Context: an optimization exercise on an open-source flow, tuned for small area. The choices shown serve that exercise and are no tape-out recipe. At most, simulation tests tie the RTL to the original design; equivalence was not proved. Some runs may be left out. An edit can pass the tests and still lose a function that they never use. No functional check of the RTL was part of run 2.

**flow/config.mk**
```make
export PLATFORM = sky130hd
export DESIGN_NAME = axi_timer_counter_top
export DESIGN_NICKNAME = axi_timer_counter_top
export VERILOG_FILES = /design/flow/design.v
export SDC_FILE = /design/flow/constraint.sdc
export NUM_CORES = 4
export LEC_CHECK = 0
export CAP_MARGIN = 20
export CORE_MARGIN = 2
export CORE_UTILIZATION = 40
export SLEW_MARGIN = 20
```
**flow/constraint.sdc**
```tcl
create_clock -name core_clock -period 5.0 [get_ports {clk}]
set_input_delay 1.0000 -clock core_clock [delete_from_list [all_inputs] [get_ports {clk}]]
set_output_delay 1.0000 -clock core_clock [all_outputs]
set_load 0.01 [all_outputs]
```
**flow/run.sh**
```bash
#!/bin/bash
# synth_recipe.tcl (not shown) runs the flow's synth.tcl, then flattens the netlist and writes it again
# the make line also repeats each setting of config.mk as NAME=value (left out here)
make -C /OpenROAD-flow-scripts/flow DESIGN_CONFIG=/design/flow/config.mk WORK_HOME=/design/flow/orfs CLKGATE_MAP_FILE= SYNTH_SCRIPT=/design/flow/synth_recipe.tcl finish
```
**flow/design.v**
```verilog
module axi_timer #(
  parameter AXI_ADDR_BW_p = 12     
) (
  input logic  clk,
  input logic  rst_n,
  input logic [AXI_ADDR_BW_p-1:0] i_axi_awaddr,
  input logic  i_axi_awvalid,
  input logic [31:0] i_axi_wdata,
  input logic i_axi_wvalid,
  input logic i_axi_bready,
  input logic [AXI_ADDR_BW_p-1:0] i_axi_araddr,
  input logic i_axi_arvalid,
  input logic i_axi_rready,
  output logic o_axi_awready,
  output logic o_axi_wready,
  output logic [1:0] o_axi_bresp,
  output logic o_axi_bvalid,
  output logic o_axi_arready,
  output logic [31:0] o_axi_rdata,
  output logic [1:0] o_axi_rresp,
  output logic o_axi_rvalid,
  output logic o_cnt0_en,
  output logic o_cnt0_reload,
  output logic o_cnt0_count_up,
  output logic [31:0] o_cnt0_load_value,
  output logic [31:0] o_cnt0_compare_value,
  input  logic [31:0] i_cnt0_value,
  output logic o_cnt1_en,
  output logic o_cnt1_reload,
  output logic o_cnt1_count_up,
  output logic o_cnt1_src,
  output logic [31:0] o_cnt1_load_value,
  output logic [31:0] o_cnt1_compare_value,
  input  logic [31:0] i_cnt1_value
);
  localparam logic [1:0] RESP_OKAY   = 2'b00;
  localparam logic [1:0] RESP_EXOKAY = 2'b01;
  localparam logic [1:0] RESP_SLVERR = 2'b10;
  localparam logic [1:0] RESP_DECERR = 2'b11;
  logic s_cnt0_en;
  logic s_cnt0_reload;
  logic s_cnt0_count_up;
  logic [31:0] s_cnt0_load_value;
  logic [31:0] s_cnt0_compare_value;
  logic s_cnt1_en;
  logic s_cnt1_reload;
  logic s_cnt1_count_up;
  logic s_cnt1_src;
  logic [31:0] s_cnt1_load_value;
  logic [31:0] s_cnt1_compare_value;
  assign o_cnt0_en = s_cnt0_en;
  assign o_cnt0_reload = s_cnt0_reload;
  assign o_cnt0_count_up = s_cnt0_count_up;
  assign o_cnt0_load_value = s_cnt0_load_value;
  assign o_cnt0_compare_value = s_cnt0_compare_value;
  assign o_cnt1_en = s_cnt1_en;
  assign o_cnt1_reload = s_cnt1_reload;
  assign o_cnt1_count_up = s_cnt1_count_up;
  assign o_cnt1_src = s_cnt1_src;
  assign o_cnt1_load_value = s_cnt1_load_value;
  assign o_cnt1_compare_value = s_cnt1_compare_value;
  logic [1:0]  c_axi_wresp;
  logic [3:0]  c_axi_wstrb;
  logic [31:0] c_axi_wdata;
  logic s_axi_wdata_buf_used;
  logic [31:0] s_axi_wdata_buf;
  logic [3:0]  s_axi_wstrb_buf;
  logic [1:0]  s_axi_bresp;
  logic [AXI_ADDR_BW_p-1:0] s_axi_awaddr_buf;
  logic [AXI_ADDR_BW_p-1:0] c_axi_awaddr;
  logic s_axi_awaddr_buf_used;
  logic s_axi_awvalid;
  logic s_axi_wvalid;
  logic s_axi_bvalid;
  logic s_axi_awready;
  logic s_axi_wready;
  logic s_awaddr_done;
  logic [AXI_ADDR_BW_p-1:0] s_axi_awaddr;
  assign o_axi_awready = !s_axi_awaddr_buf_used & s_axi_awvalid;
  assign o_axi_wready  = !s_axi_wdata_buf_used & s_axi_wvalid;
  logic write_response_stalled;
  logic valid_write_address;
  logic valid_write_data;
  assign write_response_stalled = o_axi_bvalid & ~i_axi_bready;
  assign valid_write_address = s_axi_awaddr_buf_used | (i_axi_awvalid & o_axi_awready);
  assign valid_write_data = s_axi_wdata_buf_used | (i_axi_wvalid & o_axi_wready);
  always_ff @(posedge clk) begin
    if (!rst_n) begin
      s_axi_awvalid <= 1'b0;
      s_axi_awaddr_buf_used <= 1'b0;
    end else begin
      s_axi_awvalid <= 1'b1;
      if (i_axi_awvalid && o_axi_awready && (write_response_stalled || !valid_write_data)) begin
        s_axi_awaddr_buf <= i_axi_awaddr;
        s_axi_awaddr_buf_used <= 1'b1;
      end else if (s_axi_awaddr_buf_used && valid_write_data && (!o_axi_bvalid || i_axi_bready)) begin
        s_axi_awaddr_buf_used <= 1'b0;
      end
    end
  end
  always_ff @(posedge clk) begin
    if (!rst_n) begin
      s_axi_wdata_buf_used <= 1'b0;
      s_axi_wvalid <= 1'b0;
    end else begin
      s_axi_wvalid <= 1'b1;
      if (i_axi_wvalid && o_axi_wready && (write_response_stalled || !valid_write_address)) begin
        s_axi_wdata_buf <= i_axi_wdata;
        s_axi_wdata_buf_used <= 1'b1;
      end else if (s_axi_wdata_buf_used && valid_write_address && (!o_axi_bvalid || i_axi_bready)) begin
        s_axi_wdata_buf_used <= 1'b0;
      end
    end
  end
  assign c_axi_awaddr = s_axi_awaddr_buf_used ? s_axi_awaddr_buf : i_axi_awaddr;
  assign c_axi_wdata  = s_axi_wdata_buf_used  ? s_axi_wdata_buf : i_axi_wdata;
  always_ff @(posedge clk) begin
    if (!rst_n) begin
      s_axi_bvalid <= 1'b0;
      s_cnt0_en <= 1'b0;
      s_cnt0_reload <= 1'b0;
      s_cnt0_count_up <= 1'b0;
      s_cnt0_load_value <= '0;
      s_cnt0_compare_value <= '0;
      s_cnt1_en <= 1'b0;
      s_cnt1_reload <= 1'b0;
      s_cnt1_count_up <= 1'b0;
      s_cnt1_src <= 1'b0;
      s_cnt1_load_value <= '0;
      s_cnt1_compare_value <= '0;
    end else begin
      if (valid_write_address && valid_write_data && (!o_axi_bvalid || i_axi_bready)) begin
        s_axi_bresp <= RESP_OKAY;
        s_axi_bvalid <= 1'b1;
        case (c_axi_awaddr[AXI_ADDR_BW_p-1:2])
          'd0 : begin
            s_cnt0_en <= c_axi_wdata[0];
            s_cnt0_reload <= c_axi_wdata[1];
            s_cnt0_count_up <= c_axi_wdata[2];
          end
          'd1 : begin
            s_cnt0_load_value <= c_axi_wdata;
          end
          'd2 : begin
            s_cnt0_compare_value <= c_axi_wdata;
          end
          'd4 : begin
            s_cnt1_en <= c_axi_wdata[0];
            s_cnt1_reload <= c_axi_wdata[1];
            s_cnt1_count_up <= c_axi_wdata[2];
            s_cnt1_src <= c_axi_wdata[3]; 
          end
          'd5 : begin
            s_cnt1_load_value <= c_axi_wdata;
          end
          'd6 : begin
            s_cnt1_compare_value <= c_axi_wdata;
          end
          default: begin
            s_axi_bresp <= RESP_SLVERR;
          end
        endcase
      end else if (o_axi_bvalid && i_axi_bready && !(valid_write_address && valid_write_data)) begin
        s_axi_bvalid <= 1'b0;
      end
    end
  end
  assign o_axi_bresp = s_axi_bresp;
  assign o_axi_bvalid = s_axi_bvalid;
  logic s_axi_rvalid;
  logic [31:0] s_axi_rdata;
  logic [1:0] s_axi_rresp;
  logic s_axi_arready;
  logic [AXI_ADDR_BW_p-1:0] s_araddr_buf;
  logic s_araddr_buf_used;
  logic [AXI_ADDR_BW_p-1:0] c_axi_araddr;
  always_ff @(posedge clk) begin
    if (!rst_n) begin
      s_araddr_buf_used <= 1'b0;
      s_axi_arready <= 1'b0;
    end else begin
      s_axi_arready <= 1'b1;
      if (i_axi_arvalid && o_axi_arready && o_axi_rvalid && !i_axi_rready) begin
        s_araddr_buf <= i_axi_araddr;
        s_araddr_buf_used <= 1'b1;
      end 
      else if (s_araddr_buf_used && (!o_axi_rvalid || i_axi_rready)) begin
        s_araddr_buf_used <= 1'b0;
      end
    end
  end
  assign c_axi_araddr = s_araddr_buf_used ? s_araddr_buf : i_axi_araddr;
  assign o_axi_arready = !s_araddr_buf_used & s_axi_arready;
  always_ff @(posedge clk) begin
    if (!rst_n) begin
      s_axi_rvalid <= 1'b0;
    end else begin
      if ((s_araddr_buf_used || (i_axi_arvalid && o_axi_arready)) && (!o_axi_rvalid || i_axi_rready)) begin
        s_axi_rresp <= RESP_OKAY;
        s_axi_rvalid <= 1'b1;
        s_axi_rdata <= '0;
        case (c_axi_araddr[AXI_ADDR_BW_p-1:2])
          'd0 : begin
            s_axi_rdata[0] <= s_cnt0_en;
            s_axi_rdata[1] <= s_cnt0_reload;
            s_axi_rdata[2] <= s_cnt0_count_up;
          end
          'd1 : begin
            s_axi_rdata <= s_cnt0_load_value;
          end
          'd2 : begin
            s_axi_rdata <= s_cnt0_compare_value;
          end
          'd3 : begin
            s_axi_rdata <= i_cnt0_value;
          end
          'd4 : begin
            s_axi_rdata[0] <= s_cnt1_en;
            s_axi_rdata[1] <= s_cnt1_reload; 
            s_axi_rdata[2] <= s_cnt1_count_up;
            s_axi_rdata[3] <= s_cnt1_src; 
          end
          'd5 : begin
            s_axi_rdata <= s_cnt1_load_value;
          end
          'd6 : begin
            s_axi_rdata <= s_cnt1_compare_value;
          end
          'd7 : begin
            s_axi_rdata <= i_cnt1_value;
          end
          default: begin
            s_axi_rdata <= 32'hdeaddead;
            s_axi_rresp <= RESP_SLVERR;
          end
        endcase
      end else if (o_axi_rvalid && i_axi_rready && !s_araddr_buf_used && !(i_axi_arvalid && o_axi_arready)) begin
        s_axi_rvalid <= 1'b0;
      end
    end
  end
  assign o_axi_rdata = s_axi_rdata;
  assign o_axi_rresp = s_axi_rresp;
  assign o_axi_rvalid = s_axi_rvalid;
endmodule
module timer_counter (
  input logic clk,
  input logic rst_n,
  input logic i_cnt0_en,
  input logic i_cnt0_reload,
  input logic i_cnt0_count_up,
  input logic [31:0] i_cnt0_load_value,
  input logic [31:0] i_cnt0_compare_value,
  input logic i_cnt1_en,
  input logic i_cnt1_reload,
  input logic i_cnt1_count_up,
  input logic i_cnt1_src,
  input logic [31:0] i_cnt1_load_value,
  input logic [31:0] i_cnt1_compare_value,
  output logic [31:0] o_cnt0_value,
  output logic [31:0] o_cnt1_value,
  output logic o_cnt0_done,
  output logic o_cnt1_done
);
  logic [31:0] s_cnt0_value;
  logic s_cnt0_done;
  logic [31:0] s_cnt1_value;
  logic s_cnt1_done;
  assign o_cnt0_done = s_cnt0_done & i_cnt0_en;
  assign o_cnt1_done = s_cnt1_done & i_cnt1_en; 
  assign o_cnt0_value = s_cnt0_value;
  assign o_cnt1_value = s_cnt1_value;
  always_ff @(posedge clk) begin
    if (!rst_n) begin
      s_cnt0_done <= 1'b0;
      s_cnt0_value <= '0;
    end else begin
      s_cnt0_done <= 1'b0;
      if (i_cnt0_en) begin
        if (i_cnt0_count_up) begin
          s_cnt0_value <= s_cnt0_value + 1;
        end else begin
          s_cnt0_value <= s_cnt0_value - 1;
        end
        if (s_cnt0_value == i_cnt0_compare_value) begin
          s_cnt0_done <= 1'b1;
          if (i_cnt0_reload) begin
            s_cnt0_value <= i_cnt0_load_value;
          end
        end
      end else begin
        s_cnt0_value <= i_cnt0_load_value;
      end
    end
  end
  always_ff @(posedge clk) begin
    if (!rst_n) begin
      s_cnt1_done <= 1'b0;
      s_cnt1_value <= '0;
    end else begin
      s_cnt1_done <= 1'b0;
      if (i_cnt1_en) begin
        if (!i_cnt1_src || (i_cnt1_src && s_cnt0_done)) begin
          if (i_cnt1_count_up) begin
            s_cnt1_value <= s_cnt1_value + 1;
          end else begin
            s_cnt1_value <= s_cnt1_value - 1;
          end
        end
        if (s_cnt1_value == i_cnt1_compare_value) begin
          s_cnt1_done <= 1'b1;
          if (i_cnt1_reload) begin
            s_cnt1_value <= i_cnt1_load_value;
          end
        end
      end else begin
        s_cnt1_value <= i_cnt1_load_value;
      end
    end
  end
endmodule
module axi_timer_counter_top #(
  parameter AXI_ADDR_BW_p = 12     
) (
  input logic  clk,
  input logic  rst_n,
  input logic [AXI_ADDR_BW_p-1:0] i_axi_awaddr,
  input logic  i_axi_awvalid,
  input logic [31:0] i_axi_wdata,
  input logic i_axi_wvalid,
  input logic i_axi_bready,
  input logic [AXI_ADDR_BW_p-1:0] i_axi_araddr,
  input logic i_axi_arvalid,
  input logic i_axi_rready,
  output logic o_axi_awready,
  output logic o_axi_wready,
  output logic [1:0] o_axi_bresp,
  output logic o_axi_bvalid,
  output logic o_axi_arready,
  output logic [31:0] o_axi_rdata,
  output logic [1:0] o_axi_rresp,
  output logic o_axi_rvalid,
  output logic o_cnt0_done,
  output logic o_cnt1_done
);
  logic s_cnt0_en;
  logic s_cnt0_reload;
  logic s_cnt0_count_up;
  logic [31:0] s_cnt0_load_value;
  logic [31:0] s_cnt0_compare_value;
  logic [31:0] s_cnt0_value;
  logic s_cnt1_en;
  logic s_cnt1_reload;
  logic s_cnt1_count_up;
  logic s_cnt1_src;
  logic [31:0] s_cnt1_load_value;
  logic [31:0] s_cnt1_compare_value;
  logic [31:0] s_cnt1_value;
  axi_timer #(
    .AXI_ADDR_BW_p ( AXI_ADDR_BW_p )
  ) axi_timer_inst (
    .clk                  ( clk                   ),
    .rst_n                ( rst_n                 ),
    .i_axi_awaddr         ( i_axi_awaddr          ),
    .i_axi_awvalid        ( i_axi_awvalid         ),
    .i_axi_wdata          ( i_axi_wdata           ),
    .i_axi_wvalid         ( i_axi_wvalid          ),
    .i_axi_bready         ( i_axi_bready          ),
    .i_axi_araddr         ( i_axi_araddr          ),
    .i_axi_arvalid        ( i_axi_arvalid         ),
    .i_axi_rready         ( i_axi_rready          ),
    .o_axi_awready        ( o_axi_awready         ),
    .o_axi_wready         ( o_axi_wready          ),
    .o_axi_bresp          ( o_axi_bresp           ),
    .o_axi_bvalid         ( o_axi_bvalid          ),
    .o_axi_arready        ( o_axi_arready         ),
    .o_axi_rdata          ( o_axi_rdata           ),
    .o_axi_rresp          ( o_axi_rresp           ),
    .o_axi_rvalid         ( o_axi_rvalid          ),
    .o_cnt0_en            ( s_cnt0_en             ),
    .o_cnt0_reload        ( s_cnt0_reload         ),
    .o_cnt0_count_up      ( s_cnt0_count_up       ),
    .o_cnt0_load_value    ( s_cnt0_load_value     ),
    .o_cnt0_compare_value ( s_cnt0_compare_value  ),
    .i_cnt0_value         ( s_cnt0_value          ),
    .o_cnt1_en            ( s_cnt1_en             ),
    .o_cnt1_reload        ( s_cnt1_reload         ),
    .o_cnt1_count_up      ( s_cnt1_count_up       ),
    .o_cnt1_src           ( s_cnt1_src            ),
    .o_cnt1_load_value    ( s_cnt1_load_value     ),
    .o_cnt1_compare_value ( s_cnt1_compare_value  ),
    .i_cnt1_value         ( s_cnt1_value          )
  );
  timer_counter timer_counter_inst (
    .clk                  ( clk                   ),
    .rst_n                ( rst_n                 ),
    .i_cnt0_en            ( s_cnt0_en             ),
    .i_cnt0_reload        ( s_cnt0_reload         ),
    .i_cnt0_count_up      ( s_cnt0_count_up       ),
    .i_cnt0_load_value    ( s_cnt0_load_value     ),
    .i_cnt0_compare_value ( s_cnt0_compare_value  ),
    .o_cnt0_value         ( s_cnt0_value          ),
    .i_cnt1_en            ( s_cnt1_en             ),
    .i_cnt1_reload        ( s_cnt1_reload         ),
    .i_cnt1_count_up      ( s_cnt1_count_up       ),
    .i_cnt1_src           ( s_cnt1_src            ),
    .i_cnt1_load_value    ( s_cnt1_load_value     ),
    .i_cnt1_compare_value ( s_cnt1_compare_value  ),
    .o_cnt1_value         ( s_cnt1_value          ),
    .o_cnt0_done          ( o_cnt0_done           ),
    .o_cnt1_done          ( o_cnt1_done           )
  );
endmodule
```
**Run 1: supply voltage drop heat map**

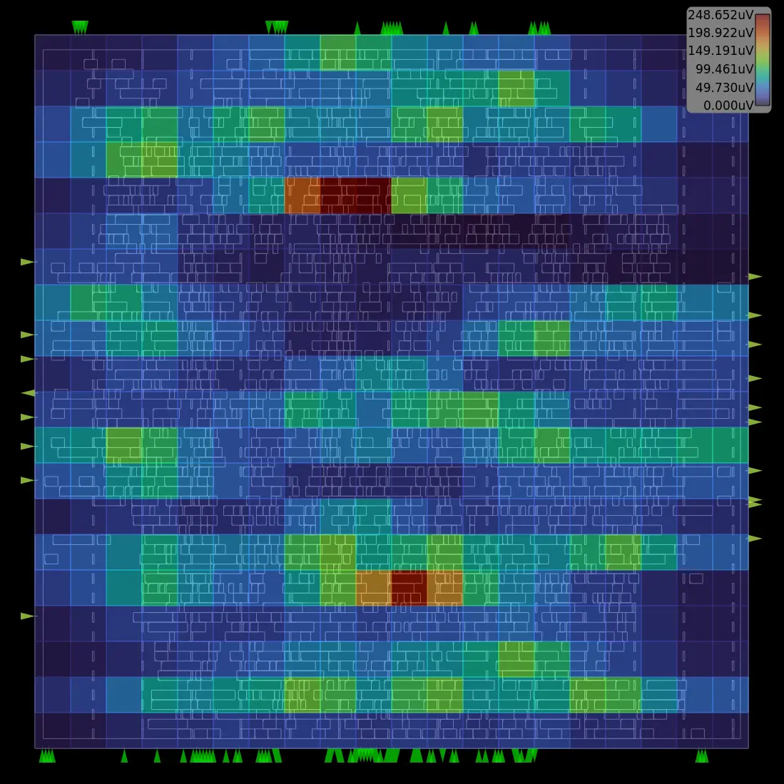

**Run 1: layout detail**

Bar = 20 um. Window x 75 to 125, y 115 to 165 um. Cells in gray, sequential cells in the stronger gray; small squares are vias.
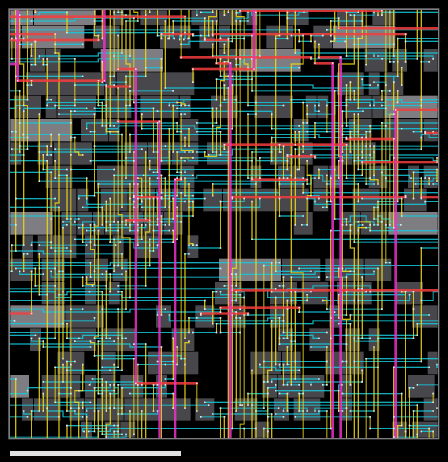
Key: met2 = yellow; met1 = cyan; met4 = magenta; met3 = red
Netlist names of flops here include timer_counter_inst.s_cnt1_value (8), timer_counter_inst.s_cnt0_value (2). Sequential cells in the window: 11. Most frequent: nand2_1 (20), o21ai_0 (14). 172 logic cells have their middle in the window.

==> reports/metrics.yaml, run 1 <==
worst_ep_required_time_ns: 5.47
footprint_of_the_multi_input_gates_um2: 8260
rows: 71
clock_cell_area_share_pct: 5.93
worst-setup-path-type: "register to register"
worst_r2r_path_depth: 11
groute.layer.met2.usage_pct: 37.9
mostFrequentLayoutCells: "sky130_fd_sc_hd__nor2_1, sky130_fd_sc_hd__dfxtp_1, sky130_fd_sc_hd__a211oi_1, sky130_fd_sc_hd__clkdlybuf4s50_1"
fillerInstances: 3542
outcome: "no timing/DRC/antenna violations"
ff2ff_setup_slack_ns: 0.79
post_synthesis_mux_area_share_pct: 4.00
syn_inst: 1627
worst-path-max-fanout: 19
drtIter0Drc: 1202
layout.buffer.nonclock.area_share_pct: 6.67
dominantRegCellSynth: "sky130_fd_sc_hd__dfxtp_1"
placed_cell_area_um2: 16900
final_area_um2: 18000
placedCellCount: 2161
seqAreaFraction_pct: 37.4
worst_hold_slack_ns: 0.493
synth_top_area_cell: "sky130_fd_sc_hd__dfxtp_1"
report.final.hold_viol_count: 0
grt_remaining_overflow: 0
r2r-end: "timer_counter_inst.s_cnt0_value[30]"
post_synth_instance_area_um2: 15400
highest_layer: "met4"
r2r-start: "axi_timer_inst.s_cnt0_count_up"
drive_gt1_share_pct: 6.62
place_ws_ns: 0.956
cp_top_family: "compound AO/OA/AOI/OAI gates"
critPathLaunchType: "register"
clkTransAtPathRegs_ns: 0.06
inv_count: 21
slew-limit-headroom_pct: 31.2
tritoncts_clock_tree: "yes"
synth_top_cells_by_count: "sky130_fd_sc_hd__nor2_1, sky130_fd_sc_hd__dfxtp_1, sky130_fd_sc_hd__a211oi_1"
inserted_diodes: 0
final_min_period_over_clock_period_pct: 84.3
worst_path_max_delay_cell: "sky130_fd_sc_hd__inv_1"
fraction_of_standard_cell_area_in_multi_input_logic_pct: 46.0
comb.multi_input.count: 1211
post_synth_main_area_contributors: "sky130_fd_sc_hd__dfxtp_1, sky130_fd_sc_hd__edfxtp_1, sky130_fd_sc_hd__a211oi_1"
ys_ff_latch: 293
cp.buffers_inverters: 1
clock_tree.buffer_depth: 3
num-nets-final: 1808
wl_mm: 48.1
report.final.slew_viol_count: 0
wl_met1_mm: 22.1
syn2layout_area_growth_pct: 16.9
h_tree_level_count: 1
starting_density_of_the_core_pct: 40.7
worstMarginPinSlew_ns: 1.02
ys_async_sr_fraction_pct: 0
**Run 1: top view of the die**

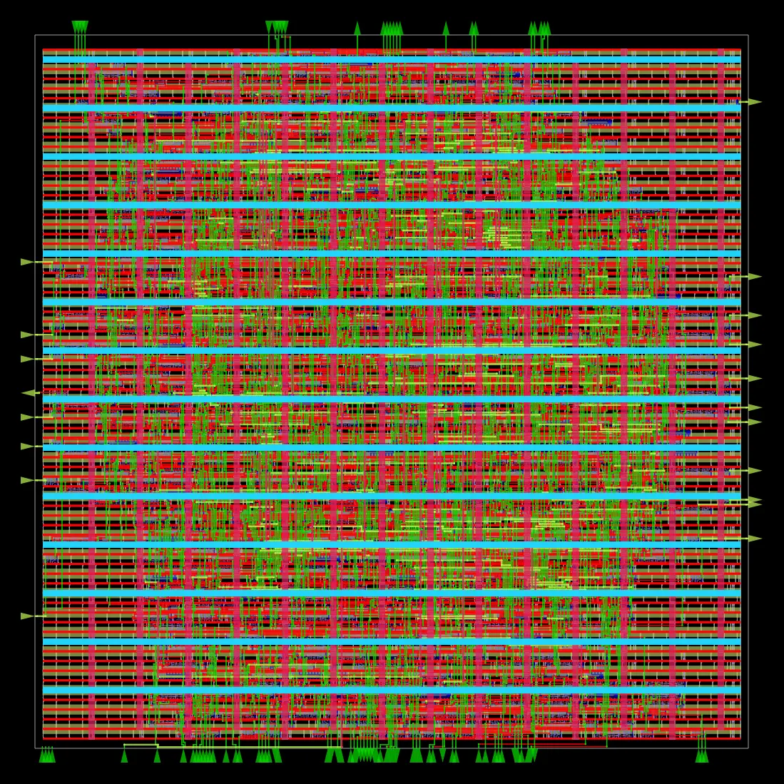
die height: 200 um
Die Area: 40,000 um2
die outline width: 200 um

**Run 1: gate families picked out**

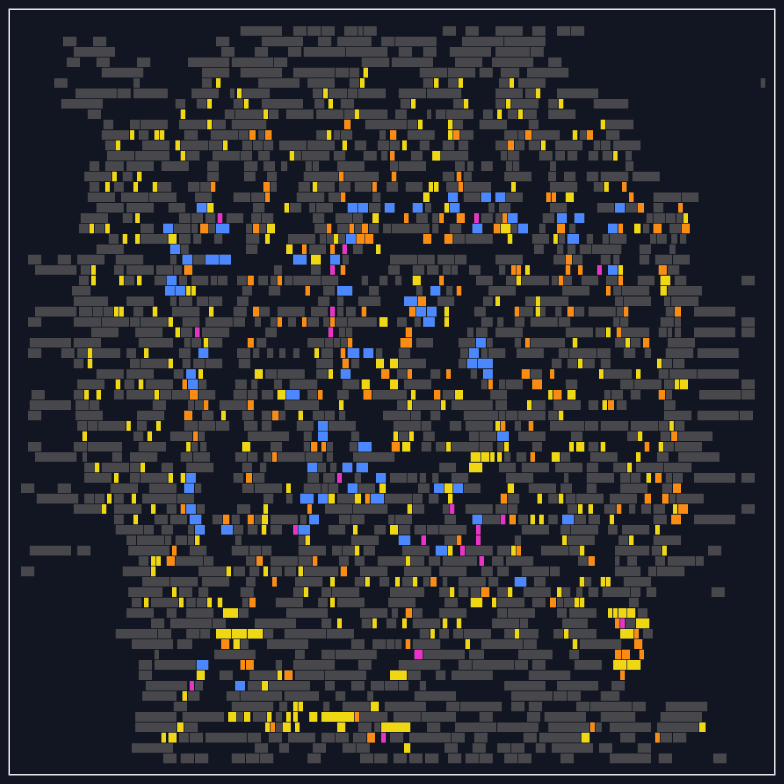

==> run 2: a larger rewrite; changed files in full <==
==> flow/design.v <==
module axi_timer (
  input  logic [3:0]  i_cls,
  input  logic [2:0]  i_ctrl0,
  input  logic [3:0]  i_ctrl1,
  input  logic [31:0] i_load0,
  input  logic [31:0] i_cmp0,
  input  logic [31:0] i_cnt0,
  input  logic [31:0] i_load1,
  input  logic [31:0] i_cmp1,
  input  logic [31:0] i_cnt1,
  output logic [31:0] o_rdata
);
  logic err;
  logic [7:0] sel;
  assign err = i_cls[3];
  always_comb begin
    for (int k = 0; k < 8; k++) sel[k] = !err && (i_cls[2:0] == k[2:0]);
  end
  assign o_rdata = ({32{sel[0]}} & {29'd0, i_ctrl0})
                 | ({32{sel[1]}} & i_load0)
                 | ({32{sel[2]}} & i_cmp0)
                 | ({32{sel[3]}} & i_cnt0)
                 | ({32{sel[4]}} & {28'd0, i_ctrl1})
                 | ({32{sel[5]}} & i_load1)
                 | ({32{sel[6]}} & i_cmp1)
                 | ({32{sel[7]}} & i_cnt1)
                 | ({32{err}}    & 32'hdeaddead);
endmodule
module timer_counter (
  input  logic        clk,
  input  logic        i_en,
  input  logic        i_reload,
  input  logic        i_up,
  input  logic        i_step,
  input  logic [31:0] i_load,
  input  logic [31:0] i_cmp,
  output logic [31:0] o_value,
  output logic        o_match
);
  logic [31:0] cnt;
  logic [31:0] tgl;
  logic        eq;
  assign eq = (cnt == i_cmp);
  always_comb begin
    tgl[0] = i_step;
    for (int i = 1; i < 32; i++) tgl[i] = tgl[i-1] & (cnt[i-1] ~^ i_up);
  end
  always_ff @(posedge clk) begin
    if (!i_en || (eq && i_reload)) cnt <= i_load;
    else                           cnt <= cnt ^ tgl;
    o_match <= i_en & eq;
  end
  assign o_value = cnt;
endmodule
module axi_timer_counter_top #(
  parameter AXI_ADDR_BW_p = 12     
) (
  input logic  clk,
  input logic  rst_n,
  input logic [AXI_ADDR_BW_p-1:0] i_axi_awaddr,
  input logic  i_axi_awvalid,
  input logic [31:0] i_axi_wdata,
  input logic i_axi_wvalid,
  input logic i_axi_bready,
  input logic [AXI_ADDR_BW_p-1:0] i_axi_araddr,
  input logic i_axi_arvalid,
  input logic i_axi_rready,
  output logic o_axi_awready,
  output logic o_axi_wready,
  output logic [1:0] o_axi_bresp,
  output logic o_axi_bvalid,
  output logic o_axi_arready,
  output logic [31:0] o_axi_rdata,
  output logic [1:0] o_axi_rresp,
  output logic o_axi_rvalid,
  output logic o_cnt0_done,
  output logic o_cnt1_done
);
  logic s_rdy;                    
  logic aw_used, w_used, ar_used;
  logic bvalid, rvalid;
  logic bresp_err, rresp_err;
  always_ff @(posedge clk) s_rdy <= rst_n;
  logic       aw_hi;
  logic [2:0] aw_cls_in, aw_buf, aw_cls;
  logic [31:0] w_buf, gdata;
  assign aw_hi     = |i_axi_awaddr[AXI_ADDR_BW_p-1:5];
  assign aw_cls_in = {i_axi_awaddr[4], i_axi_awaddr[3] | aw_hi, i_axi_awaddr[2] | aw_hi};
  logic hs_aw, hs_w, vwa, vwd, go;
  assign o_axi_awready = s_rdy & !aw_used;
  assign o_axi_wready  = s_rdy & !w_used;
  assign hs_aw = i_axi_awvalid & o_axi_awready;
  assign hs_w  = i_axi_wvalid & o_axi_wready;
  assign vwa   = aw_used | hs_aw;
  assign vwd   = w_used | hs_w;
  assign go    = vwa & vwd & (!bvalid | i_axi_bready);
  logic wsel_buf, wsel_bus;
  assign wsel_buf = rst_n & w_used;
  assign wsel_bus = rst_n & !w_used;
  assign gdata  = ({32{wsel_buf}} & w_buf) | ({32{wsel_bus}} & i_axi_wdata);
  always_ff @(posedge clk) begin
    if (!aw_used) aw_buf <= aw_cls_in;
    w_buf <= gdata;
  end
  assign aw_cls = aw_used ? aw_buf : aw_cls_in;
  always_ff @(posedge clk) begin
    aw_used <= rst_n & vwa & !go;
    w_used  <= rst_n & vwd & !go;
    bvalid  <= rst_n & (go | (bvalid & !i_axi_bready));
    if (go) bresp_err <= aw_cls[1] & aw_cls[0];
  end
  assign o_axi_bvalid = bvalid;
  assign o_axi_bresp  = {bresp_err, 1'b0};
  logic [2:0]  ctrl0;             
  logic [3:0]  ctrl1;             
  logic [31:0] load0, cmp0, load1, cmp1;
  logic [7:0]  we;
  always_comb begin
    for (int k = 0; k < 8; k++) we[k] = !rst_n || (go && aw_cls == k[2:0]);
  end
  always_ff @(posedge clk) begin
    if (we[0]) ctrl0 <= gdata[2:0];
    if (we[1]) load0 <= gdata;
    if (we[2]) cmp0  <= gdata;
    if (we[4]) ctrl1 <= gdata[3:0];
    if (we[5]) load1 <= gdata;
    if (we[6]) cmp1  <= gdata;
  end
  logic [31:0] cnt0, cnt1;
  logic        m0, m1;
  timer_counter t0 (
    .clk      ( clk ),
    .i_en     ( ctrl0[0] ),
    .i_reload ( ctrl0[1] ),
    .i_up     ( ctrl0[2] ),
    .i_step   ( 1'b1 ),
    .i_load   ( load0 ),
    .i_cmp    ( cmp0 ),
    .o_value  ( cnt0 ),
    .o_match  ( m0 )
  );
  timer_counter t1 (
    .clk      ( clk ),
    .i_en     ( ctrl1[0] ),
    .i_reload ( ctrl1[1] ),
    .i_up     ( ctrl1[2] ),
    .i_step   ( !ctrl1[3] | m0 ),
    .i_load   ( load1 ),
    .i_cmp    ( cmp1 ),
    .o_value  ( cnt1 ),
    .o_match  ( m1 )
  );
  assign o_cnt0_done = m0 & ctrl0[0];
  assign o_cnt1_done = m1 & ctrl1[0];
  logic [3:0]  ar_cls_in, ar_buf, ar_cls;
  logic [31:0] rsel, rdata;
  logic        hs_ar, var_, cap;
  assign ar_cls_in = {|i_axi_araddr[AXI_ADDR_BW_p-1:5], i_axi_araddr[4:2]};
  assign o_axi_arready = s_rdy & !ar_used;
  assign hs_ar = i_axi_arvalid & o_axi_arready;
  assign var_  = ar_used | hs_ar;
  assign cap   = var_ & (!rvalid | i_axi_rready);
  always_ff @(posedge clk) begin
    if (!ar_used) ar_buf <= ar_cls_in;
  end
  assign ar_cls = ar_used ? ar_buf : ar_cls_in;
  axi_timer rmux (
    .i_cls   ( ar_cls ),
    .i_ctrl0 ( ctrl0 ),
    .i_ctrl1 ( ctrl1 ),
    .i_load0 ( load0 ),
    .i_cmp0  ( cmp0 ),
    .i_cnt0  ( cnt0 ),
    .i_load1 ( load1 ),
    .i_cmp1  ( cmp1 ),
    .i_cnt1  ( cnt1 ),
    .o_rdata ( rsel )
  );
  always_ff @(posedge clk) begin
    ar_used <= rst_n & var_ & !cap;
    rvalid  <= rst_n & (cap | (rvalid & !i_axi_rready));
    if (cap) begin
      rdata     <= rsel;
      rresp_err <= ar_cls[3];
    end
  end
  assign o_axi_rvalid = rvalid;
  assign o_axi_rdata  = rdata;
  assign o_axi_rresp  = {rresp_err, 1'b0};
endmodule
==> flow/config.mk <==
export PLATFORM = sky130hd
export DESIGN_NAME = axi_timer_counter_top
export DESIGN_NICKNAME = axi_timer_counter_top
export VERILOG_FILES = /design/flow/design.v
export SDC_FILE = /design/flow/constraint.sdc
export NUM_CORES = 4
export LEC_CHECK = 0
export CAP_MARGIN = 20
export CORE_MARGIN = 2
export CORE_UTILIZATION = 60
export CTS_BUF_LIST = sky130_fd_sc_hd__clkbuf_8
export CTS_CLUSTER_DIAMETER = 60
export CTS_CLUSTER_SIZE = 18
export SLEW_MARGIN = 20
**Run 2: gate families picked out**

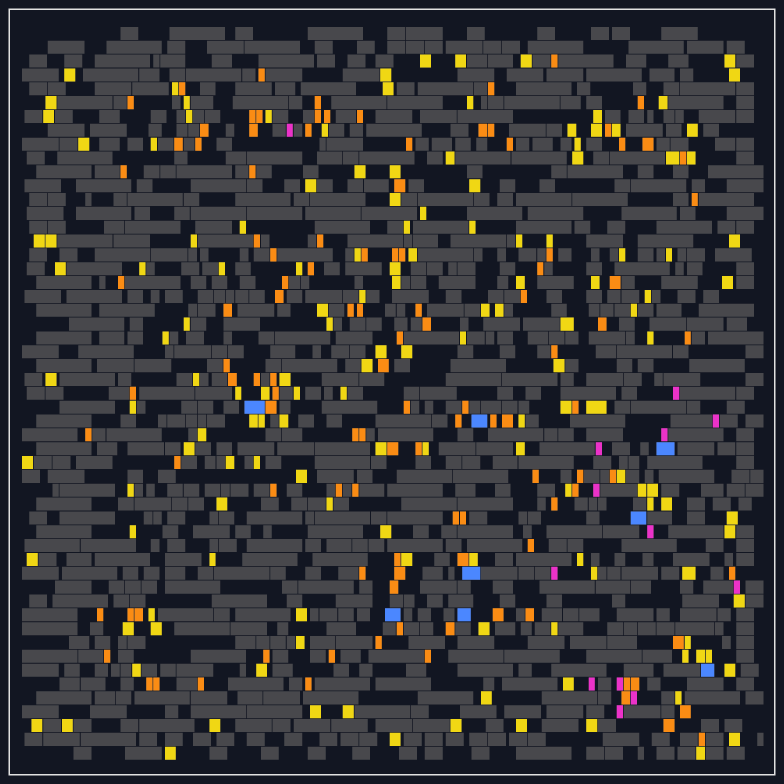
Key: inverters = magenta [cells 13]; AND-OR and OR-AND gates = blue [cells 8]; NOR gates = yellow [cells 146, where spread over the die]; NAND gates = orange [cells 112]

**Run 2: supply voltage drop heat map**

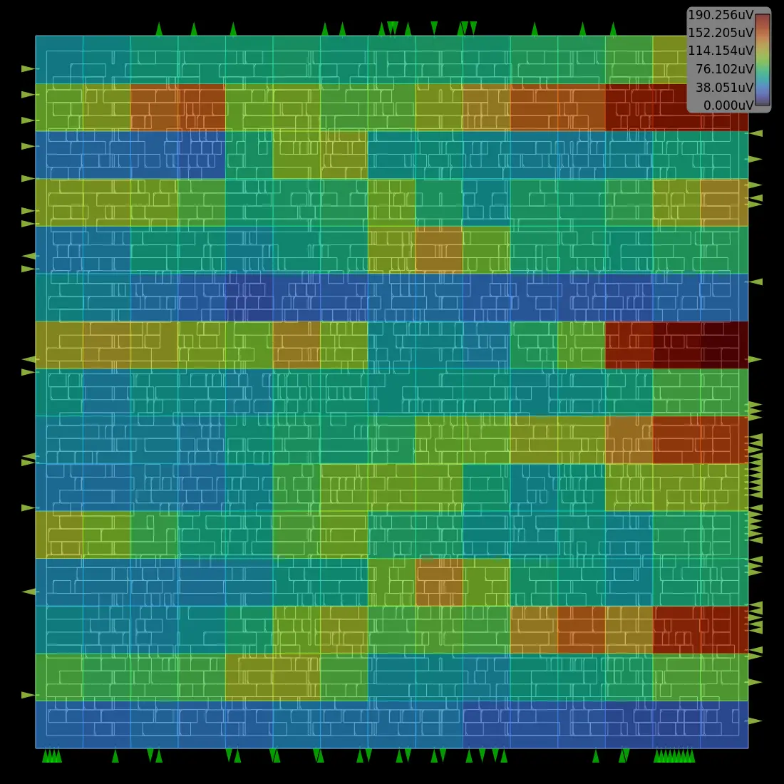

**Run 2: wiring by layer**

Only two layers are drawn.
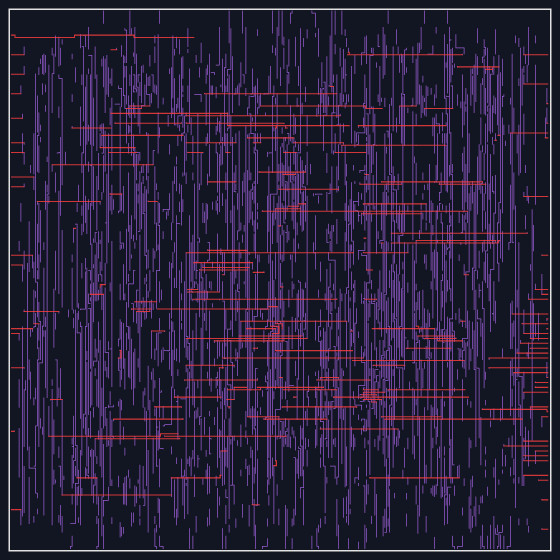
Key: met3 = red [wire length 2,180 um]; met2 = purple [wire length 14,300 um]

==> reports/metrics.yaml, run 2 <==
outcome: "no timing/DRC/antenna violations"  # unchanged
dp_hpwl_mm: 20.2  # was 33.7 mm
die_outline_width_um: 150  # was 200 um
fraction_of_standard_cell_area_in_multi_input_logic_pct: 35.9  # was 46.0%
post_cts.resized_instances: 0  # unchanged
num-nets-final: 1230  # was 1,808
critPathLaunchType: "register"  # unchanged
yosysWarningCount: 3  # was 2
detail_route.first_pass.iterations: 7  # was 6
hold_path_depth: 1  # was 2
fillerInstances: 1574  # was 3,542
drive_gt1_share_pct: 8.12  # was 6.62%
fp.coreArea_um2: 21000  # was 37,800 um2
worst_ep_required_time_ns: 5.47  # about the same
post-cts-setup-buffer-count: 0  # unchanged
utilization_pct: 68.6  # was 47.6%
grt_first_pass_wirelength_mm: 47.0  # was 74.5 mm
cts_made_buffers: 21  # was 31
report.final.hold_viol_count: 0  # unchanged
worst-setup-path-type: "register to register"  # unchanged
synth_top_cells_by_count: "sky130_fd_sc_hd__edfxtp_1, sky130_fd_sc_hd__dfxtp_1, sky130_fd_sc_hd__xor2_1"  # was sky130_fd_sc_hd__nor2_1, sky130_fd_sc_hd__dfxtp_1, sky130_fd_sc_hd__a211oi_1
timing.critical_path.to_type: "register"  # unchanged
combinational_family_with_the_most_area_after_synthesis: "simple AND/OR/NAND/NOR gates"  # was compound AO/OA/AOI/OAI gates
clkLatencyLatePin_ns: 0.57  # was 0.59 ns
clock_sink_count: 280  # was 293
worstHoldPathType: "register to register"  # unchanged
groute.layer.met2.usage_pct: 44.4  # was 37.9%
tritoncts_clock_tree: "yes"  # unchanged
seqAreaFraction_pct: 50.6  # was 37.4%
placedCellCount: 1419  # was 2,161
gp_routability_congestion: 0.845  # was 0.906
worst_path_max_delay_cell: "sky130_fd_sc_hd__or4_1"  # was sky130_fd_sc_hd__inv_1
n_sequential_cell: 280  # was 293
layout.cells.most_common: "sky130_fd_sc_hd__edfxtp_1"  # was sky130_fd_sc_hd__nor2_1
layout.buffer.nonclock.area_share_pct: 7.76  # was 6.67%
mostFrequentLayoutCells: "sky130_fd_sc_hd__edfxtp_1, sky130_fd_sc_hd__dfxtp_1, sky130_fd_sc_hd__clkdlybuf4s50_1, sky130_fd_sc_hd__xor2_1, sky130_fd_sc_hd__nand2_1"  # was sky130_fd_sc_hd__nor2_1, sky130_fd_sc_hd__dfxtp_1, sky130_fd_sc_hd__a211oi_1, sky130_fd_sc_hd__clkdlybuf4s50_1
worstMarginPinSlew_ns: 0.960  # was 1.02 ns
crit_cells: 6  # was 11
dominantRegCellSynth: "sky130_fd_sc_hd__edfxtp_1"  # was sky130_fd_sc_hd__dfxtp_1
syn_inst: 1119  # was 1,627
maximum_number_of_pins_on_one_net_before_global_route_repair: 59  # was 68
fp.dieH_um: 150  # was 200 um
ys_ff_latch: 280  # was 293
timing.hold.worst.start: "load1[31]"  # was axi_timer_inst.s_cnt0_load_value[26]
synth_area_per_cell_um2: 11.4  # was 9.44 um2
inv_count: 13  # was 21
route.detailed.wl_per_inst_um: 21.1  # was 21.7 um
r2r-start: "ctrl1[2]"  # was axi_timer_inst.s_cnt0_count_up
place_ws_ns: 1.16  # was 0.956 ns
yosys.area_share.xor_xnor_pct: 10.0  # was 6.21%
number_of_different_library_cells_in_the_post_synthesis_netlist: 53  # was 78
max_capacitance_violation_count: 0  # unchanged
grt_remaining_overflow: 0  # unchanged
clock_tree.buffer_depth: 3  # unchanged
clkTransAtPathRegs_ns: 0.11  # was 0.06 ns
met1_usage_pct: 38.6  # was 34.4%
rows: 53  # was 71
root_buffer: "sky130_fd_sc_hd__clkbuf_8"  # was sky130_fd_sc_hd__clkbuf_16
clock_cell_area_share_pct: 2.95  # was 5.93%
post_synth_fa_ha_maj_area_fraction_pct: 0  # was 5.15%
cp.buffers_inverters: 0  # was 1
fin_skew_ns: 0.0321  # was 0.0177 ns
syn2layout_area_growth_pct: 12.5  # was 16.9%
report.final.slew_viol_count: 0  # unchanged
highest_layer: "met4"  # unchanged
comb.multi_input.count: 735  # was 1,211
critical_path.startpoint: "ctrl1[2]"  # was axi_timer_inst.s_cnt0_count_up
critical_path.cell_chain: "or4_4 -> a21o_1 -> or4_1 -> nor4_1 -> xor2_1 -> mux2_1"  # was inv_1 -> ha_1 -> nor2b_1 -> o31a_1 -> o31ai_1 -> o211ai_1 -> a211oi_1 -> o31ai_1 -> o21ai_0 -> mux2i_1 -> o211ai_1
buffers: 116  # was 125
finalCriticalPeriod_ns: 3.53  # was 4.21 ns
h_tree_level_count: 1  # unchanged
input_output_buffers: 99  # unchanged
groute.layer.met3.usage_pct: 3.82  # was 3.09%
min_to: "t1.cnt[31]"  # was timer_counter_inst.s_cnt0_value[26]
ys_async_sr_fraction_pct: 0  # unchanged
rsz0062_at_grt: "false"  # unchanged
final.clkbuf_count: 22  # was 42
detailroute.via_count: 8668  # was 13,119
synth_compound_area_share_pct: 9.37  # was 23.9%
post_cts_hold_buffer_count: 0  # unchanged
synth_top_area_share_pct: 39.6  # was 27.0%
worst-path-max-fanout: 19  # unchanged
vias_in_the_first_global_route: 8489  # was 12,608
synth_top_area_cell: "sky130_fd_sc_hd__edfxtp_1"  # was sky130_fd_sc_hd__dfxtp_1
ff_latch_area_um2: 7300  # was 6730 um2
grt_antenna_before_repair: 0  # was 1
footprint_of_the_multi_input_gates_um2: 5180  # was 8260 um2
post_synth_instance_area_um2: 12800  # was 15,400 um2
synth_edf_count: 169  # was 86
detail-route-antenna-nets: 0  # unchanged
stdcell_count: 1457  # was 2,219
viasPerCell: 5.95  # was 5.91
grt_util_all_layers_pct: 27.4  # was 24.3%
ff2ff_setup_slack_ns: 1.47  # was 0.79 ns
taps: 275  # was 511
post_synth_main_area_contributors: "sky130_fd_sc_hd__edfxtp_1, sky130_fd_sc_hd__dfxtp_1, sky130_fd_sc_hd__xor2_1"  # was sky130_fd_sc_hd__dfxtp_1, sky130_fd_sc_hd__edfxtp_1, sky130_fd_sc_hd__a211oi_1
starting_density_of_the_core_pct: 60.9  # was 40.7%
synth_simple_gate_area_share_pct: 11.8  # was 13.7%
setup_viol: 0  # unchanged
io_pins: 106  # unchanged
drtIter0Drc: 790  # was 1,202
slew-limit-headroom_pct: 35.8  # was 31.2%
routed-wl-met3_mm: 2.18  # was 2.93 mm
post_synthesis_mux_area_share_pct: 8.42  # was 4.00%
placed_cell_area_um2: 14000  # was 16,900 um2
wl_met2_mm: 14.3  # was 21.3 mm
dieArea_um2: 22500  # was 40,000 um2
final.setup.tns_ns: 0  # unchanged
wl_mm: 30.7  # was 48.1 mm
timing.critical_path.arrival_ns: 4.00  # was 4.68 ns
cp_top_family: "simple AND/OR/NAND/NOR gates"  # was compound AO/OA/AOI/OAI gates
gr-max-usage-layer: "met2"  # unchanged
timing.fmax_mhz: 283  # was 237 MHz
wl_met1_mm: 13.4  # was 22.1 mm
max_stage_delay_ns: 0.89  # was 0.64 ns
final_min_period_over_clock_period_pct: 70.6  # was 84.3%
final.setup.worst_slack_ns: 1.47  # was 0.787 ns
post-route-drc-count: 0  # unchanged
dominant_cells: "sequential cells"  # was multi-input gates
worst_r2r_path_depth: 6  # was 11
final_area_um2: 14400  # was 18,000 um2
inserted_diodes: 0  # unchanged
worst_hold_slack_ns: 0.492  # was 0.493 ns
r2r-end: "t1.cnt[31]"  # was timer_counter_inst.s_cnt0_value[30]
synth_sequential_area_ratio_pct: 57.0  # was 43.8%
**Run 2: layout detail**

Bar = 20 um. Window x 50 to 100, y 80 to 130 um. Cells in gray, sequential cells in the stronger gray; small squares are vias.
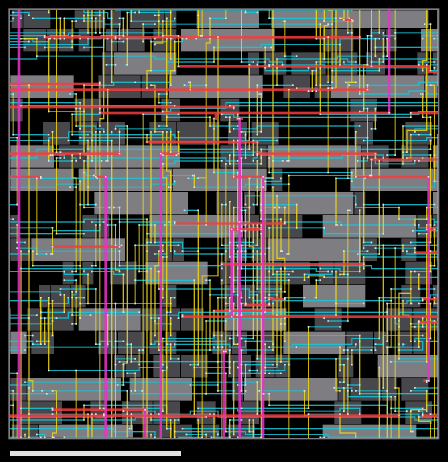

--- run 3 (diff from run 2) ---
--- a/flow/design.v
+++ b/flow/design.v
@@ -83,7 +83,7 @@
   always_ff @(posedge clk) s_rdy <= rst_n;
   logic       aw_hi;
   logic [2:0] aw_cls_in, aw_buf, aw_cls;
-  logic [31:0] w_buf, gdata;
+  logic [31:0] w_buf, wdata, gdata;
   assign aw_hi     = |i_axi_awaddr[AXI_ADDR_BW_p-1:5];
   assign aw_cls_in = {i_axi_awaddr[4], i_axi_awaddr[3] | aw_hi, i_axi_awaddr[2] | aw_hi};
   logic hs_aw, hs_w, vwa, vwd, go;
@@ -94,15 +94,13 @@
   assign vwa   = aw_used | hs_aw;
   assign vwd   = w_used | hs_w;
   assign go    = vwa & vwd & (!bvalid | i_axi_bready);
-  logic wsel_buf, wsel_bus;
-  assign wsel_buf = rst_n & w_used;
-  assign wsel_bus = rst_n & !w_used;
-  assign gdata  = ({32{wsel_buf}} & w_buf) | ({32{wsel_bus}} & i_axi_wdata);
   always_ff @(posedge clk) begin
     if (!aw_used) aw_buf <= aw_cls_in;
-    w_buf <= gdata;
+    if (!w_used)  w_buf  <= i_axi_wdata;
   end
   assign aw_cls = aw_used ? aw_buf : aw_cls_in;
+  assign wdata  = w_used ? w_buf : i_axi_wdata;
+  assign gdata  = wdata & {32{rst_n}};
   always_ff @(posedge clk) begin
     aw_used <= rst_n & vwa & !go;
     w_used  <= rst_n & vwd & !go;
--- a/flow/config.mk
+++ b/flow/config.mk
@@ -7,8 +7,5 @@
 export LEC_CHECK = 0
 export CAP_MARGIN = 20
 export CORE_MARGIN = 2
-export CORE_UTILIZATION = 60
-export CTS_BUF_LIST = sky130_fd_sc_hd__clkbuf_8
-export CTS_CLUSTER_DIAMETER = 60
-export CTS_CLUSTER_SIZE = 18
+export CORE_UTILIZATION = 40
 export SLEW_MARGIN = 20
**Run 3: layout detail**

Bar = 20 um. Window x 67 to 117, y 104 to 154 um. Cells in gray, sequential cells in the stronger gray; small squares are vias.
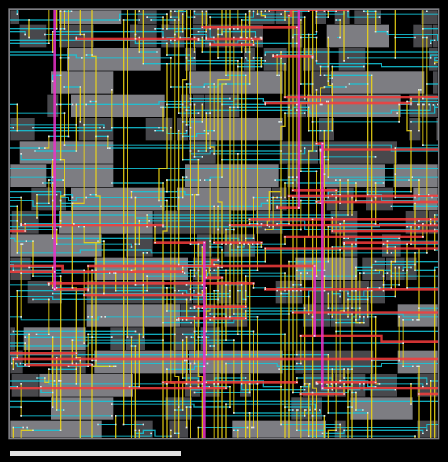
Key: met1 = cyan; met3 = red; met2 = yellow; met4 = magenta
Netlist names of flops here include cmp0 (6), cmp1 (5), t1.cnt (5). 128 logic cells have their middle in the window. Most frequent: edfxtp_1 (19), xor2_1 (17), nand2_1 (11). Sequential cells in the window: 28.

**Run 3: top view of the die**

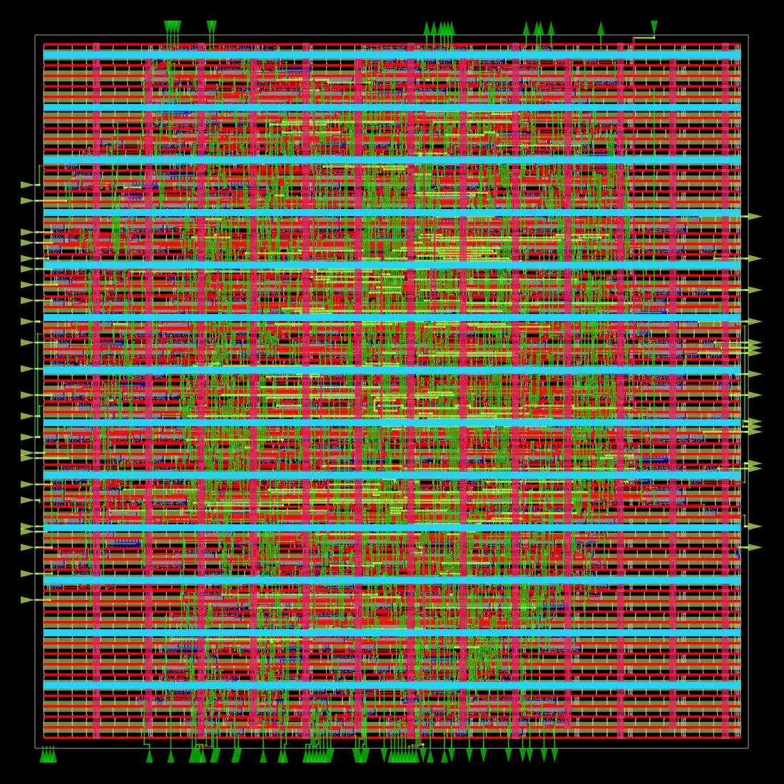
post-route cell area: 15,600 um2
final core utilization: 48.2%
Die Area: 34,100 um2
Total Wirelength: 34.8 mm
die outline width: 185 um

==> reports/metrics.yaml, run 3 <==
synth_top_cells_by_count: "sky130_fd_sc_hd__edfxtp_1, sky130_fd_sc_hd__dfxtp_1, sky130_fd_sc_hd__xor2_1"  # unchanged
timing.critical_path.to_type: "register"  # unchanged
post_cts.resized_instances: 0  # unchanged
footprint_of_the_multi_input_gates_um2: 5420  # was 5180 um2
syn2layout_area_growth_pct: 19.4  # was 12.5%
timing.critical_path.arrival_ns: 3.54  # was 4.00 ns
finalCriticalPeriod_ns: 3.23  # was 3.53 ns
worst-path-max-fanout: 11  # was 19
mostFrequentLayoutCells: "sky130_fd_sc_hd__edfxtp_1, sky130_fd_sc_hd__dfxtp_1, sky130_fd_sc_hd__xor2_1, sky130_fd_sc_hd__clkdlybuf4s50_1, sky130_fd_sc_hd__nand2_1"  # was sky130_fd_sc_hd__edfxtp_1, sky130_fd_sc_hd__dfxtp_1, sky130_fd_sc_hd__clkdlybuf4s50_1, sky130_fd_sc_hd__xor2_1, sky130_fd_sc_hd__nand2_1
layout.cells.most_common: "sky130_fd_sc_hd__edfxtp_1"  # unchanged
buffers: 126  # was 116
yosys.area_share.xor_xnor_pct: 10.1  # was 10.0%
viasPerCell: 5.45  # was 5.95
inv_count: 13  # unchanged
detail_route.first_pass.iterations: 5  # was 7
route.detailed.wl_per_inst_um: 21.2  # was 21.1 um
drtIter0Drc: 870  # was 790
ff_latch_area_um2: 7300  # about the same
synth_top_area_share_pct: 38.9  # was 39.6%
fillerInstances: 2961  # was 1,574
critical_path.startpoint: "i_axi_araddr[2]"  # was ctrl1[2]
rows: 66  # was 53
stdcell_count: 1646  # was 1,457
clock_cell_area_share_pct: 6.71  # was 2.95%
cp_top_family: "simple AND/OR/NAND/NOR gates"  # unchanged
input_output_buffers: 99  # unchanged
post_synth_main_area_contributors: "sky130_fd_sc_hd__edfxtp_1, sky130_fd_sc_hd__dfxtp_1, sky130_fd_sc_hd__xor2_1"  # unchanged
min_to: "w_buf[30]"  # was t1.cnt[31]
placedCellCount: 1587  # was 1,419
dominant_cells: "sequential cells"  # unchanged
yosysWarningCount: 3  # unchanged
synth_sequential_area_ratio_pct: 55.9  # was 57.0%
syn_inst: 1112  # was 1,119
worst_path_max_delay_cell: "sky130_fd_sc_hd__nor3b_2"  # was sky130_fd_sc_hd__or4_1
ff2ff_setup_slack_ns: 1.90  # was 1.47 ns
timing.hold.worst.start: "w_buf[30]"  # was load1[31]
fraction_of_standard_cell_area_in_multi_input_logic_pct: 34.8  # was 35.9%
dominantRegCellSynth: "sky130_fd_sc_hd__edfxtp_1"  # unchanged
grt_antenna_before_repair: 0  # unchanged
clock_tree.buffer_depth: 3  # unchanged
met1_usage_pct: 31.0  # was 38.6%
seqAreaFraction_pct: 46.8  # was 50.6%
worst_hold_slack_ns: 0.468  # was 0.492 ns
cts_made_buffers: 30  # was 21
hold_path_depth: 1  # unchanged
outcome: "no timing/DRC/antenna violations"  # unchanged
number_of_different_library_cells_in_the_post_synthesis_netlist: 68  # was 53
report.final.hold_viol_count: 0  # unchanged
comb.multi_input.count: 727  # was 735
io_pins: 106  # unchanged
critPathLaunchType: "primary input"  # was register
synth_edf_count: 169  # unchanged
rsz0062_at_grt: "false"  # unchanged
detail-route-antenna-nets: 0  # unchanged
clkTransAtPathRegs_ns: 0.06  # was 0.11 ns
cp.buffers_inverters: 2  # was 0
synth_area_per_cell_um2: 11.7  # was 11.4 um2
grt_remaining_overflow: 0  # unchanged
root_buffer: "sky130_fd_sc_hd__clkbuf_16"  # was sky130_fd_sc_hd__clkbuf_8
placed_cell_area_um2: 14500  # was 14,000 um2
synth_simple_gate_area_share_pct: 12.7  # was 11.8%
clock_sink_count: 280  # unchanged
worst_ep_required_time_ns: 5.31  # was 5.47 ns
routed-wl-met3_mm: 2.64  # was 2.18 mm
vias_in_the_first_global_route: 8457  # was 8,489
n_sequential_cell: 280  # unchanged
post_synth_instance_area_um2: 13100  # was 12,800 um2
inserted_diodes: 2  # was 0
final.setup.worst_slack_ns: 1.77  # was 1.47 ns
setup_viol: 0  # unchanged
r2r-start: "ctrl1[2]"  # unchanged
drive_gt1_share_pct: 14.6  # was 8.12%
post_synthesis_mux_area_share_pct: 6.74  # was 8.42%
synth_compound_area_share_pct: 11.1  # was 9.37%
clkLatencyLatePin_ns: 0.56  # was 0.57 ns
place_ws_ns: 1.23  # was 1.16 ns
**Run 3: gate families picked out**

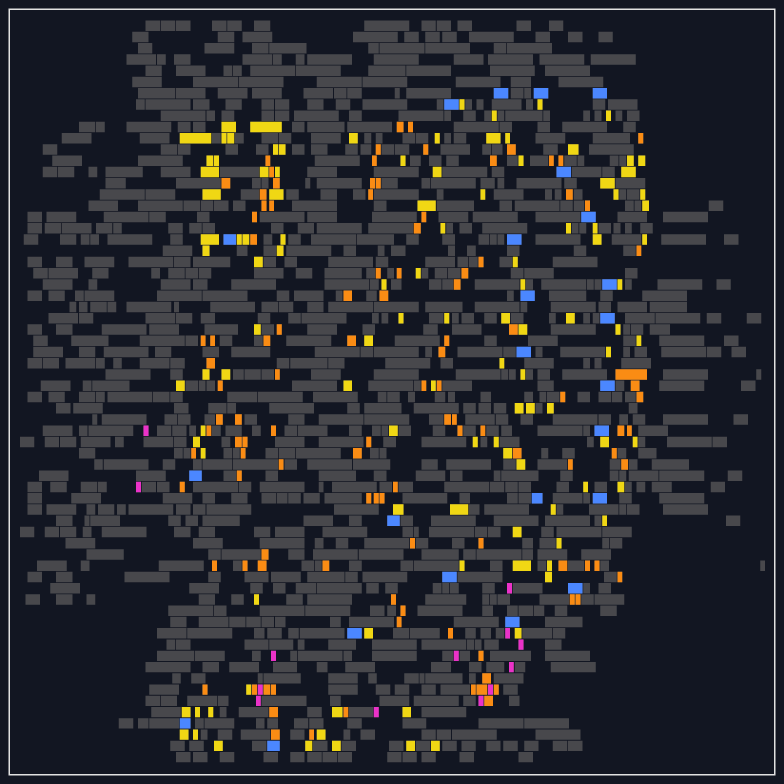
Key: AND-OR and OR-AND gates = blue [cells 24]; NAND gates = orange [cells 109]; inverters = magenta [cells 13]; NOR gates = yellow [cells 111]

**Run 3: wiring by layer**

Only two layers are drawn.
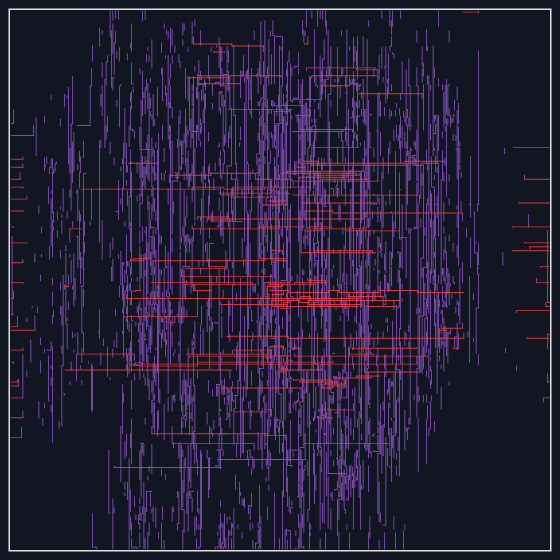

--- run 4 (diff from run 3) ---
--- a/flow/design.v
+++ b/flow/design.v
@@ -1,5 +1,7 @@
 module axi_timer (
+  input  logic        i_cap,
   input  logic [3:0]  i_cls,
+  input  logic [31:0] i_hold,
   input  logic [2:0]  i_ctrl0,
   input  logic [3:0]  i_ctrl1,
   input  logic [31:0] i_load0,
@@ -12,9 +14,9 @@
 );
   logic err;
   logic [7:0] sel;
-  assign err = i_cls[3];
+  assign err = i_cap & i_cls[3];
   always_comb begin
-    for (int k = 0; k < 8; k++) sel[k] = !err && (i_cls[2:0] == k[2:0]);
+    for (int k = 0; k < 8; k++) sel[k] = i_cap && !i_cls[3] && (i_cls[2:0] == k[2:0]);
   end
   assign o_rdata = ({32{sel[0]}} & {29'd0, i_ctrl0})
                  | ({32{sel[1]}} & i_load0)
@@ -24,7 +26,8 @@
                  | ({32{sel[5]}} & i_load1)
                  | ({32{sel[6]}} & i_cmp1)
                  | ({32{sel[7]}} & i_cnt1)
-                 | ({32{err}}    & 32'hdeaddead);
+                 | ({32{err}}    & 32'hdeaddead)
+                 | ({32{!i_cap}} & i_hold);
 endmodule
 module timer_counter (
   input  logic        clk,
@@ -83,7 +86,7 @@
   always_ff @(posedge clk) s_rdy <= rst_n;
   logic       aw_hi;
   logic [2:0] aw_cls_in, aw_buf, aw_cls;
-  logic [31:0] w_buf, wdata, gdata;
+  logic [31:0] w_buf, gdata;
   assign aw_hi     = |i_axi_awaddr[AXI_ADDR_BW_p-1:5];
   assign aw_cls_in = {i_axi_awaddr[4], i_axi_awaddr[3] | aw_hi, i_axi_awaddr[2] | aw_hi};
   logic hs_aw, hs_w, vwa, vwd, go;
@@ -94,13 +97,15 @@
   assign vwa   = aw_used | hs_aw;
   assign vwd   = w_used | hs_w;
   assign go    = vwa & vwd & (!bvalid | i_axi_bready);
+  logic wsel_buf, wsel_bus;
+  assign wsel_buf = rst_n & w_used;
+  assign wsel_bus = rst_n & !w_used;
+  assign gdata  = ({32{wsel_buf}} & w_buf) | ({32{wsel_bus}} & i_axi_wdata);
   always_ff @(posedge clk) begin
     if (!aw_used) aw_buf <= aw_cls_in;
-    if (!w_used)  w_buf  <= i_axi_wdata;
+    w_buf <= gdata;
   end
   assign aw_cls = aw_used ? aw_buf : aw_cls_in;
-  assign wdata  = w_used ? w_buf : i_axi_wdata;
-  assign gdata  = wdata & {32{rst_n}};
   always_ff @(posedge clk) begin
     aw_used <= rst_n & vwa & !go;
     w_used  <= rst_n & vwd & !go;
@@ -163,7 +168,9 @@
   end
   assign ar_cls = ar_used ? ar_buf : ar_cls_in;
   axi_timer rmux (
+    .i_cap   ( cap ),
     .i_cls   ( ar_cls ),
+    .i_hold  ( rdata ),
     .i_ctrl0 ( ctrl0 ),
     .i_ctrl1 ( ctrl1 ),
     .i_load0 ( load0 ),
@@ -177,10 +184,8 @@
   always_ff @(posedge clk) begin
     ar_used <= rst_n & var_ & !cap;
     rvalid  <= rst_n & (cap | (rvalid & !i_axi_rready));
-    if (cap) begin
-      rdata     <= rsel;
-      rresp_err <= ar_cls[3];
-    end
+    rdata     <= rsel;
+    rresp_err <= (cap & ar_cls[3]) | (!cap & rresp_err);
   end
   assign o_axi_rvalid = rvalid;
   assign o_axi_rdata  = rdata;
--- a/flow/config.mk
+++ b/flow/config.mk
@@ -7,5 +7,8 @@
 export LEC_CHECK = 0
 export CAP_MARGIN = 20
 export CORE_MARGIN = 2
-export CORE_UTILIZATION = 40
+export CORE_UTILIZATION = 60
+export CTS_BUF_LIST = sky130_fd_sc_hd__clkbuf_16
+export CTS_CLUSTER_DIAMETER = 150
+export CTS_CLUSTER_SIZE = 30
 export SLEW_MARGIN = 20
**Run 4: wiring by layer**

Only two layers are drawn.
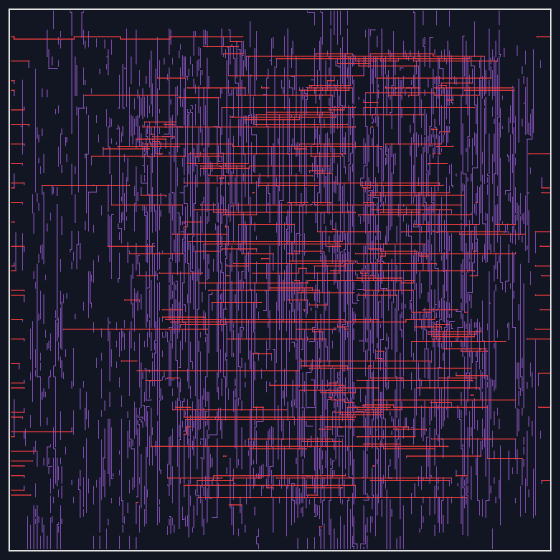
Key: met3 = red [wire length 4,010 um]; met2 = purple [wire length 14,700 um]

**Run 4: supply voltage drop heat map**

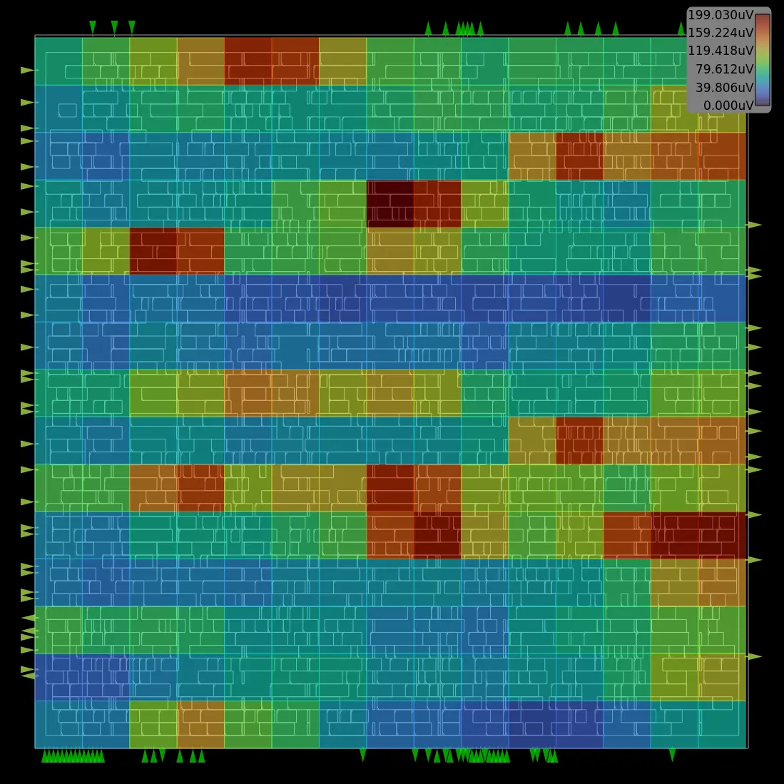

**Run 4: top view of the die**

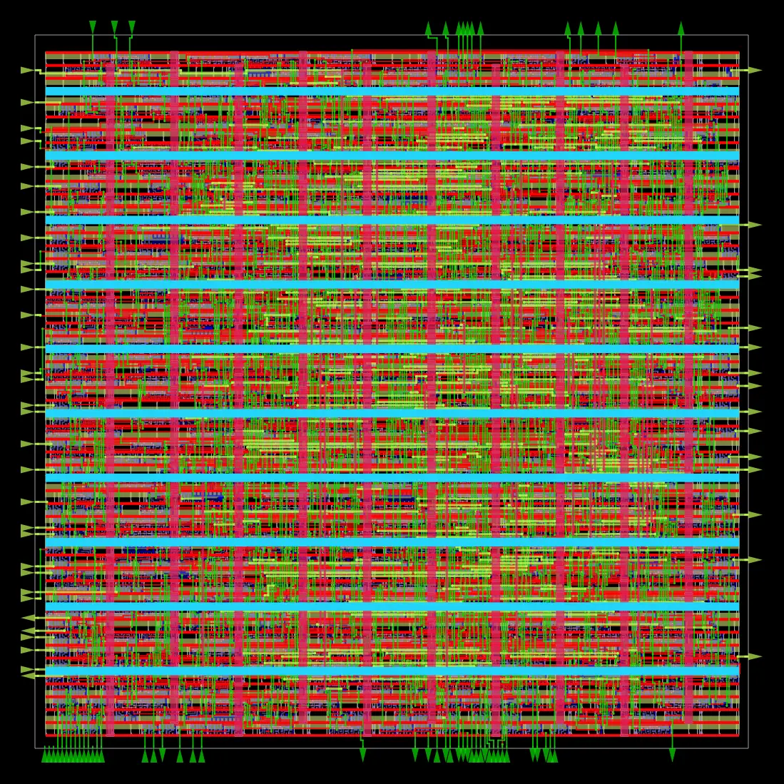
count of standard-cell rows: 53
Boundary Pins: 106

==> reports/metrics.yaml, run 4 <==
post_synth_instance_area_um2: 12900  # was 13,100 um2
timing.hold.worst.start: "load1[8]"  # was w_buf[30]
route.detailed.wl_per_inst_um: 24.3  # was 21.2 um
worst_hold_slack_ns: 0.485  # was 0.468 ns
highest_layer: "met4"  # unchanged
synth_area_per_cell_um2: 11.6  # was 11.7 um2
seqAreaFraction_pct: 48.2  # was 46.8%
report.final.hold_viol_count: 0  # unchanged
n_sequential_cell: 280  # unchanged
finalCriticalPeriod_ns: 3.32  # was 3.23 ns
place_ws_ns: 1.33  # was 1.23 ns
clkLatencyLatePin_ns: 0.51  # was 0.56 ns
layout.cells.most_common: "sky130_fd_sc_hd__dfxtp_1"  # was sky130_fd_sc_hd__edfxtp_1
timing.critical_path.to_type: "register"  # unchanged
syn_inst: 1114  # was 1,112
detail-route-antenna-nets: 0  # unchanged
timing.fmax_mhz: 301  # was 310 MHz
routed-wl-met3_mm: 4.01  # was 2.64 mm
worst-setup-path-type: "register to register"  # was primary input to register
cp_top_family: "simple AND/OR/NAND/NOR gates"  # unchanged
post_synthesis_mux_area_share_pct: 9.18  # was 6.74%
ys_ff_latch: 280  # unchanged
placedCellCount: 1421  # was 1,587
viasPerCell: 6.42  # was 5.45
worst_r2r_path_depth: 7  # unchanged
post_synth_fa_ha_maj_area_fraction_pct: 0  # unchanged
wl_met1_mm: 15.4  # was 16.3 mm
final.setup.worst_slack_ns: 1.68  # was 1.77 ns
syn2layout_area_growth_pct: 12.3  # was 19.4%
post_cts.resized_instances: 0  # unchanged
gr-max-usage-layer: "met1"  # was met2
tritoncts_clock_tree: "yes"  # unchanged
report.final.slew_viol_count: 0  # unchanged
setup_viol: 0  # unchanged
h_tree_level_count: 1  # unchanged
input_output_buffers: 99  # unchanged
utilization_pct: 68.6  # was 48.2%
combinational_family_with_the_most_area_after_synthesis: "compound AO/OA/AOI/OAI gates"  # was simple AND/OR/NAND/NOR gates
critPathLaunchType: "register"  # was primary input
synth_top_cells_by_count: "sky130_fd_sc_hd__dfxtp_1, sky130_fd_sc_hd__edfxtp_1, sky130_fd_sc_hd__xor2_1"  # was sky130_fd_sc_hd__edfxtp_1, sky130_fd_sc_hd__dfxtp_1, sky130_fd_sc_hd__xor2_1
post_synth_main_area_contributors: "sky130_fd_sc_hd__edfxtp_1, sky130_fd_sc_hd__dfxtp_1, sky130_fd_sc_hd__xor2_1"  # unchanged
slew-limit-headroom_pct: 23.0  # was 38.3%
ys_async_sr_fraction_pct: 0  # unchanged
timing.critical_path.arrival_ns: 3.72  # was 3.54 ns
taps: 275  # was 442
hold_path_depth: 1  # unchanged
inv_count: 12  # was 13
number_of_different_library_cells_in_the_post_synthesis_netlist: 65  # was 68
comb.multi_input.count: 732  # was 727
starting_density_of_the_core_pct: 61.1  # was 40.3%
final.clkbuf_count: 13  # was 44
worstHoldPathType: "register to register"  # unchanged
fp.dieH_um: 151  # was 185 um
synth_edf_count: 137  # was 169
grt_antenna_before_repair: 0  # unchanged
grt_remaining_overflow: 0  # unchanged
crit_cells: 7  # unchanged
detailroute.via_count: 9260  # was 8,977
mostFrequentLayoutCells: "sky130_fd_sc_hd__dfxtp_1, sky130_fd_sc_hd__edfxtp_1, sky130_fd_sc_hd__xor2_1, sky130_fd_sc_hd__clkdlybuf4s50_1, sky130_fd_sc_hd__mux2_2"  # was sky130_fd_sc_hd__edfxtp_1, sky130_fd_sc_hd__dfxtp_1, sky130_fd_sc_hd__xor2_1, sky130_fd_sc_hd__clkdlybuf4s50_1, sky130_fd_sc_hd__nand2_1
final.setup.tns_ns: 0  # unchanged
final_min_period_over_clock_period_pct: 66.4  # was 64.5%
root_buffer: "sky130_fd_sc_hd__clkbuf_16"  # unchanged
layout.buffer.nonclock.area_share_pct: 8.13  # was 7.79%
gp_routability_congestion: 0.925  # was 0.861
synth_top_area_cell: "sky130_fd_sc_hd__edfxtp_1"  # unchanged
rsz0062_at_grt: "false"  # unchanged
critical_path.cell_chain: "buf_4 -> or4_1 -> mux2i_1 -> nand2_1 -> nor4_1 -> xor2_1 -> mux2_2"  # was clkdlybuf4s50_1 -> or3b_2 -> nand2_1 -> buf_4 -> nor3b_2 -> a22oi_1 -> o21ai_0
buffers: 122  # was 126
stdcell_count: 1443  # was 1,646
clock_sink_count: 280  # unchanged
grt_first_pass_wirelength_mm: 52.5  # about the same
r2r-end: "t0.cnt[27]"  # was t1.cnt[29]
drive_gt1_share_pct: 10.9  # was 14.6%
grt_util_all_layers_pct: 31.3  # was 20.5%
cts_made_buffers: 13  # was 30
footprint_of_the_multi_input_gates_um2: 5550  # was 5420 um2
ff2ff_setup_slack_ns: 1.68  # was 1.90 ns
outcome: "no timing/DRC/antenna violations"  # unchanged
r2r-start: "ctrl0[2]"  # was ctrl1[2]
cp.buffers_inverters: 1  # was 2
yosysWarningCount: 3  # unchanged
fillerInstances: 1662  # was 2,961
worst_ep_required_time_ns: 5.40  # was 5.31 ns
worstMarginPinSlew_ns: 1.15  # was 0.926 ns
synth_top_area_share_pct: 31.9  # was 38.9%
detail_route.first_pass.iterations: 6  # was 5
synth_sequential_area_ratio_pct: 54.1  # was 55.9%
wl_met2_mm: 14.7  # was 15.2 mm
clock_cell_area_share_pct: 2.63  # was 6.71%
placed_cell_area_um2: 14100  # was 14,500 um2
dieArea_um2: 22700  # was 34,100 um2
fp.coreArea_um2: 21100  # was 32,400 um2
fin_skew_ns: 0.0313  # was 0.00880 ns
critical_path.endpoint: "t0.cnt[27]"  # was rdata[17]
max_stage_delay_ns: 0.61  # was 0.72 ns
post-route-drc-count: 0  # unchanged
post_cts_hold_buffer_count: 0  # unchanged
ff_latch_area_um2: 6980  # was 7300 um2
synth_compound_area_share_pct: 11.7  # was 11.1%
maximum_number_of_pins_on_one_net_before_global_route_repair: 44  # was 60
vias_in_the_first_global_route: 8495  # was 8,457
drtIter0Drc: 1171  # was 870
groute.layer.met3.usage_pct: 5.88  # was 3.04%
final_area_um2: 14500  # was 15,600 um2
min_to: "t1.cnt[8]"  # was w_buf[30]
yosys.area_share.xor_xnor_pct: 9.99  # was 10.1%
worst-path-max-fanout: 41  # was 11
max_capacitance_violation_count: 0  # unchanged
clock_tree.buffer_depth: 3  # unchanged
post-cts-setup-buffer-count: 0  # unchanged
fraction_of_standard_cell_area_in_multi_input_logic_pct: 38.4  # was 34.8%
dominantRegCellSynth: "sky130_fd_sc_hd__dfxtp_1"  # was sky130_fd_sc_hd__edfxtp_1
worst_path_max_delay_cell: "sky130_fd_sc_hd__or4_1"  # was sky130_fd_sc_hd__nor3b_2
synthMostInstantiatedCell: "sky130_fd_sc_hd__dfxtp_1"  # was sky130_fd_sc_hd__edfxtp_1
critical_path.startpoint: "ctrl0[2]"  # was i_axi_araddr[2]
synth_simple_gate_area_share_pct: 11.7  # was 12.7%
groute.layer.met2.usage_pct: 43.8  # was 31.2%
die_outline_width_um: 151  # was 185 um
met1_usage_pct: 49.0  # was 31.0%
clkTransAtPathRegs_ns: 0.12  # was 0.06 ns
num-nets-final: 1224  # was 1,241
inserted_diodes: 0  # was 2
wl_mm: 35.1  # was 34.8 mm
dp_hpwl_mm: 24.9  # was 24.5 mm
dominant_cells: "sequential cells"  # unchanged
**Run 4: gate families picked out**

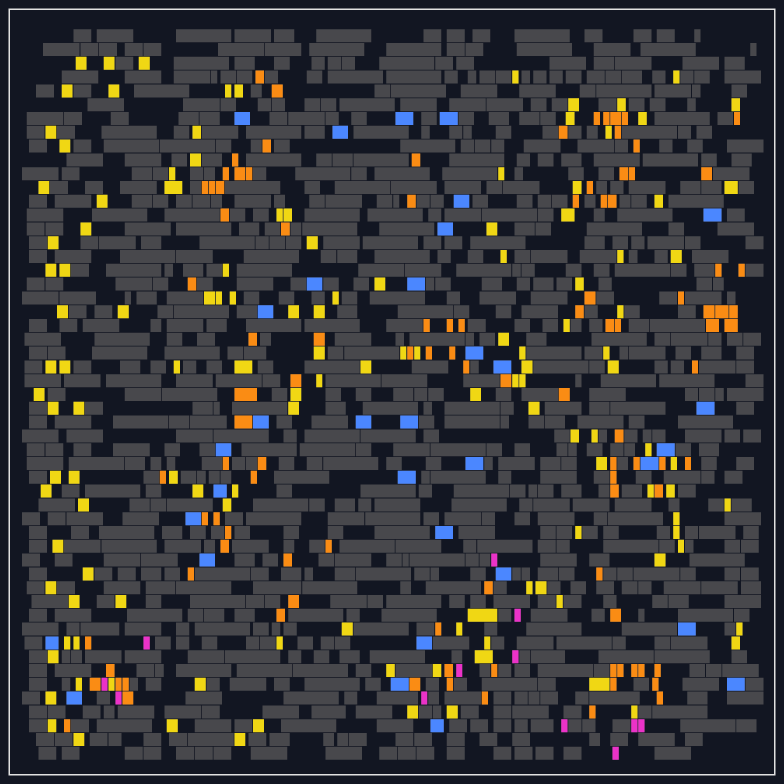

--- run 5 (diff from run 4) ---
==> flow/flow/run.sh (new file) <==
#!/bin/bash
# Layout flow: the standard synthesis, then the combinational logic between
# the registers re-mapped for area by ABC (registers, their names and cell types
# untouched), then the standard ORFS flow from the synthesised netlist on.
set -euo pipefail
W=$(pwd)
P=${FLOW_PLATFORM:-sky130hd}
R=$W/orfs/results/$P/axi_timer_counter_top/base
LIB=$FLOW_HOME/platforms/$P/lib/sky130_fd_sc_hd__tt_025C_1v80.lib

# 1. standard synthesis
bash standard.sh synth > $W/log_1_synth.log 2>&1
cp $R/1_2_yosys.v $W/std_synth.v

# 2. re-map the logic between the registers
SEQ=$(python3 - "$LIB" <<'PY'
import re, sys
t = open(sys.argv[1]).read()
out = []
for c in re.split(r'\n\s*cell\s*\(', t)[1:]:
    name = re.match(r'"?(\w+)"?\)', c).group(1)
    if re.search(r'\n\s*(ff|latch|ff_bank|statetable)\s*\(', c):
        out.append(name)
print(' '.join(out))
PY
)
DONTUSE=$(for c in $(make -s -C $FLOW_HOME DESIGN_CONFIG=$W/config.mk WORK_HOME=$W/orfs print-DONT_USE_CELLS 2>/dev/null | sed 's/^DONT_USE_CELLS: *//'); do printf -- '-dont_use %s ' "$c"; done)
B='&get -n\n&st\n&dch\n&nf -R 1000\n&put\n'
printf "&get -n\n&st\n&deepsyn -T 60\n&put\n$B$B$B$B" > $W/remap.abc
cat > $W/remap.ys <<YS
read_liberty -ignore_miss_func -ignore_miss_dir $LIB
blackbox $SEQ
read_verilog $W/std_synth.v
hierarchy -top $FLOW_TOP
flatten
opt_clean -purge
abc -liberty $LIB -script $W/remap.abc -D 5000 $DONTUSE
opt_clean -purge
hilomap -singleton -hicell sky130_fd_sc_hd__conb_1 HI -locell sky130_fd_sc_hd__conb_1 LO
insbuf -buf sky130_fd_sc_hd__buf_4 A X
splitnets
opt_clean -purge
stat -liberty $LIB
write_verilog -noattr -noexpr -nohex -nodec $W/remapped.v
YS
yosys -s $W/remap.ys > $W/log_2_remap.log 2>&1
cp $W/remapped.v $R/1_2_yosys.v
rm -f $R/1_synth.odb

# 3. the rest of the standard flow: port buffers of the smallest size, no
#    dummy loads in the clock tree
bash standard.sh finish \
  "BUFFER_PORTS_ARGS=-buffer_cell sky130_fd_sc_hd__buf_1" \
  "CTS_ARGS=-sink_clustering_enable -repair_clock_nets -sink_clustering_size 30 -sink_clustering_max_diameter 60 -buf_list sky130_fd_sc_hd__clkbuf_16 -dont_use_dummy_load" \
  > $W/log_3_layout.log 2>&1
==> flow/standard.sh (new file) <==
#!/bin/bash
# synth_recipe.tcl (not shown) runs the flow's synth.tcl, then flattens the netlist and writes it again
# the make line also repeats each setting of config.mk as NAME=value (left out here)
make -C /OpenROAD-flow-scripts/flow DESIGN_CONFIG=/design/flow/config.mk WORK_HOME=/design/flow/orfs CLKGATE_MAP_FILE= SYNTH_SCRIPT=/design/flow/synth_recipe.tcl "${@:-finish}"
--- a/flow/config.mk
+++ b/flow/config.mk
@@ -8,7 +8,4 @@
 export CAP_MARGIN = 20
 export CORE_MARGIN = 2
 export CORE_UTILIZATION = 60
-export CTS_BUF_LIST = sky130_fd_sc_hd__clkbuf_16
-export CTS_CLUSTER_DIAMETER = 150
-export CTS_CLUSTER_SIZE = 30
 export SLEW_MARGIN = 20
removed: flow/run.sh
**Run 5: gate families picked out**

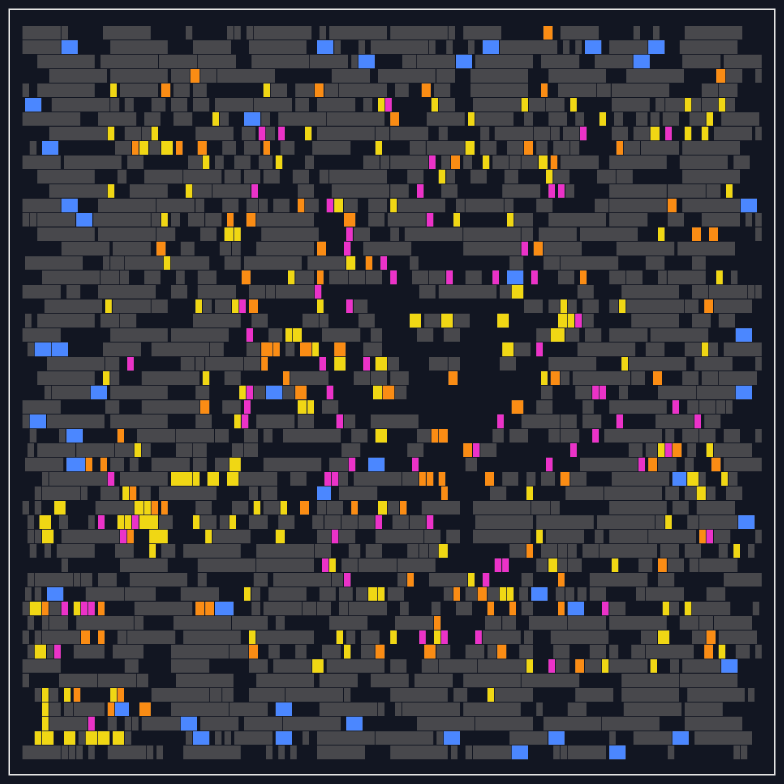
Key: AND-OR and OR-AND gates = blue [cells 44, where spread over the die]; inverters = magenta [cells 73]; NOR gates = yellow [cells 144, where spread over the die]; NAND gates = orange [cells 95, where spread over the die]

**Run 5: layout detail**

Bar = 20 um. Window x 47 to 97, y 76 to 126 um. Cells in gray, sequential cells in the stronger gray; small squares are vias.
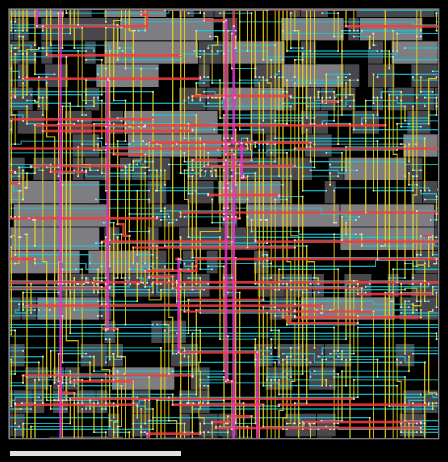
Key: met3 = red; met2 = yellow; met1 = cyan; met4 = magenta
Most frequent: clkinv_1 (16). 149 logic cells have their middle in the window. Netlist names of flops here include t0.cnt (5), t1.cnt (5), cmp0 (3). Sequential cells in the window: 25.

**Run 5: supply voltage drop heat map**

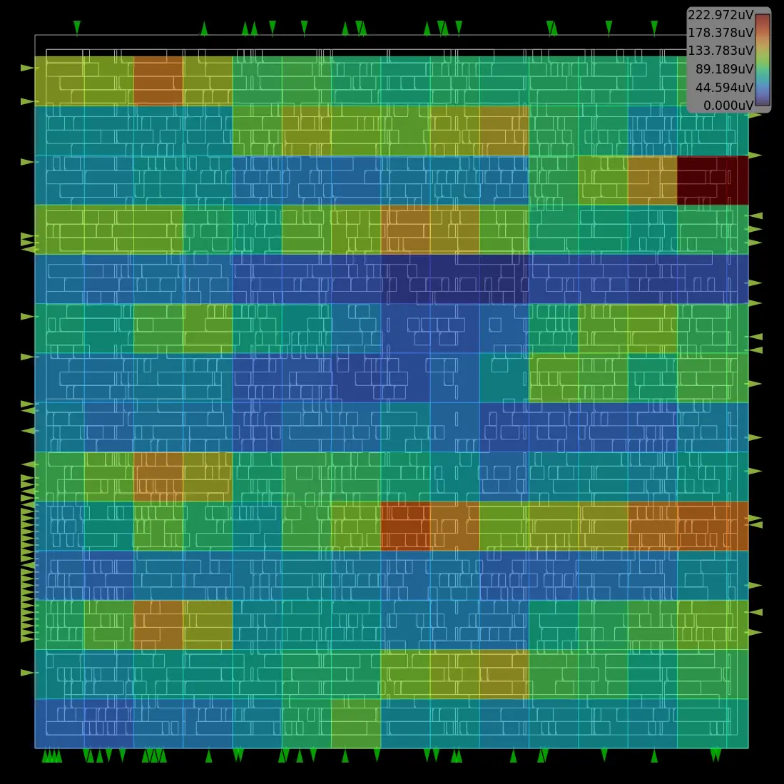

==> reports/metrics.yaml, run 5 <==
outcome: "no timing/DRC/antenna violations"  # unchanged
worst-setup-path-type: "register to register"  # unchanged
detail_route.first_pass.iterations: 8  # was 6
layout.buffer.nonclock.area_share_pct: 4.75  # was 8.13%
crit_cells: 18  # was 7
ff_latch_area_um2: 6980  # about the same
layout.cells.most_common: "sky130_fd_sc_hd__dfxtp_1"  # unchanged
routed-wl-met3_mm: 3.43  # was 4.01 mm
timing.hold.worst.start: "rdata[22]"  # was load1[8]
critical_path.startpoint: "ctrl0[2]"  # unchanged
buffers: 131  # was 122
wl_met2_mm: 16.8  # was 14.7 mm
post_cts.resized_instances: 0  # unchanged
timing.critical_path.arrival_ns: 4.90  # was 3.72 ns
r2r-start: "ctrl0[2]"  # unchanged
cp_common_cell: "sky130_fd_sc_hd__o21ai_0"
route.detailed.wl_per_inst_um: 25.2  # was 24.3 um
critical_path.cell_chain: "or3_1 -> or3_1 -> or3_1 -> o21ai_0 -> o21ai_0 -> a21oi_1 -> nor3b_1 -> buf_4 -> o211ai_1 -> a21oi_2 -> o21ai_0 -> a21oi_1 -> o211ai_1 -> a21oi_2 -> o21ai_0 -> nor2_1 -> xnor2_1 -> a21oi_1"  # was buf_4 -> or4_1 -> mux2i_1 -> nand2_1 -> nor4_1 -> xor2_1 -> mux2_2
wl_met1_mm: 15.1  # was 15.4 mm
final.setup.tns_ns: 0  # unchanged
cts_made_buffers: 21  # was 13
slew-limit-headroom_pct: 28.6  # was 23.0%
clock_sink_count: 280  # unchanged
fp.coreArea_um2: 19400  # was 21,100 um2
worst_r2r_path_depth: 18  # was 7
gr-max-usage-layer: "met2"  # was met1
seqAreaFraction_pct: 53.0  # was 48.2%
stdcell_count: 1440  # was 1,443
final_area_um2: 13200  # was 14,500 um2
highest_layer: "met4"  # unchanged
inserted_diodes: 0  # unchanged
max_stage_delay_ns: 0.43  # was 0.61 ns
grt_first_pass_wirelength_mm: 53.1  # was 52.5 mm
detail-route-antenna-nets: 0  # unchanged
report.final.hold_viol_count: 0  # unchanged
n_sequential_cell: 280  # unchanged
syn2layout_area_growth_pct: 11.2  # was 12.3%
placedCellCount: 1418  # was 1,421
gp_routability_congestion: 1.08  # was 0.925
fillerInstances: 1527  # was 1,662
cp_top_family: "compound AO/OA/AOI/OAI gates"  # was simple AND/OR/NAND/NOR gates
report.final.slew_viol_count: 0  # unchanged
clkTransAtPathRegs_ns: 0.09  # was 0.12 ns
drtIter0Drc: 1300  # was 1,171
timing.fmax_mhz: 220  # was 301 MHz
viasPerCell: 6.53  # was 6.42
synth_area_per_cell_um2: 11.2  # was 11.6 um2
vias_in_the_first_global_route: 8854  # was 8,495
input_output_buffers: 99  # unchanged
utilization_pct: 67.8  # was 68.6%
fraction_of_standard_cell_area_in_multi_input_logic_pct: 33.6  # was 38.4%
worstHoldPathType: "register to register"  # unchanged
mostFrequentLayoutCells: "sky130_fd_sc_hd__dfxtp_1, sky130_fd_sc_hd__edfxtp_1, sky130_fd_sc_hd__buf_1, sky130_fd_sc_hd__nor2_1"  # was sky130_fd_sc_hd__dfxtp_1, sky130_fd_sc_hd__edfxtp_1, sky130_fd_sc_hd__xor2_1, sky130_fd_sc_hd__clkdlybuf4s50_1, sky130_fd_sc_hd__mux2_2
worst_ep_required_time_ns: 5.37  # was 5.40 ns
post_cts_hold_buffer_count: 0  # unchanged
critPathLaunchType: "register"  # unchanged
timing.critical_path.to_type: "register"  # unchanged
grt_remaining_overflow: 0  # unchanged
hold_path_depth: 1  # unchanged
rows: 51  # was 53
placed_cell_area_um2: 12600  # was 14,100 um2
groute.layer.met3.usage_pct: 4.70  # was 5.88%
cp.buffers_inverters: 1  # unchanged
maximum_number_of_pins_on_one_net_before_global_route_repair: 39  # was 44
tritoncts_clock_tree: "yes"  # unchanged
starting_density_of_the_core_pct: 60.9  # was 61.1%
grt_util_all_layers_pct: 34.8  # was 31.3%
footprint_of_the_multi_input_gates_um2: 4420  # was 5550 um2
final.clkbuf_count: 21  # was 13
groute.layer.met2.usage_pct: 55.8  # was 43.8%
yosysWarningCount: 3  # unchanged
r2r-end: "t0.cnt[31]"  # was t0.cnt[27]
place_ws_ns: 0.267  # was 1.33 ns
worst-path-max-fanout: 5  # was 41
critical_path.endpoint: "t0.cnt[31]"  # was t0.cnt[27]
worst_hold_slack_ns: 0.482  # was 0.485 ns
final.setup.worst_slack_ns: 0.462  # was 1.68 ns
dominant_cells: "sequential cells"  # unchanged
fin_skew_ns: 0.0320  # was 0.0313 ns
max_capacitance_violation_count: 0  # unchanged
fp.dieH_um: 144  # was 151 um
clock_tree.buffer_depth: 3  # unchanged
syn_inst: 1058  # was 1,114
dieArea_um2: 20800  # was 22,700 um2
grt_antenna_before_repair: 0  # unchanged
min_to: "rdata[22]"  # was t1.cnt[8]
setup_viol: 0  # unchanged
worst_path_max_delay_cell: "sky130_fd_sc_hd__or3_1"  # was sky130_fd_sc_hd__or4_1
h_tree_level_count: 1  # unchanged
num-nets-final: 1240  # was 1,224
met1_usage_pct: 49.9  # was 49.0%
root_buffer: "sky130_fd_sc_hd__clkbuf_16"  # unchanged
final_min_period_over_clock_period_pct: 90.8  # was 66.4%
wl_mm: 36.2  # was 35.1 mm
ff2ff_setup_slack_ns: 0.46  # was 1.68 ns
io_pins: 106  # unchanged
post-route-drc-count: 0  # unchanged
inv_count: 73  # was 12
clock_cell_area_share_pct: 4.00  # was 2.63%
die_outline_width_um: 144  # was 151 um
post-cts-setup-buffer-count: 0  # unchanged
taps: 265  # was 275
clkLatencyLatePin_ns: 0.52  # was 0.51 ns
drive_gt1_share_pct: 6.04  # was 10.9%
comb.multi_input.count: 670  # was 732
worstMarginPinSlew_ns: 1.07  # was 1.15 ns
detailroute.via_count: 9396  # was 9,260
finalCriticalPeriod_ns: 4.54  # was 3.32 ns
post_synth_instance_area_um2: 11800  # was 12,900 um2
dp_hpwl_mm: 25.0  # was 24.9 mm
**Run 5: wiring by layer**

Only two layers are drawn.
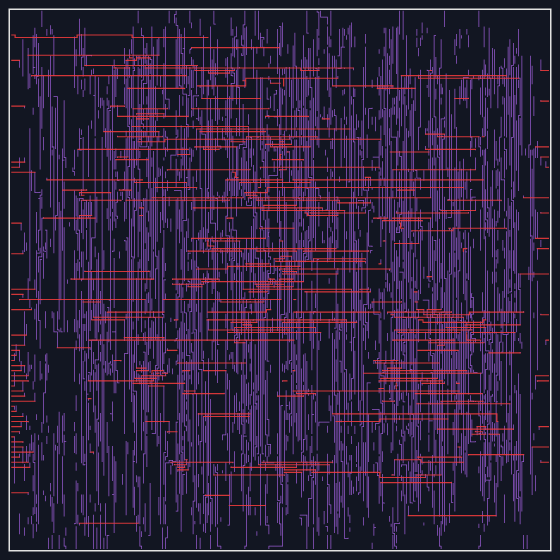

--- run 6 (diff from run 5) ---
--- a/flow/flow/run.sh
+++ b/flow/flow/run.sh
@@ -51,5 +51,6 @@
 #    dummy loads in the clock tree
 bash standard.sh finish \
   "BUFFER_PORTS_ARGS=-buffer_cell sky130_fd_sc_hd__buf_1" \
-  "CTS_ARGS=-sink_clustering_enable -repair_clock_nets -sink_clustering_size 30 -sink_clustering_max_diameter 60 -buf_list sky130_fd_sc_hd__clkbuf_16 -dont_use_dummy_load" \
+  RECOVER_POWER=100 \
+  "CTS_ARGS=-sink_clustering_enable -repair_clock_nets -sink_clustering_size 30 -sink_clustering_max_diameter 150 -buf_list sky130_fd_sc_hd__clkbuf_16 -root_buf sky130_fd_sc_hd__clkbuf_8 -tree_buf sky130_fd_sc_hd__clkbuf_8 -dont_use_dummy_load" \
   > $W/log_3_layout.log 2>&1
**Run 6: wiring by layer**

Only two layers are drawn.
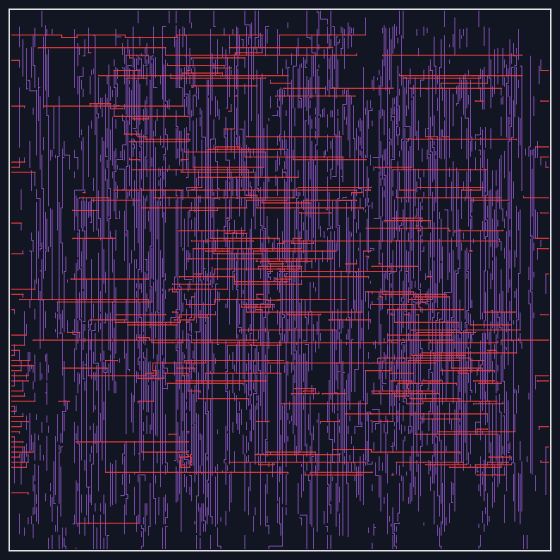
Key: met3 = red [wire length 3,590 um]; met2 = purple [wire length 16,300 um]

**Run 6: top view of the die**

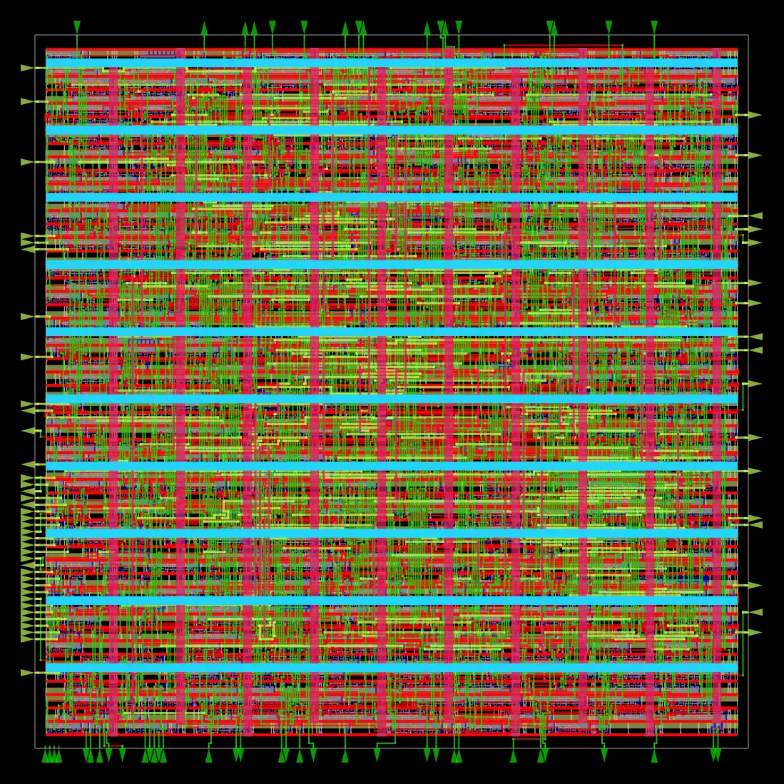
Layout Cells excl Fill: 1,432
Total Wirelength: 35.7 mm
final core utilization: 66.0%

**Run 6: supply voltage drop heat map**

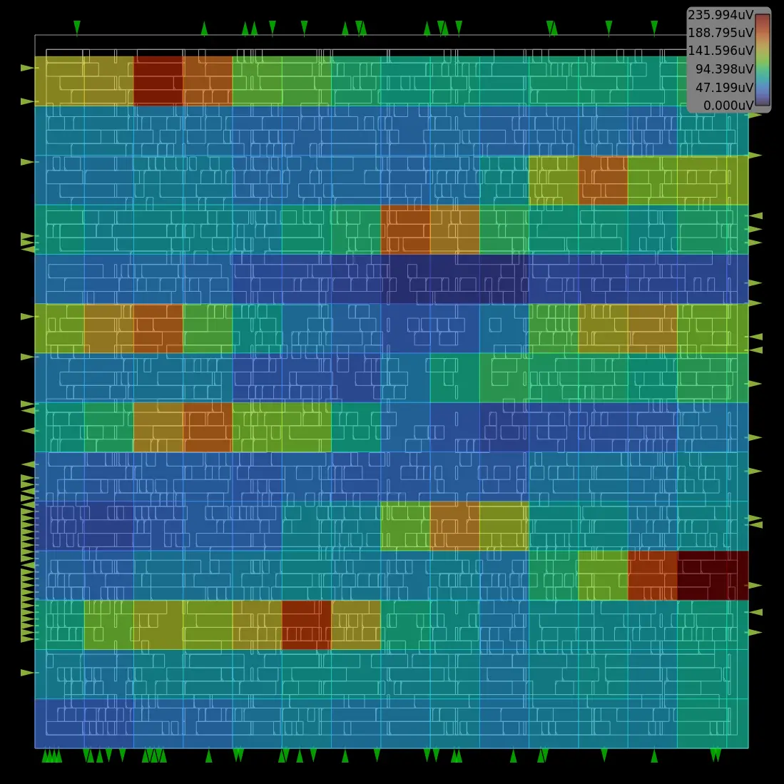

==> reports/metrics.yaml, run 6 <==
starting_density_of_the_core_pct: 60.9  # unchanged
clkTransAtPathRegs_ns: 0.12  # was 0.09 ns
outcome: "finished with violations"  # was no timing/DRC/antenna violations
grt_first_pass_wirelength_mm: 52.6  # was 53.1 mm
critical_path.cell_chain: "buf_1 -> nand2b_1 -> nand2_1 -> clkbuf_1 -> clkinv_1 -> and2_0 -> clkbuf_2 -> a221oi_1 -> nand3_1"  # was or3_1 -> or3_1 -> or3_1 -> o21ai_0 -> o21ai_0 -> a21oi_1 -> nor3b_1 -> buf_4 -> o211ai_1 -> a21oi_2 -> o21ai_0 -> a21oi_1 -> o211ai_1 -> a21oi_2 -> o21ai_0 -> nor2_1 -> xnor2_1 -> a21oi_1
timing.critical_path.arrival_ns: 5.09  # was 4.90 ns
viasPerCell: 6.49  # was 6.53
timing.fmax_mhz: 213  # was 220 MHz
ff_latch_area_um2: 6980  # unchanged
check-failures: "max-capacitance violations, max-slew violations"
finalCriticalPeriod_ns: 4.69  # was 4.54 ns
dp_hpwl_mm: 25.0  # unchanged
yosysWarningCount: 3  # unchanged
rsz0062_at_grt: "false"
crit_cells: 9  # was 18
final_min_period_over_clock_period_pct: 93.7  # was 90.8%
dieArea_um2: 20800  # unchanged
post_cts_hold_buffer_count: 0  # unchanged
min_to: "rdata[22]"  # unchanged
cp.buffers_inverters: 4  # was 1
timing.critical_path.to_type: "register"  # unchanged
mostFrequentLayoutCells: "sky130_fd_sc_hd__dfxtp_1, sky130_fd_sc_hd__edfxtp_1, sky130_fd_sc_hd__nor2_1, sky130_fd_sc_hd__buf_1"  # was sky130_fd_sc_hd__dfxtp_1, sky130_fd_sc_hd__edfxtp_1, sky130_fd_sc_hd__buf_1, sky130_fd_sc_hd__nor2_1
detailroute.via_count: 9298  # was 9,396
inv_count: 73  # unchanged
input_output_buffers: 99  # unchanged
syn_inst: 1058  # unchanged
rows: 51  # unchanged
layout.cells.most_common: "sky130_fd_sc_hd__dfxtp_1"  # unchanged
root_buffer: "sky130_fd_sc_hd__clkbuf_8"  # was sky130_fd_sc_hd__clkbuf_16
placed_cell_area_um2: 12600  # unchanged
post-cts-setup-buffer-count: 0  # unchanged
vias_in_the_first_global_route: 8687  # was 8,854
detail_route.first_pass.iterations: 9  # was 8
grt_remaining_overflow: 0  # unchanged
cts_made_buffers: 13  # was 21
route.detailed.wl_per_inst_um: 24.9  # was 25.2 um
worst_path_max_delay_cell: "sky130_fd_sc_hd__clkbuf_1"  # was sky130_fd_sc_hd__or3_1
final.setup.tns_ns: 0  # unchanged
taps: 265  # unchanged
max_stage_delay_ns: 1.57  # was 0.43 ns
fp.coreArea_um2: 19400  # unchanged
routed-wl-met3_mm: 3.59  # was 3.43 mm
met1_usage_pct: 50.5  # was 49.9%
seqAreaFraction_pct: 54.5  # was 53.0%
report.final.slew_viol_count: 205  # was 0
fillerInstances: 1576  # was 1,527
final.setup.worst_slack_ns: 0.313  # was 0.462 ns
tritoncts_clock_tree: "yes"  # unchanged
groute.layer.met3.usage_pct: 4.21  # was 4.70%
max_capacitance_violation_count: 9  # was 0
gr-max-usage-layer: "met2"  # unchanged
place_ws_ns: 0.267  # unchanged
inserted_diodes: 0  # unchanged
maximum_number_of_pins_on_one_net_before_global_route_repair: 39  # unchanged
syn2layout_area_growth_pct: 8.24  # was 11.2%
r2r-start: "t1.cnt[8]"  # was ctrl0[2]
die_outline_width_um: 144  # unchanged
worstMarginPinSlew_ns: 3.04  # was 1.07 ns
critical_path.endpoint: "rdata[11]"  # was t0.cnt[31]
final.clkbuf_count: 13  # was 21
num-nets-final: 1232  # was 1,240
h_tree_level_count: 1  # unchanged
fp.dieH_um: 144  # unchanged
io_pins: 106  # unchanged
post-route-drc-count: 0  # unchanged
report.final.hold_viol_count: 0  # unchanged
worst_ep_required_time_ns: 5.40  # was 5.37 ns
post_cts.resized_instances: 0  # unchanged
dominant_cells: "sequential cells"  # unchanged
clock_sink_count: 280  # unchanged
worst_r2r_path_depth: 10  # was 18
fraction_of_standard_cell_area_in_multi_input_logic_pct: 34.0  # was 33.6%
groute.layer.met2.usage_pct: 54.8  # was 55.8%
post_synth_instance_area_um2: 11800  # unchanged
drtIter0Drc: 1344  # was 1,300
ff2ff_setup_slack_ns: 0.40  # was 0.46 ns
wl_met1_mm: 14.8  # was 15.1 mm
drive_gt1_share_pct: 4.20  # was 6.04%
critical_path.startpoint: "i_axi_rready"  # was ctrl0[2]
final_area_um2: 12800  # was 13,200 um2
r2r-end: "t1.cnt[18]"  # was t0.cnt[31]
timing.hold.worst.start: "rdata[22]"  # unchanged
worst-path-max-fanout: 31  # was 5
synth_area_per_cell_um2: 11.2  # unchanged
wl_met2_mm: 16.3  # was 16.8 mm
worstHoldPathType: "register to register"  # unchanged
**Run 6: layout detail**

Bar = 20 um. Window x 47 to 97, y 76 to 126 um. Cells in gray, sequential cells in the stronger gray; small squares are vias.
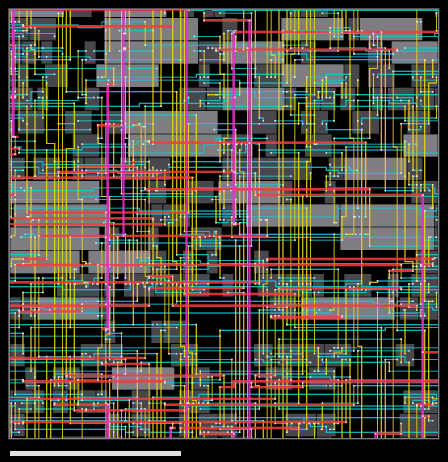

--- run 7 (diff from run 6) ---
--- a/flow/flow/run.sh
+++ b/flow/flow/run.sh
@@ -51,6 +51,5 @@
 #    dummy loads in the clock tree
 bash standard.sh finish \
   "BUFFER_PORTS_ARGS=-buffer_cell sky130_fd_sc_hd__buf_1" \
-  RECOVER_POWER=100 \
   "CTS_ARGS=-sink_clustering_enable -repair_clock_nets -sink_clustering_size 30 -sink_clustering_max_diameter 150 -buf_list sky130_fd_sc_hd__clkbuf_16 -root_buf sky130_fd_sc_hd__clkbuf_8 -tree_buf sky130_fd_sc_hd__clkbuf_8 -dont_use_dummy_load" \
   > $W/log_3_layout.log 2>&1
**Run 7: layout detail**

Bar = 20 um. Window x 47 to 97, y 76 to 126 um. Cells in gray, sequential cells in the stronger gray; small squares are vias.
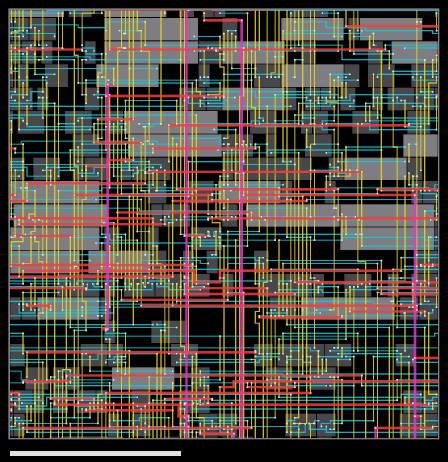
Key: met3 = red; met2 = yellow; met4 = magenta; met1 = cyan
Most frequent: clkinv_1 (16). 148 logic cells have their middle in the window. Netlist names of flops here include t0.cnt (5), t1.cnt (5), cmp0 (3). Sequential cells in the window: 25.

**Run 7: supply voltage drop heat map**

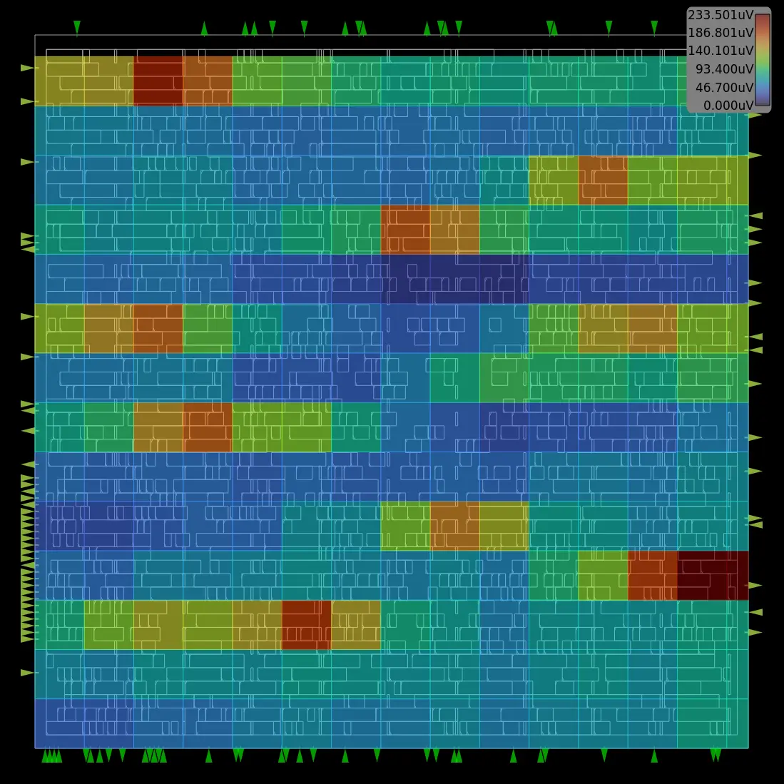

==> reports/metrics.yaml, run 7 <==
layout.buffer.nonclock.area_share_pct: 4.83  # was 4.49%
viasPerCell: 6.51  # was 6.49
highest_layer: "met4"  # unchanged
post-cts-setup-buffer-count: 0  # unchanged
worstMarginPinSlew_ns: 1.10  # was 3.04 ns
rows: 51  # unchanged
finalCriticalPeriod_ns: 4.50  # was 4.69 ns
grt_remaining_overflow: 0  # unchanged
timing.hold.worst.start: "rdata[22]"  # unchanged
clock_sink_count: 280  # unchanged
setup_viol: 0  # unchanged
stdcell_count: 1432  # unchanged
clock_tree.buffer_depth: 3  # unchanged
layout.cells.most_common: "sky130_fd_sc_hd__dfxtp_1"  # unchanged
worst_ep_required_time_ns: 5.39  # was 5.40 ns
fin_skew_ns: 0.0577  # was 0.0545 ns
worst_r2r_path_depth: 18  # was 10
seqAreaFraction_pct: 54.0  # was 54.5%
tritoncts_clock_tree: "yes"  # unchanged
timing.critical_path.to_type: "register"  # unchanged
ff2ff_setup_slack_ns: 0.50  # was 0.40 ns
place_ws_ns: 0.267  # unchanged
final_area_um2: 12900  # was 12,800 um2
final.setup.worst_slack_ns: 0.502  # was 0.313 ns
critical_path.startpoint: "ctrl0[2]"  # was i_axi_rready
met1_usage_pct: 50.5  # unchanged
timing.fmax_mhz: 222  # was 213 MHz
outcome: "no timing/DRC/antenna violations"  # was finished with violations
detailroute.via_count: 9329  # was 9,298
r2r-end: "t0.cnt[31]"  # was t1.cnt[18]
footprint_of_the_multi_input_gates_um2: 4420  # was 4350 um2
syn_inst: 1058  # unchanged
fp.dieH_um: 144  # unchanged
max_capacitance_violation_count: 0  # was 9
yosysWarningCount: 3  # unchanged
cts_made_buffers: 13  # unchanged
gr-max-usage-layer: "met2"  # unchanged
detail-route-antenna-nets: 0  # unchanged
h_tree_level_count: 1  # unchanged
maximum_number_of_pins_on_one_net_before_global_route_repair: 39  # unchanged
worst-setup-path-type: "register to register"  # was primary input to register
post_cts.resized_instances: 0  # unchanged
report.final.slew_viol_count: 0  # was 205
worst_path_max_delay_cell: "sky130_fd_sc_hd__or3_1"  # was sky130_fd_sc_hd__clkbuf_1
route.detailed.wl_per_inst_um: 25.0  # was 24.9 um
buffers: 131  # unchanged
timing.critical_path.arrival_ns: 4.89  # was 5.09 ns
worstHoldPathType: "register to register"  # unchanged
wl_met1_mm: 14.8  # about the same
cp_top_family: "compound AO/OA/AOI/OAI gates"  # was buffers and inverters
max_stage_delay_ns: 0.42  # was 1.57 ns
critPathLaunchType: "register"  # was primary input
taps: 265  # unchanged
mostFrequentLayoutCells: "sky130_fd_sc_hd__dfxtp_1, sky130_fd_sc_hd__edfxtp_1, sky130_fd_sc_hd__buf_1, sky130_fd_sc_hd__nor2_1"  # was sky130_fd_sc_hd__dfxtp_1, sky130_fd_sc_hd__edfxtp_1, sky130_fd_sc_hd__nor2_1, sky130_fd_sc_hd__buf_1
dieArea_um2: 20800  # unchanged
fraction_of_standard_cell_area_in_multi_input_logic_pct: 34.2  # was 34.0%
ff_latch_area_um2: 6980  # unchanged
grt_first_pass_wirelength_mm: 52.6  # unchanged
final.clkbuf_count: 13  # unchanged
grt_antenna_before_repair: 0  # unchanged
dp_hpwl_mm: 25.0  # unchanged
rsz0062_at_grt: "false"  # unchanged
fillerInstances: 1555  # was 1,576
clock_cell_area_share_pct: 2.26  # was 2.28%
critical_path.cell_chain: "or3_1 -> or3_1 -> or3_1 -> o21ai_1 -> o21ai_0 -> a21oi_1 -> nor3b_1 -> buf_4 -> o211ai_1 -> a21oi_2 -> o21ai_0 -> a21oi_1 -> o211ai_1 -> a21oi_2 -> o21ai_0 -> nor2_1 -> xnor2_1 -> a21oi_1"  # was buf_1 -> nand2b_1 -> nand2_1 -> clkbuf_1 -> clkinv_1 -> and2_0 -> clkbuf_2 -> a221oi_1 -> nand3_1
inv_count: 73  # unchanged
post-route-drc-count: 0  # unchanged
groute.layer.met3.usage_pct: 4.21  # unchanged
dominant_cells: "sequential cells"  # unchanged
n_sequential_cell: 280  # unchanged
cp.buffers_inverters: 1  # was 4
num-nets-final: 1232  # unchanged
utilization_pct: 66.6  # was 66.0%
slew-limit-headroom_pct: 26.8  # was -103%
fp.coreArea_um2: 19400  # unchanged
placed_cell_area_um2: 12600  # unchanged
clkTransAtPathRegs_ns: 0.12  # about the same
drive_gt1_share_pct: 5.40  # was 4.20%
final.setup.tns_ns: 0  # unchanged
vias_in_the_first_global_route: 8687  # unchanged
wl_mm: 35.8  # was 35.7 mm
synth_area_per_cell_um2: 11.2  # unchanged
drtIter0Drc: 1305  # was 1,344
critical_path.endpoint: "t0.cnt[31]"  # was rdata[11]
clkLatencyLatePin_ns: 0.55  # was 0.54 ns
input_output_buffers: 99  # unchanged
grt_util_all_layers_pct: 34.4  # unchanged
worst_hold_slack_ns: 0.488  # was 0.492 ns
inserted_diodes: 0  # unchanged
placedCellCount: 1418  # unchanged
comb.multi_input.count: 670  # unchanged
crit_cells: 18  # was 9
post_synth_instance_area_um2: 11800  # unchanged
gp_routability_congestion: 1.08  # unchanged
starting_density_of_the_core_pct: 60.9  # unchanged
final_min_period_over_clock_period_pct: 90.0  # was 93.7%
hold_path_depth: 1  # unchanged
io_pins: 106  # unchanged
worst-path-max-fanout: 5  # was 31
syn2layout_area_growth_pct: 9.26  # was 8.24%
wl_met2_mm: 16.4  # was 16.3 mm
post_cts_hold_buffer_count: 0  # unchanged
root_buffer: "sky130_fd_sc_hd__clkbuf_8"  # unchanged
die_outline_width_um: 144  # unchanged
detail_route.first_pass.iterations: 8  # was 9
routed-wl-met3_mm: 3.72  # was 3.59 mm
min_to: "rdata[22]"  # unchanged
r2r-start: "ctrl0[2]"  # was t1.cnt[8]
groute.layer.met2.usage_pct: 54.8  # unchanged
report.final.hold_viol_count: 0  # unchanged
**Run 7: wiring by layer**

Only two layers are drawn.
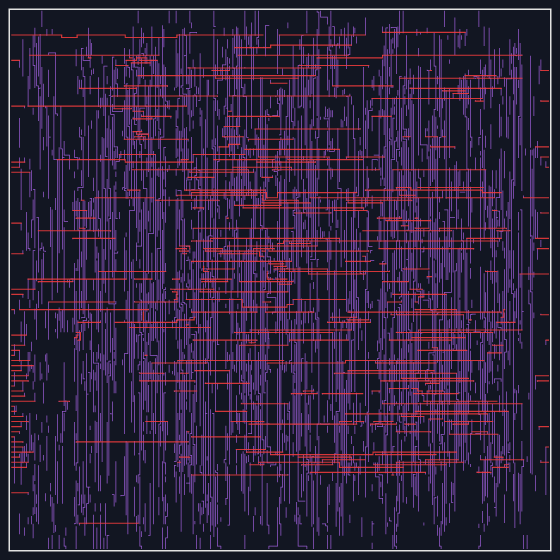
Key: met3 = red [wire length 3,720 um]; met2 = purple [wire length 16,400 um]

afterwards: timing with drivers on the ports:
In the flow no input, the clock included, has a driving cell. The finished layouts below were timed again as built, in two steps. Step 1 sets driving cells, clkbuf_16 on the clock port and buf_2 on the other inputs (assumed; they add their load-dependent delay and slew). Step 2 moves the port delays by t, midway between the first and last clock arrival at a register: inputs arrive t later, outputs are due t later. That takes back most of the time a late clock gives input paths. Slacks: no drivers / after step 1 / after step 2; pairs: no drivers / after step 1.
run	shift t [ns]	setup slack, ns	pins driven straight from the clock port
run 1	0.635	0.787 / 0.787 / 0.787	1
run 2	0.597	1.472 / 1.472 / 1.099	1
run 3	0.605	1.773 / 1.799 / 1.194	1
run 4	0.541	1.682 / 1.682 / 1.311	1
run 5	0.554	0.462 / 0.462 / 0.462	1
run 6	0.557	0.313 / 0.336 / -0.221	1
run 7	0.564	0.502 / 0.502 / 0.502	1
For run 3, which loses most, drivers alone change the setup slack by +0.026 ns; drivers and shift together by -0.579 ns.
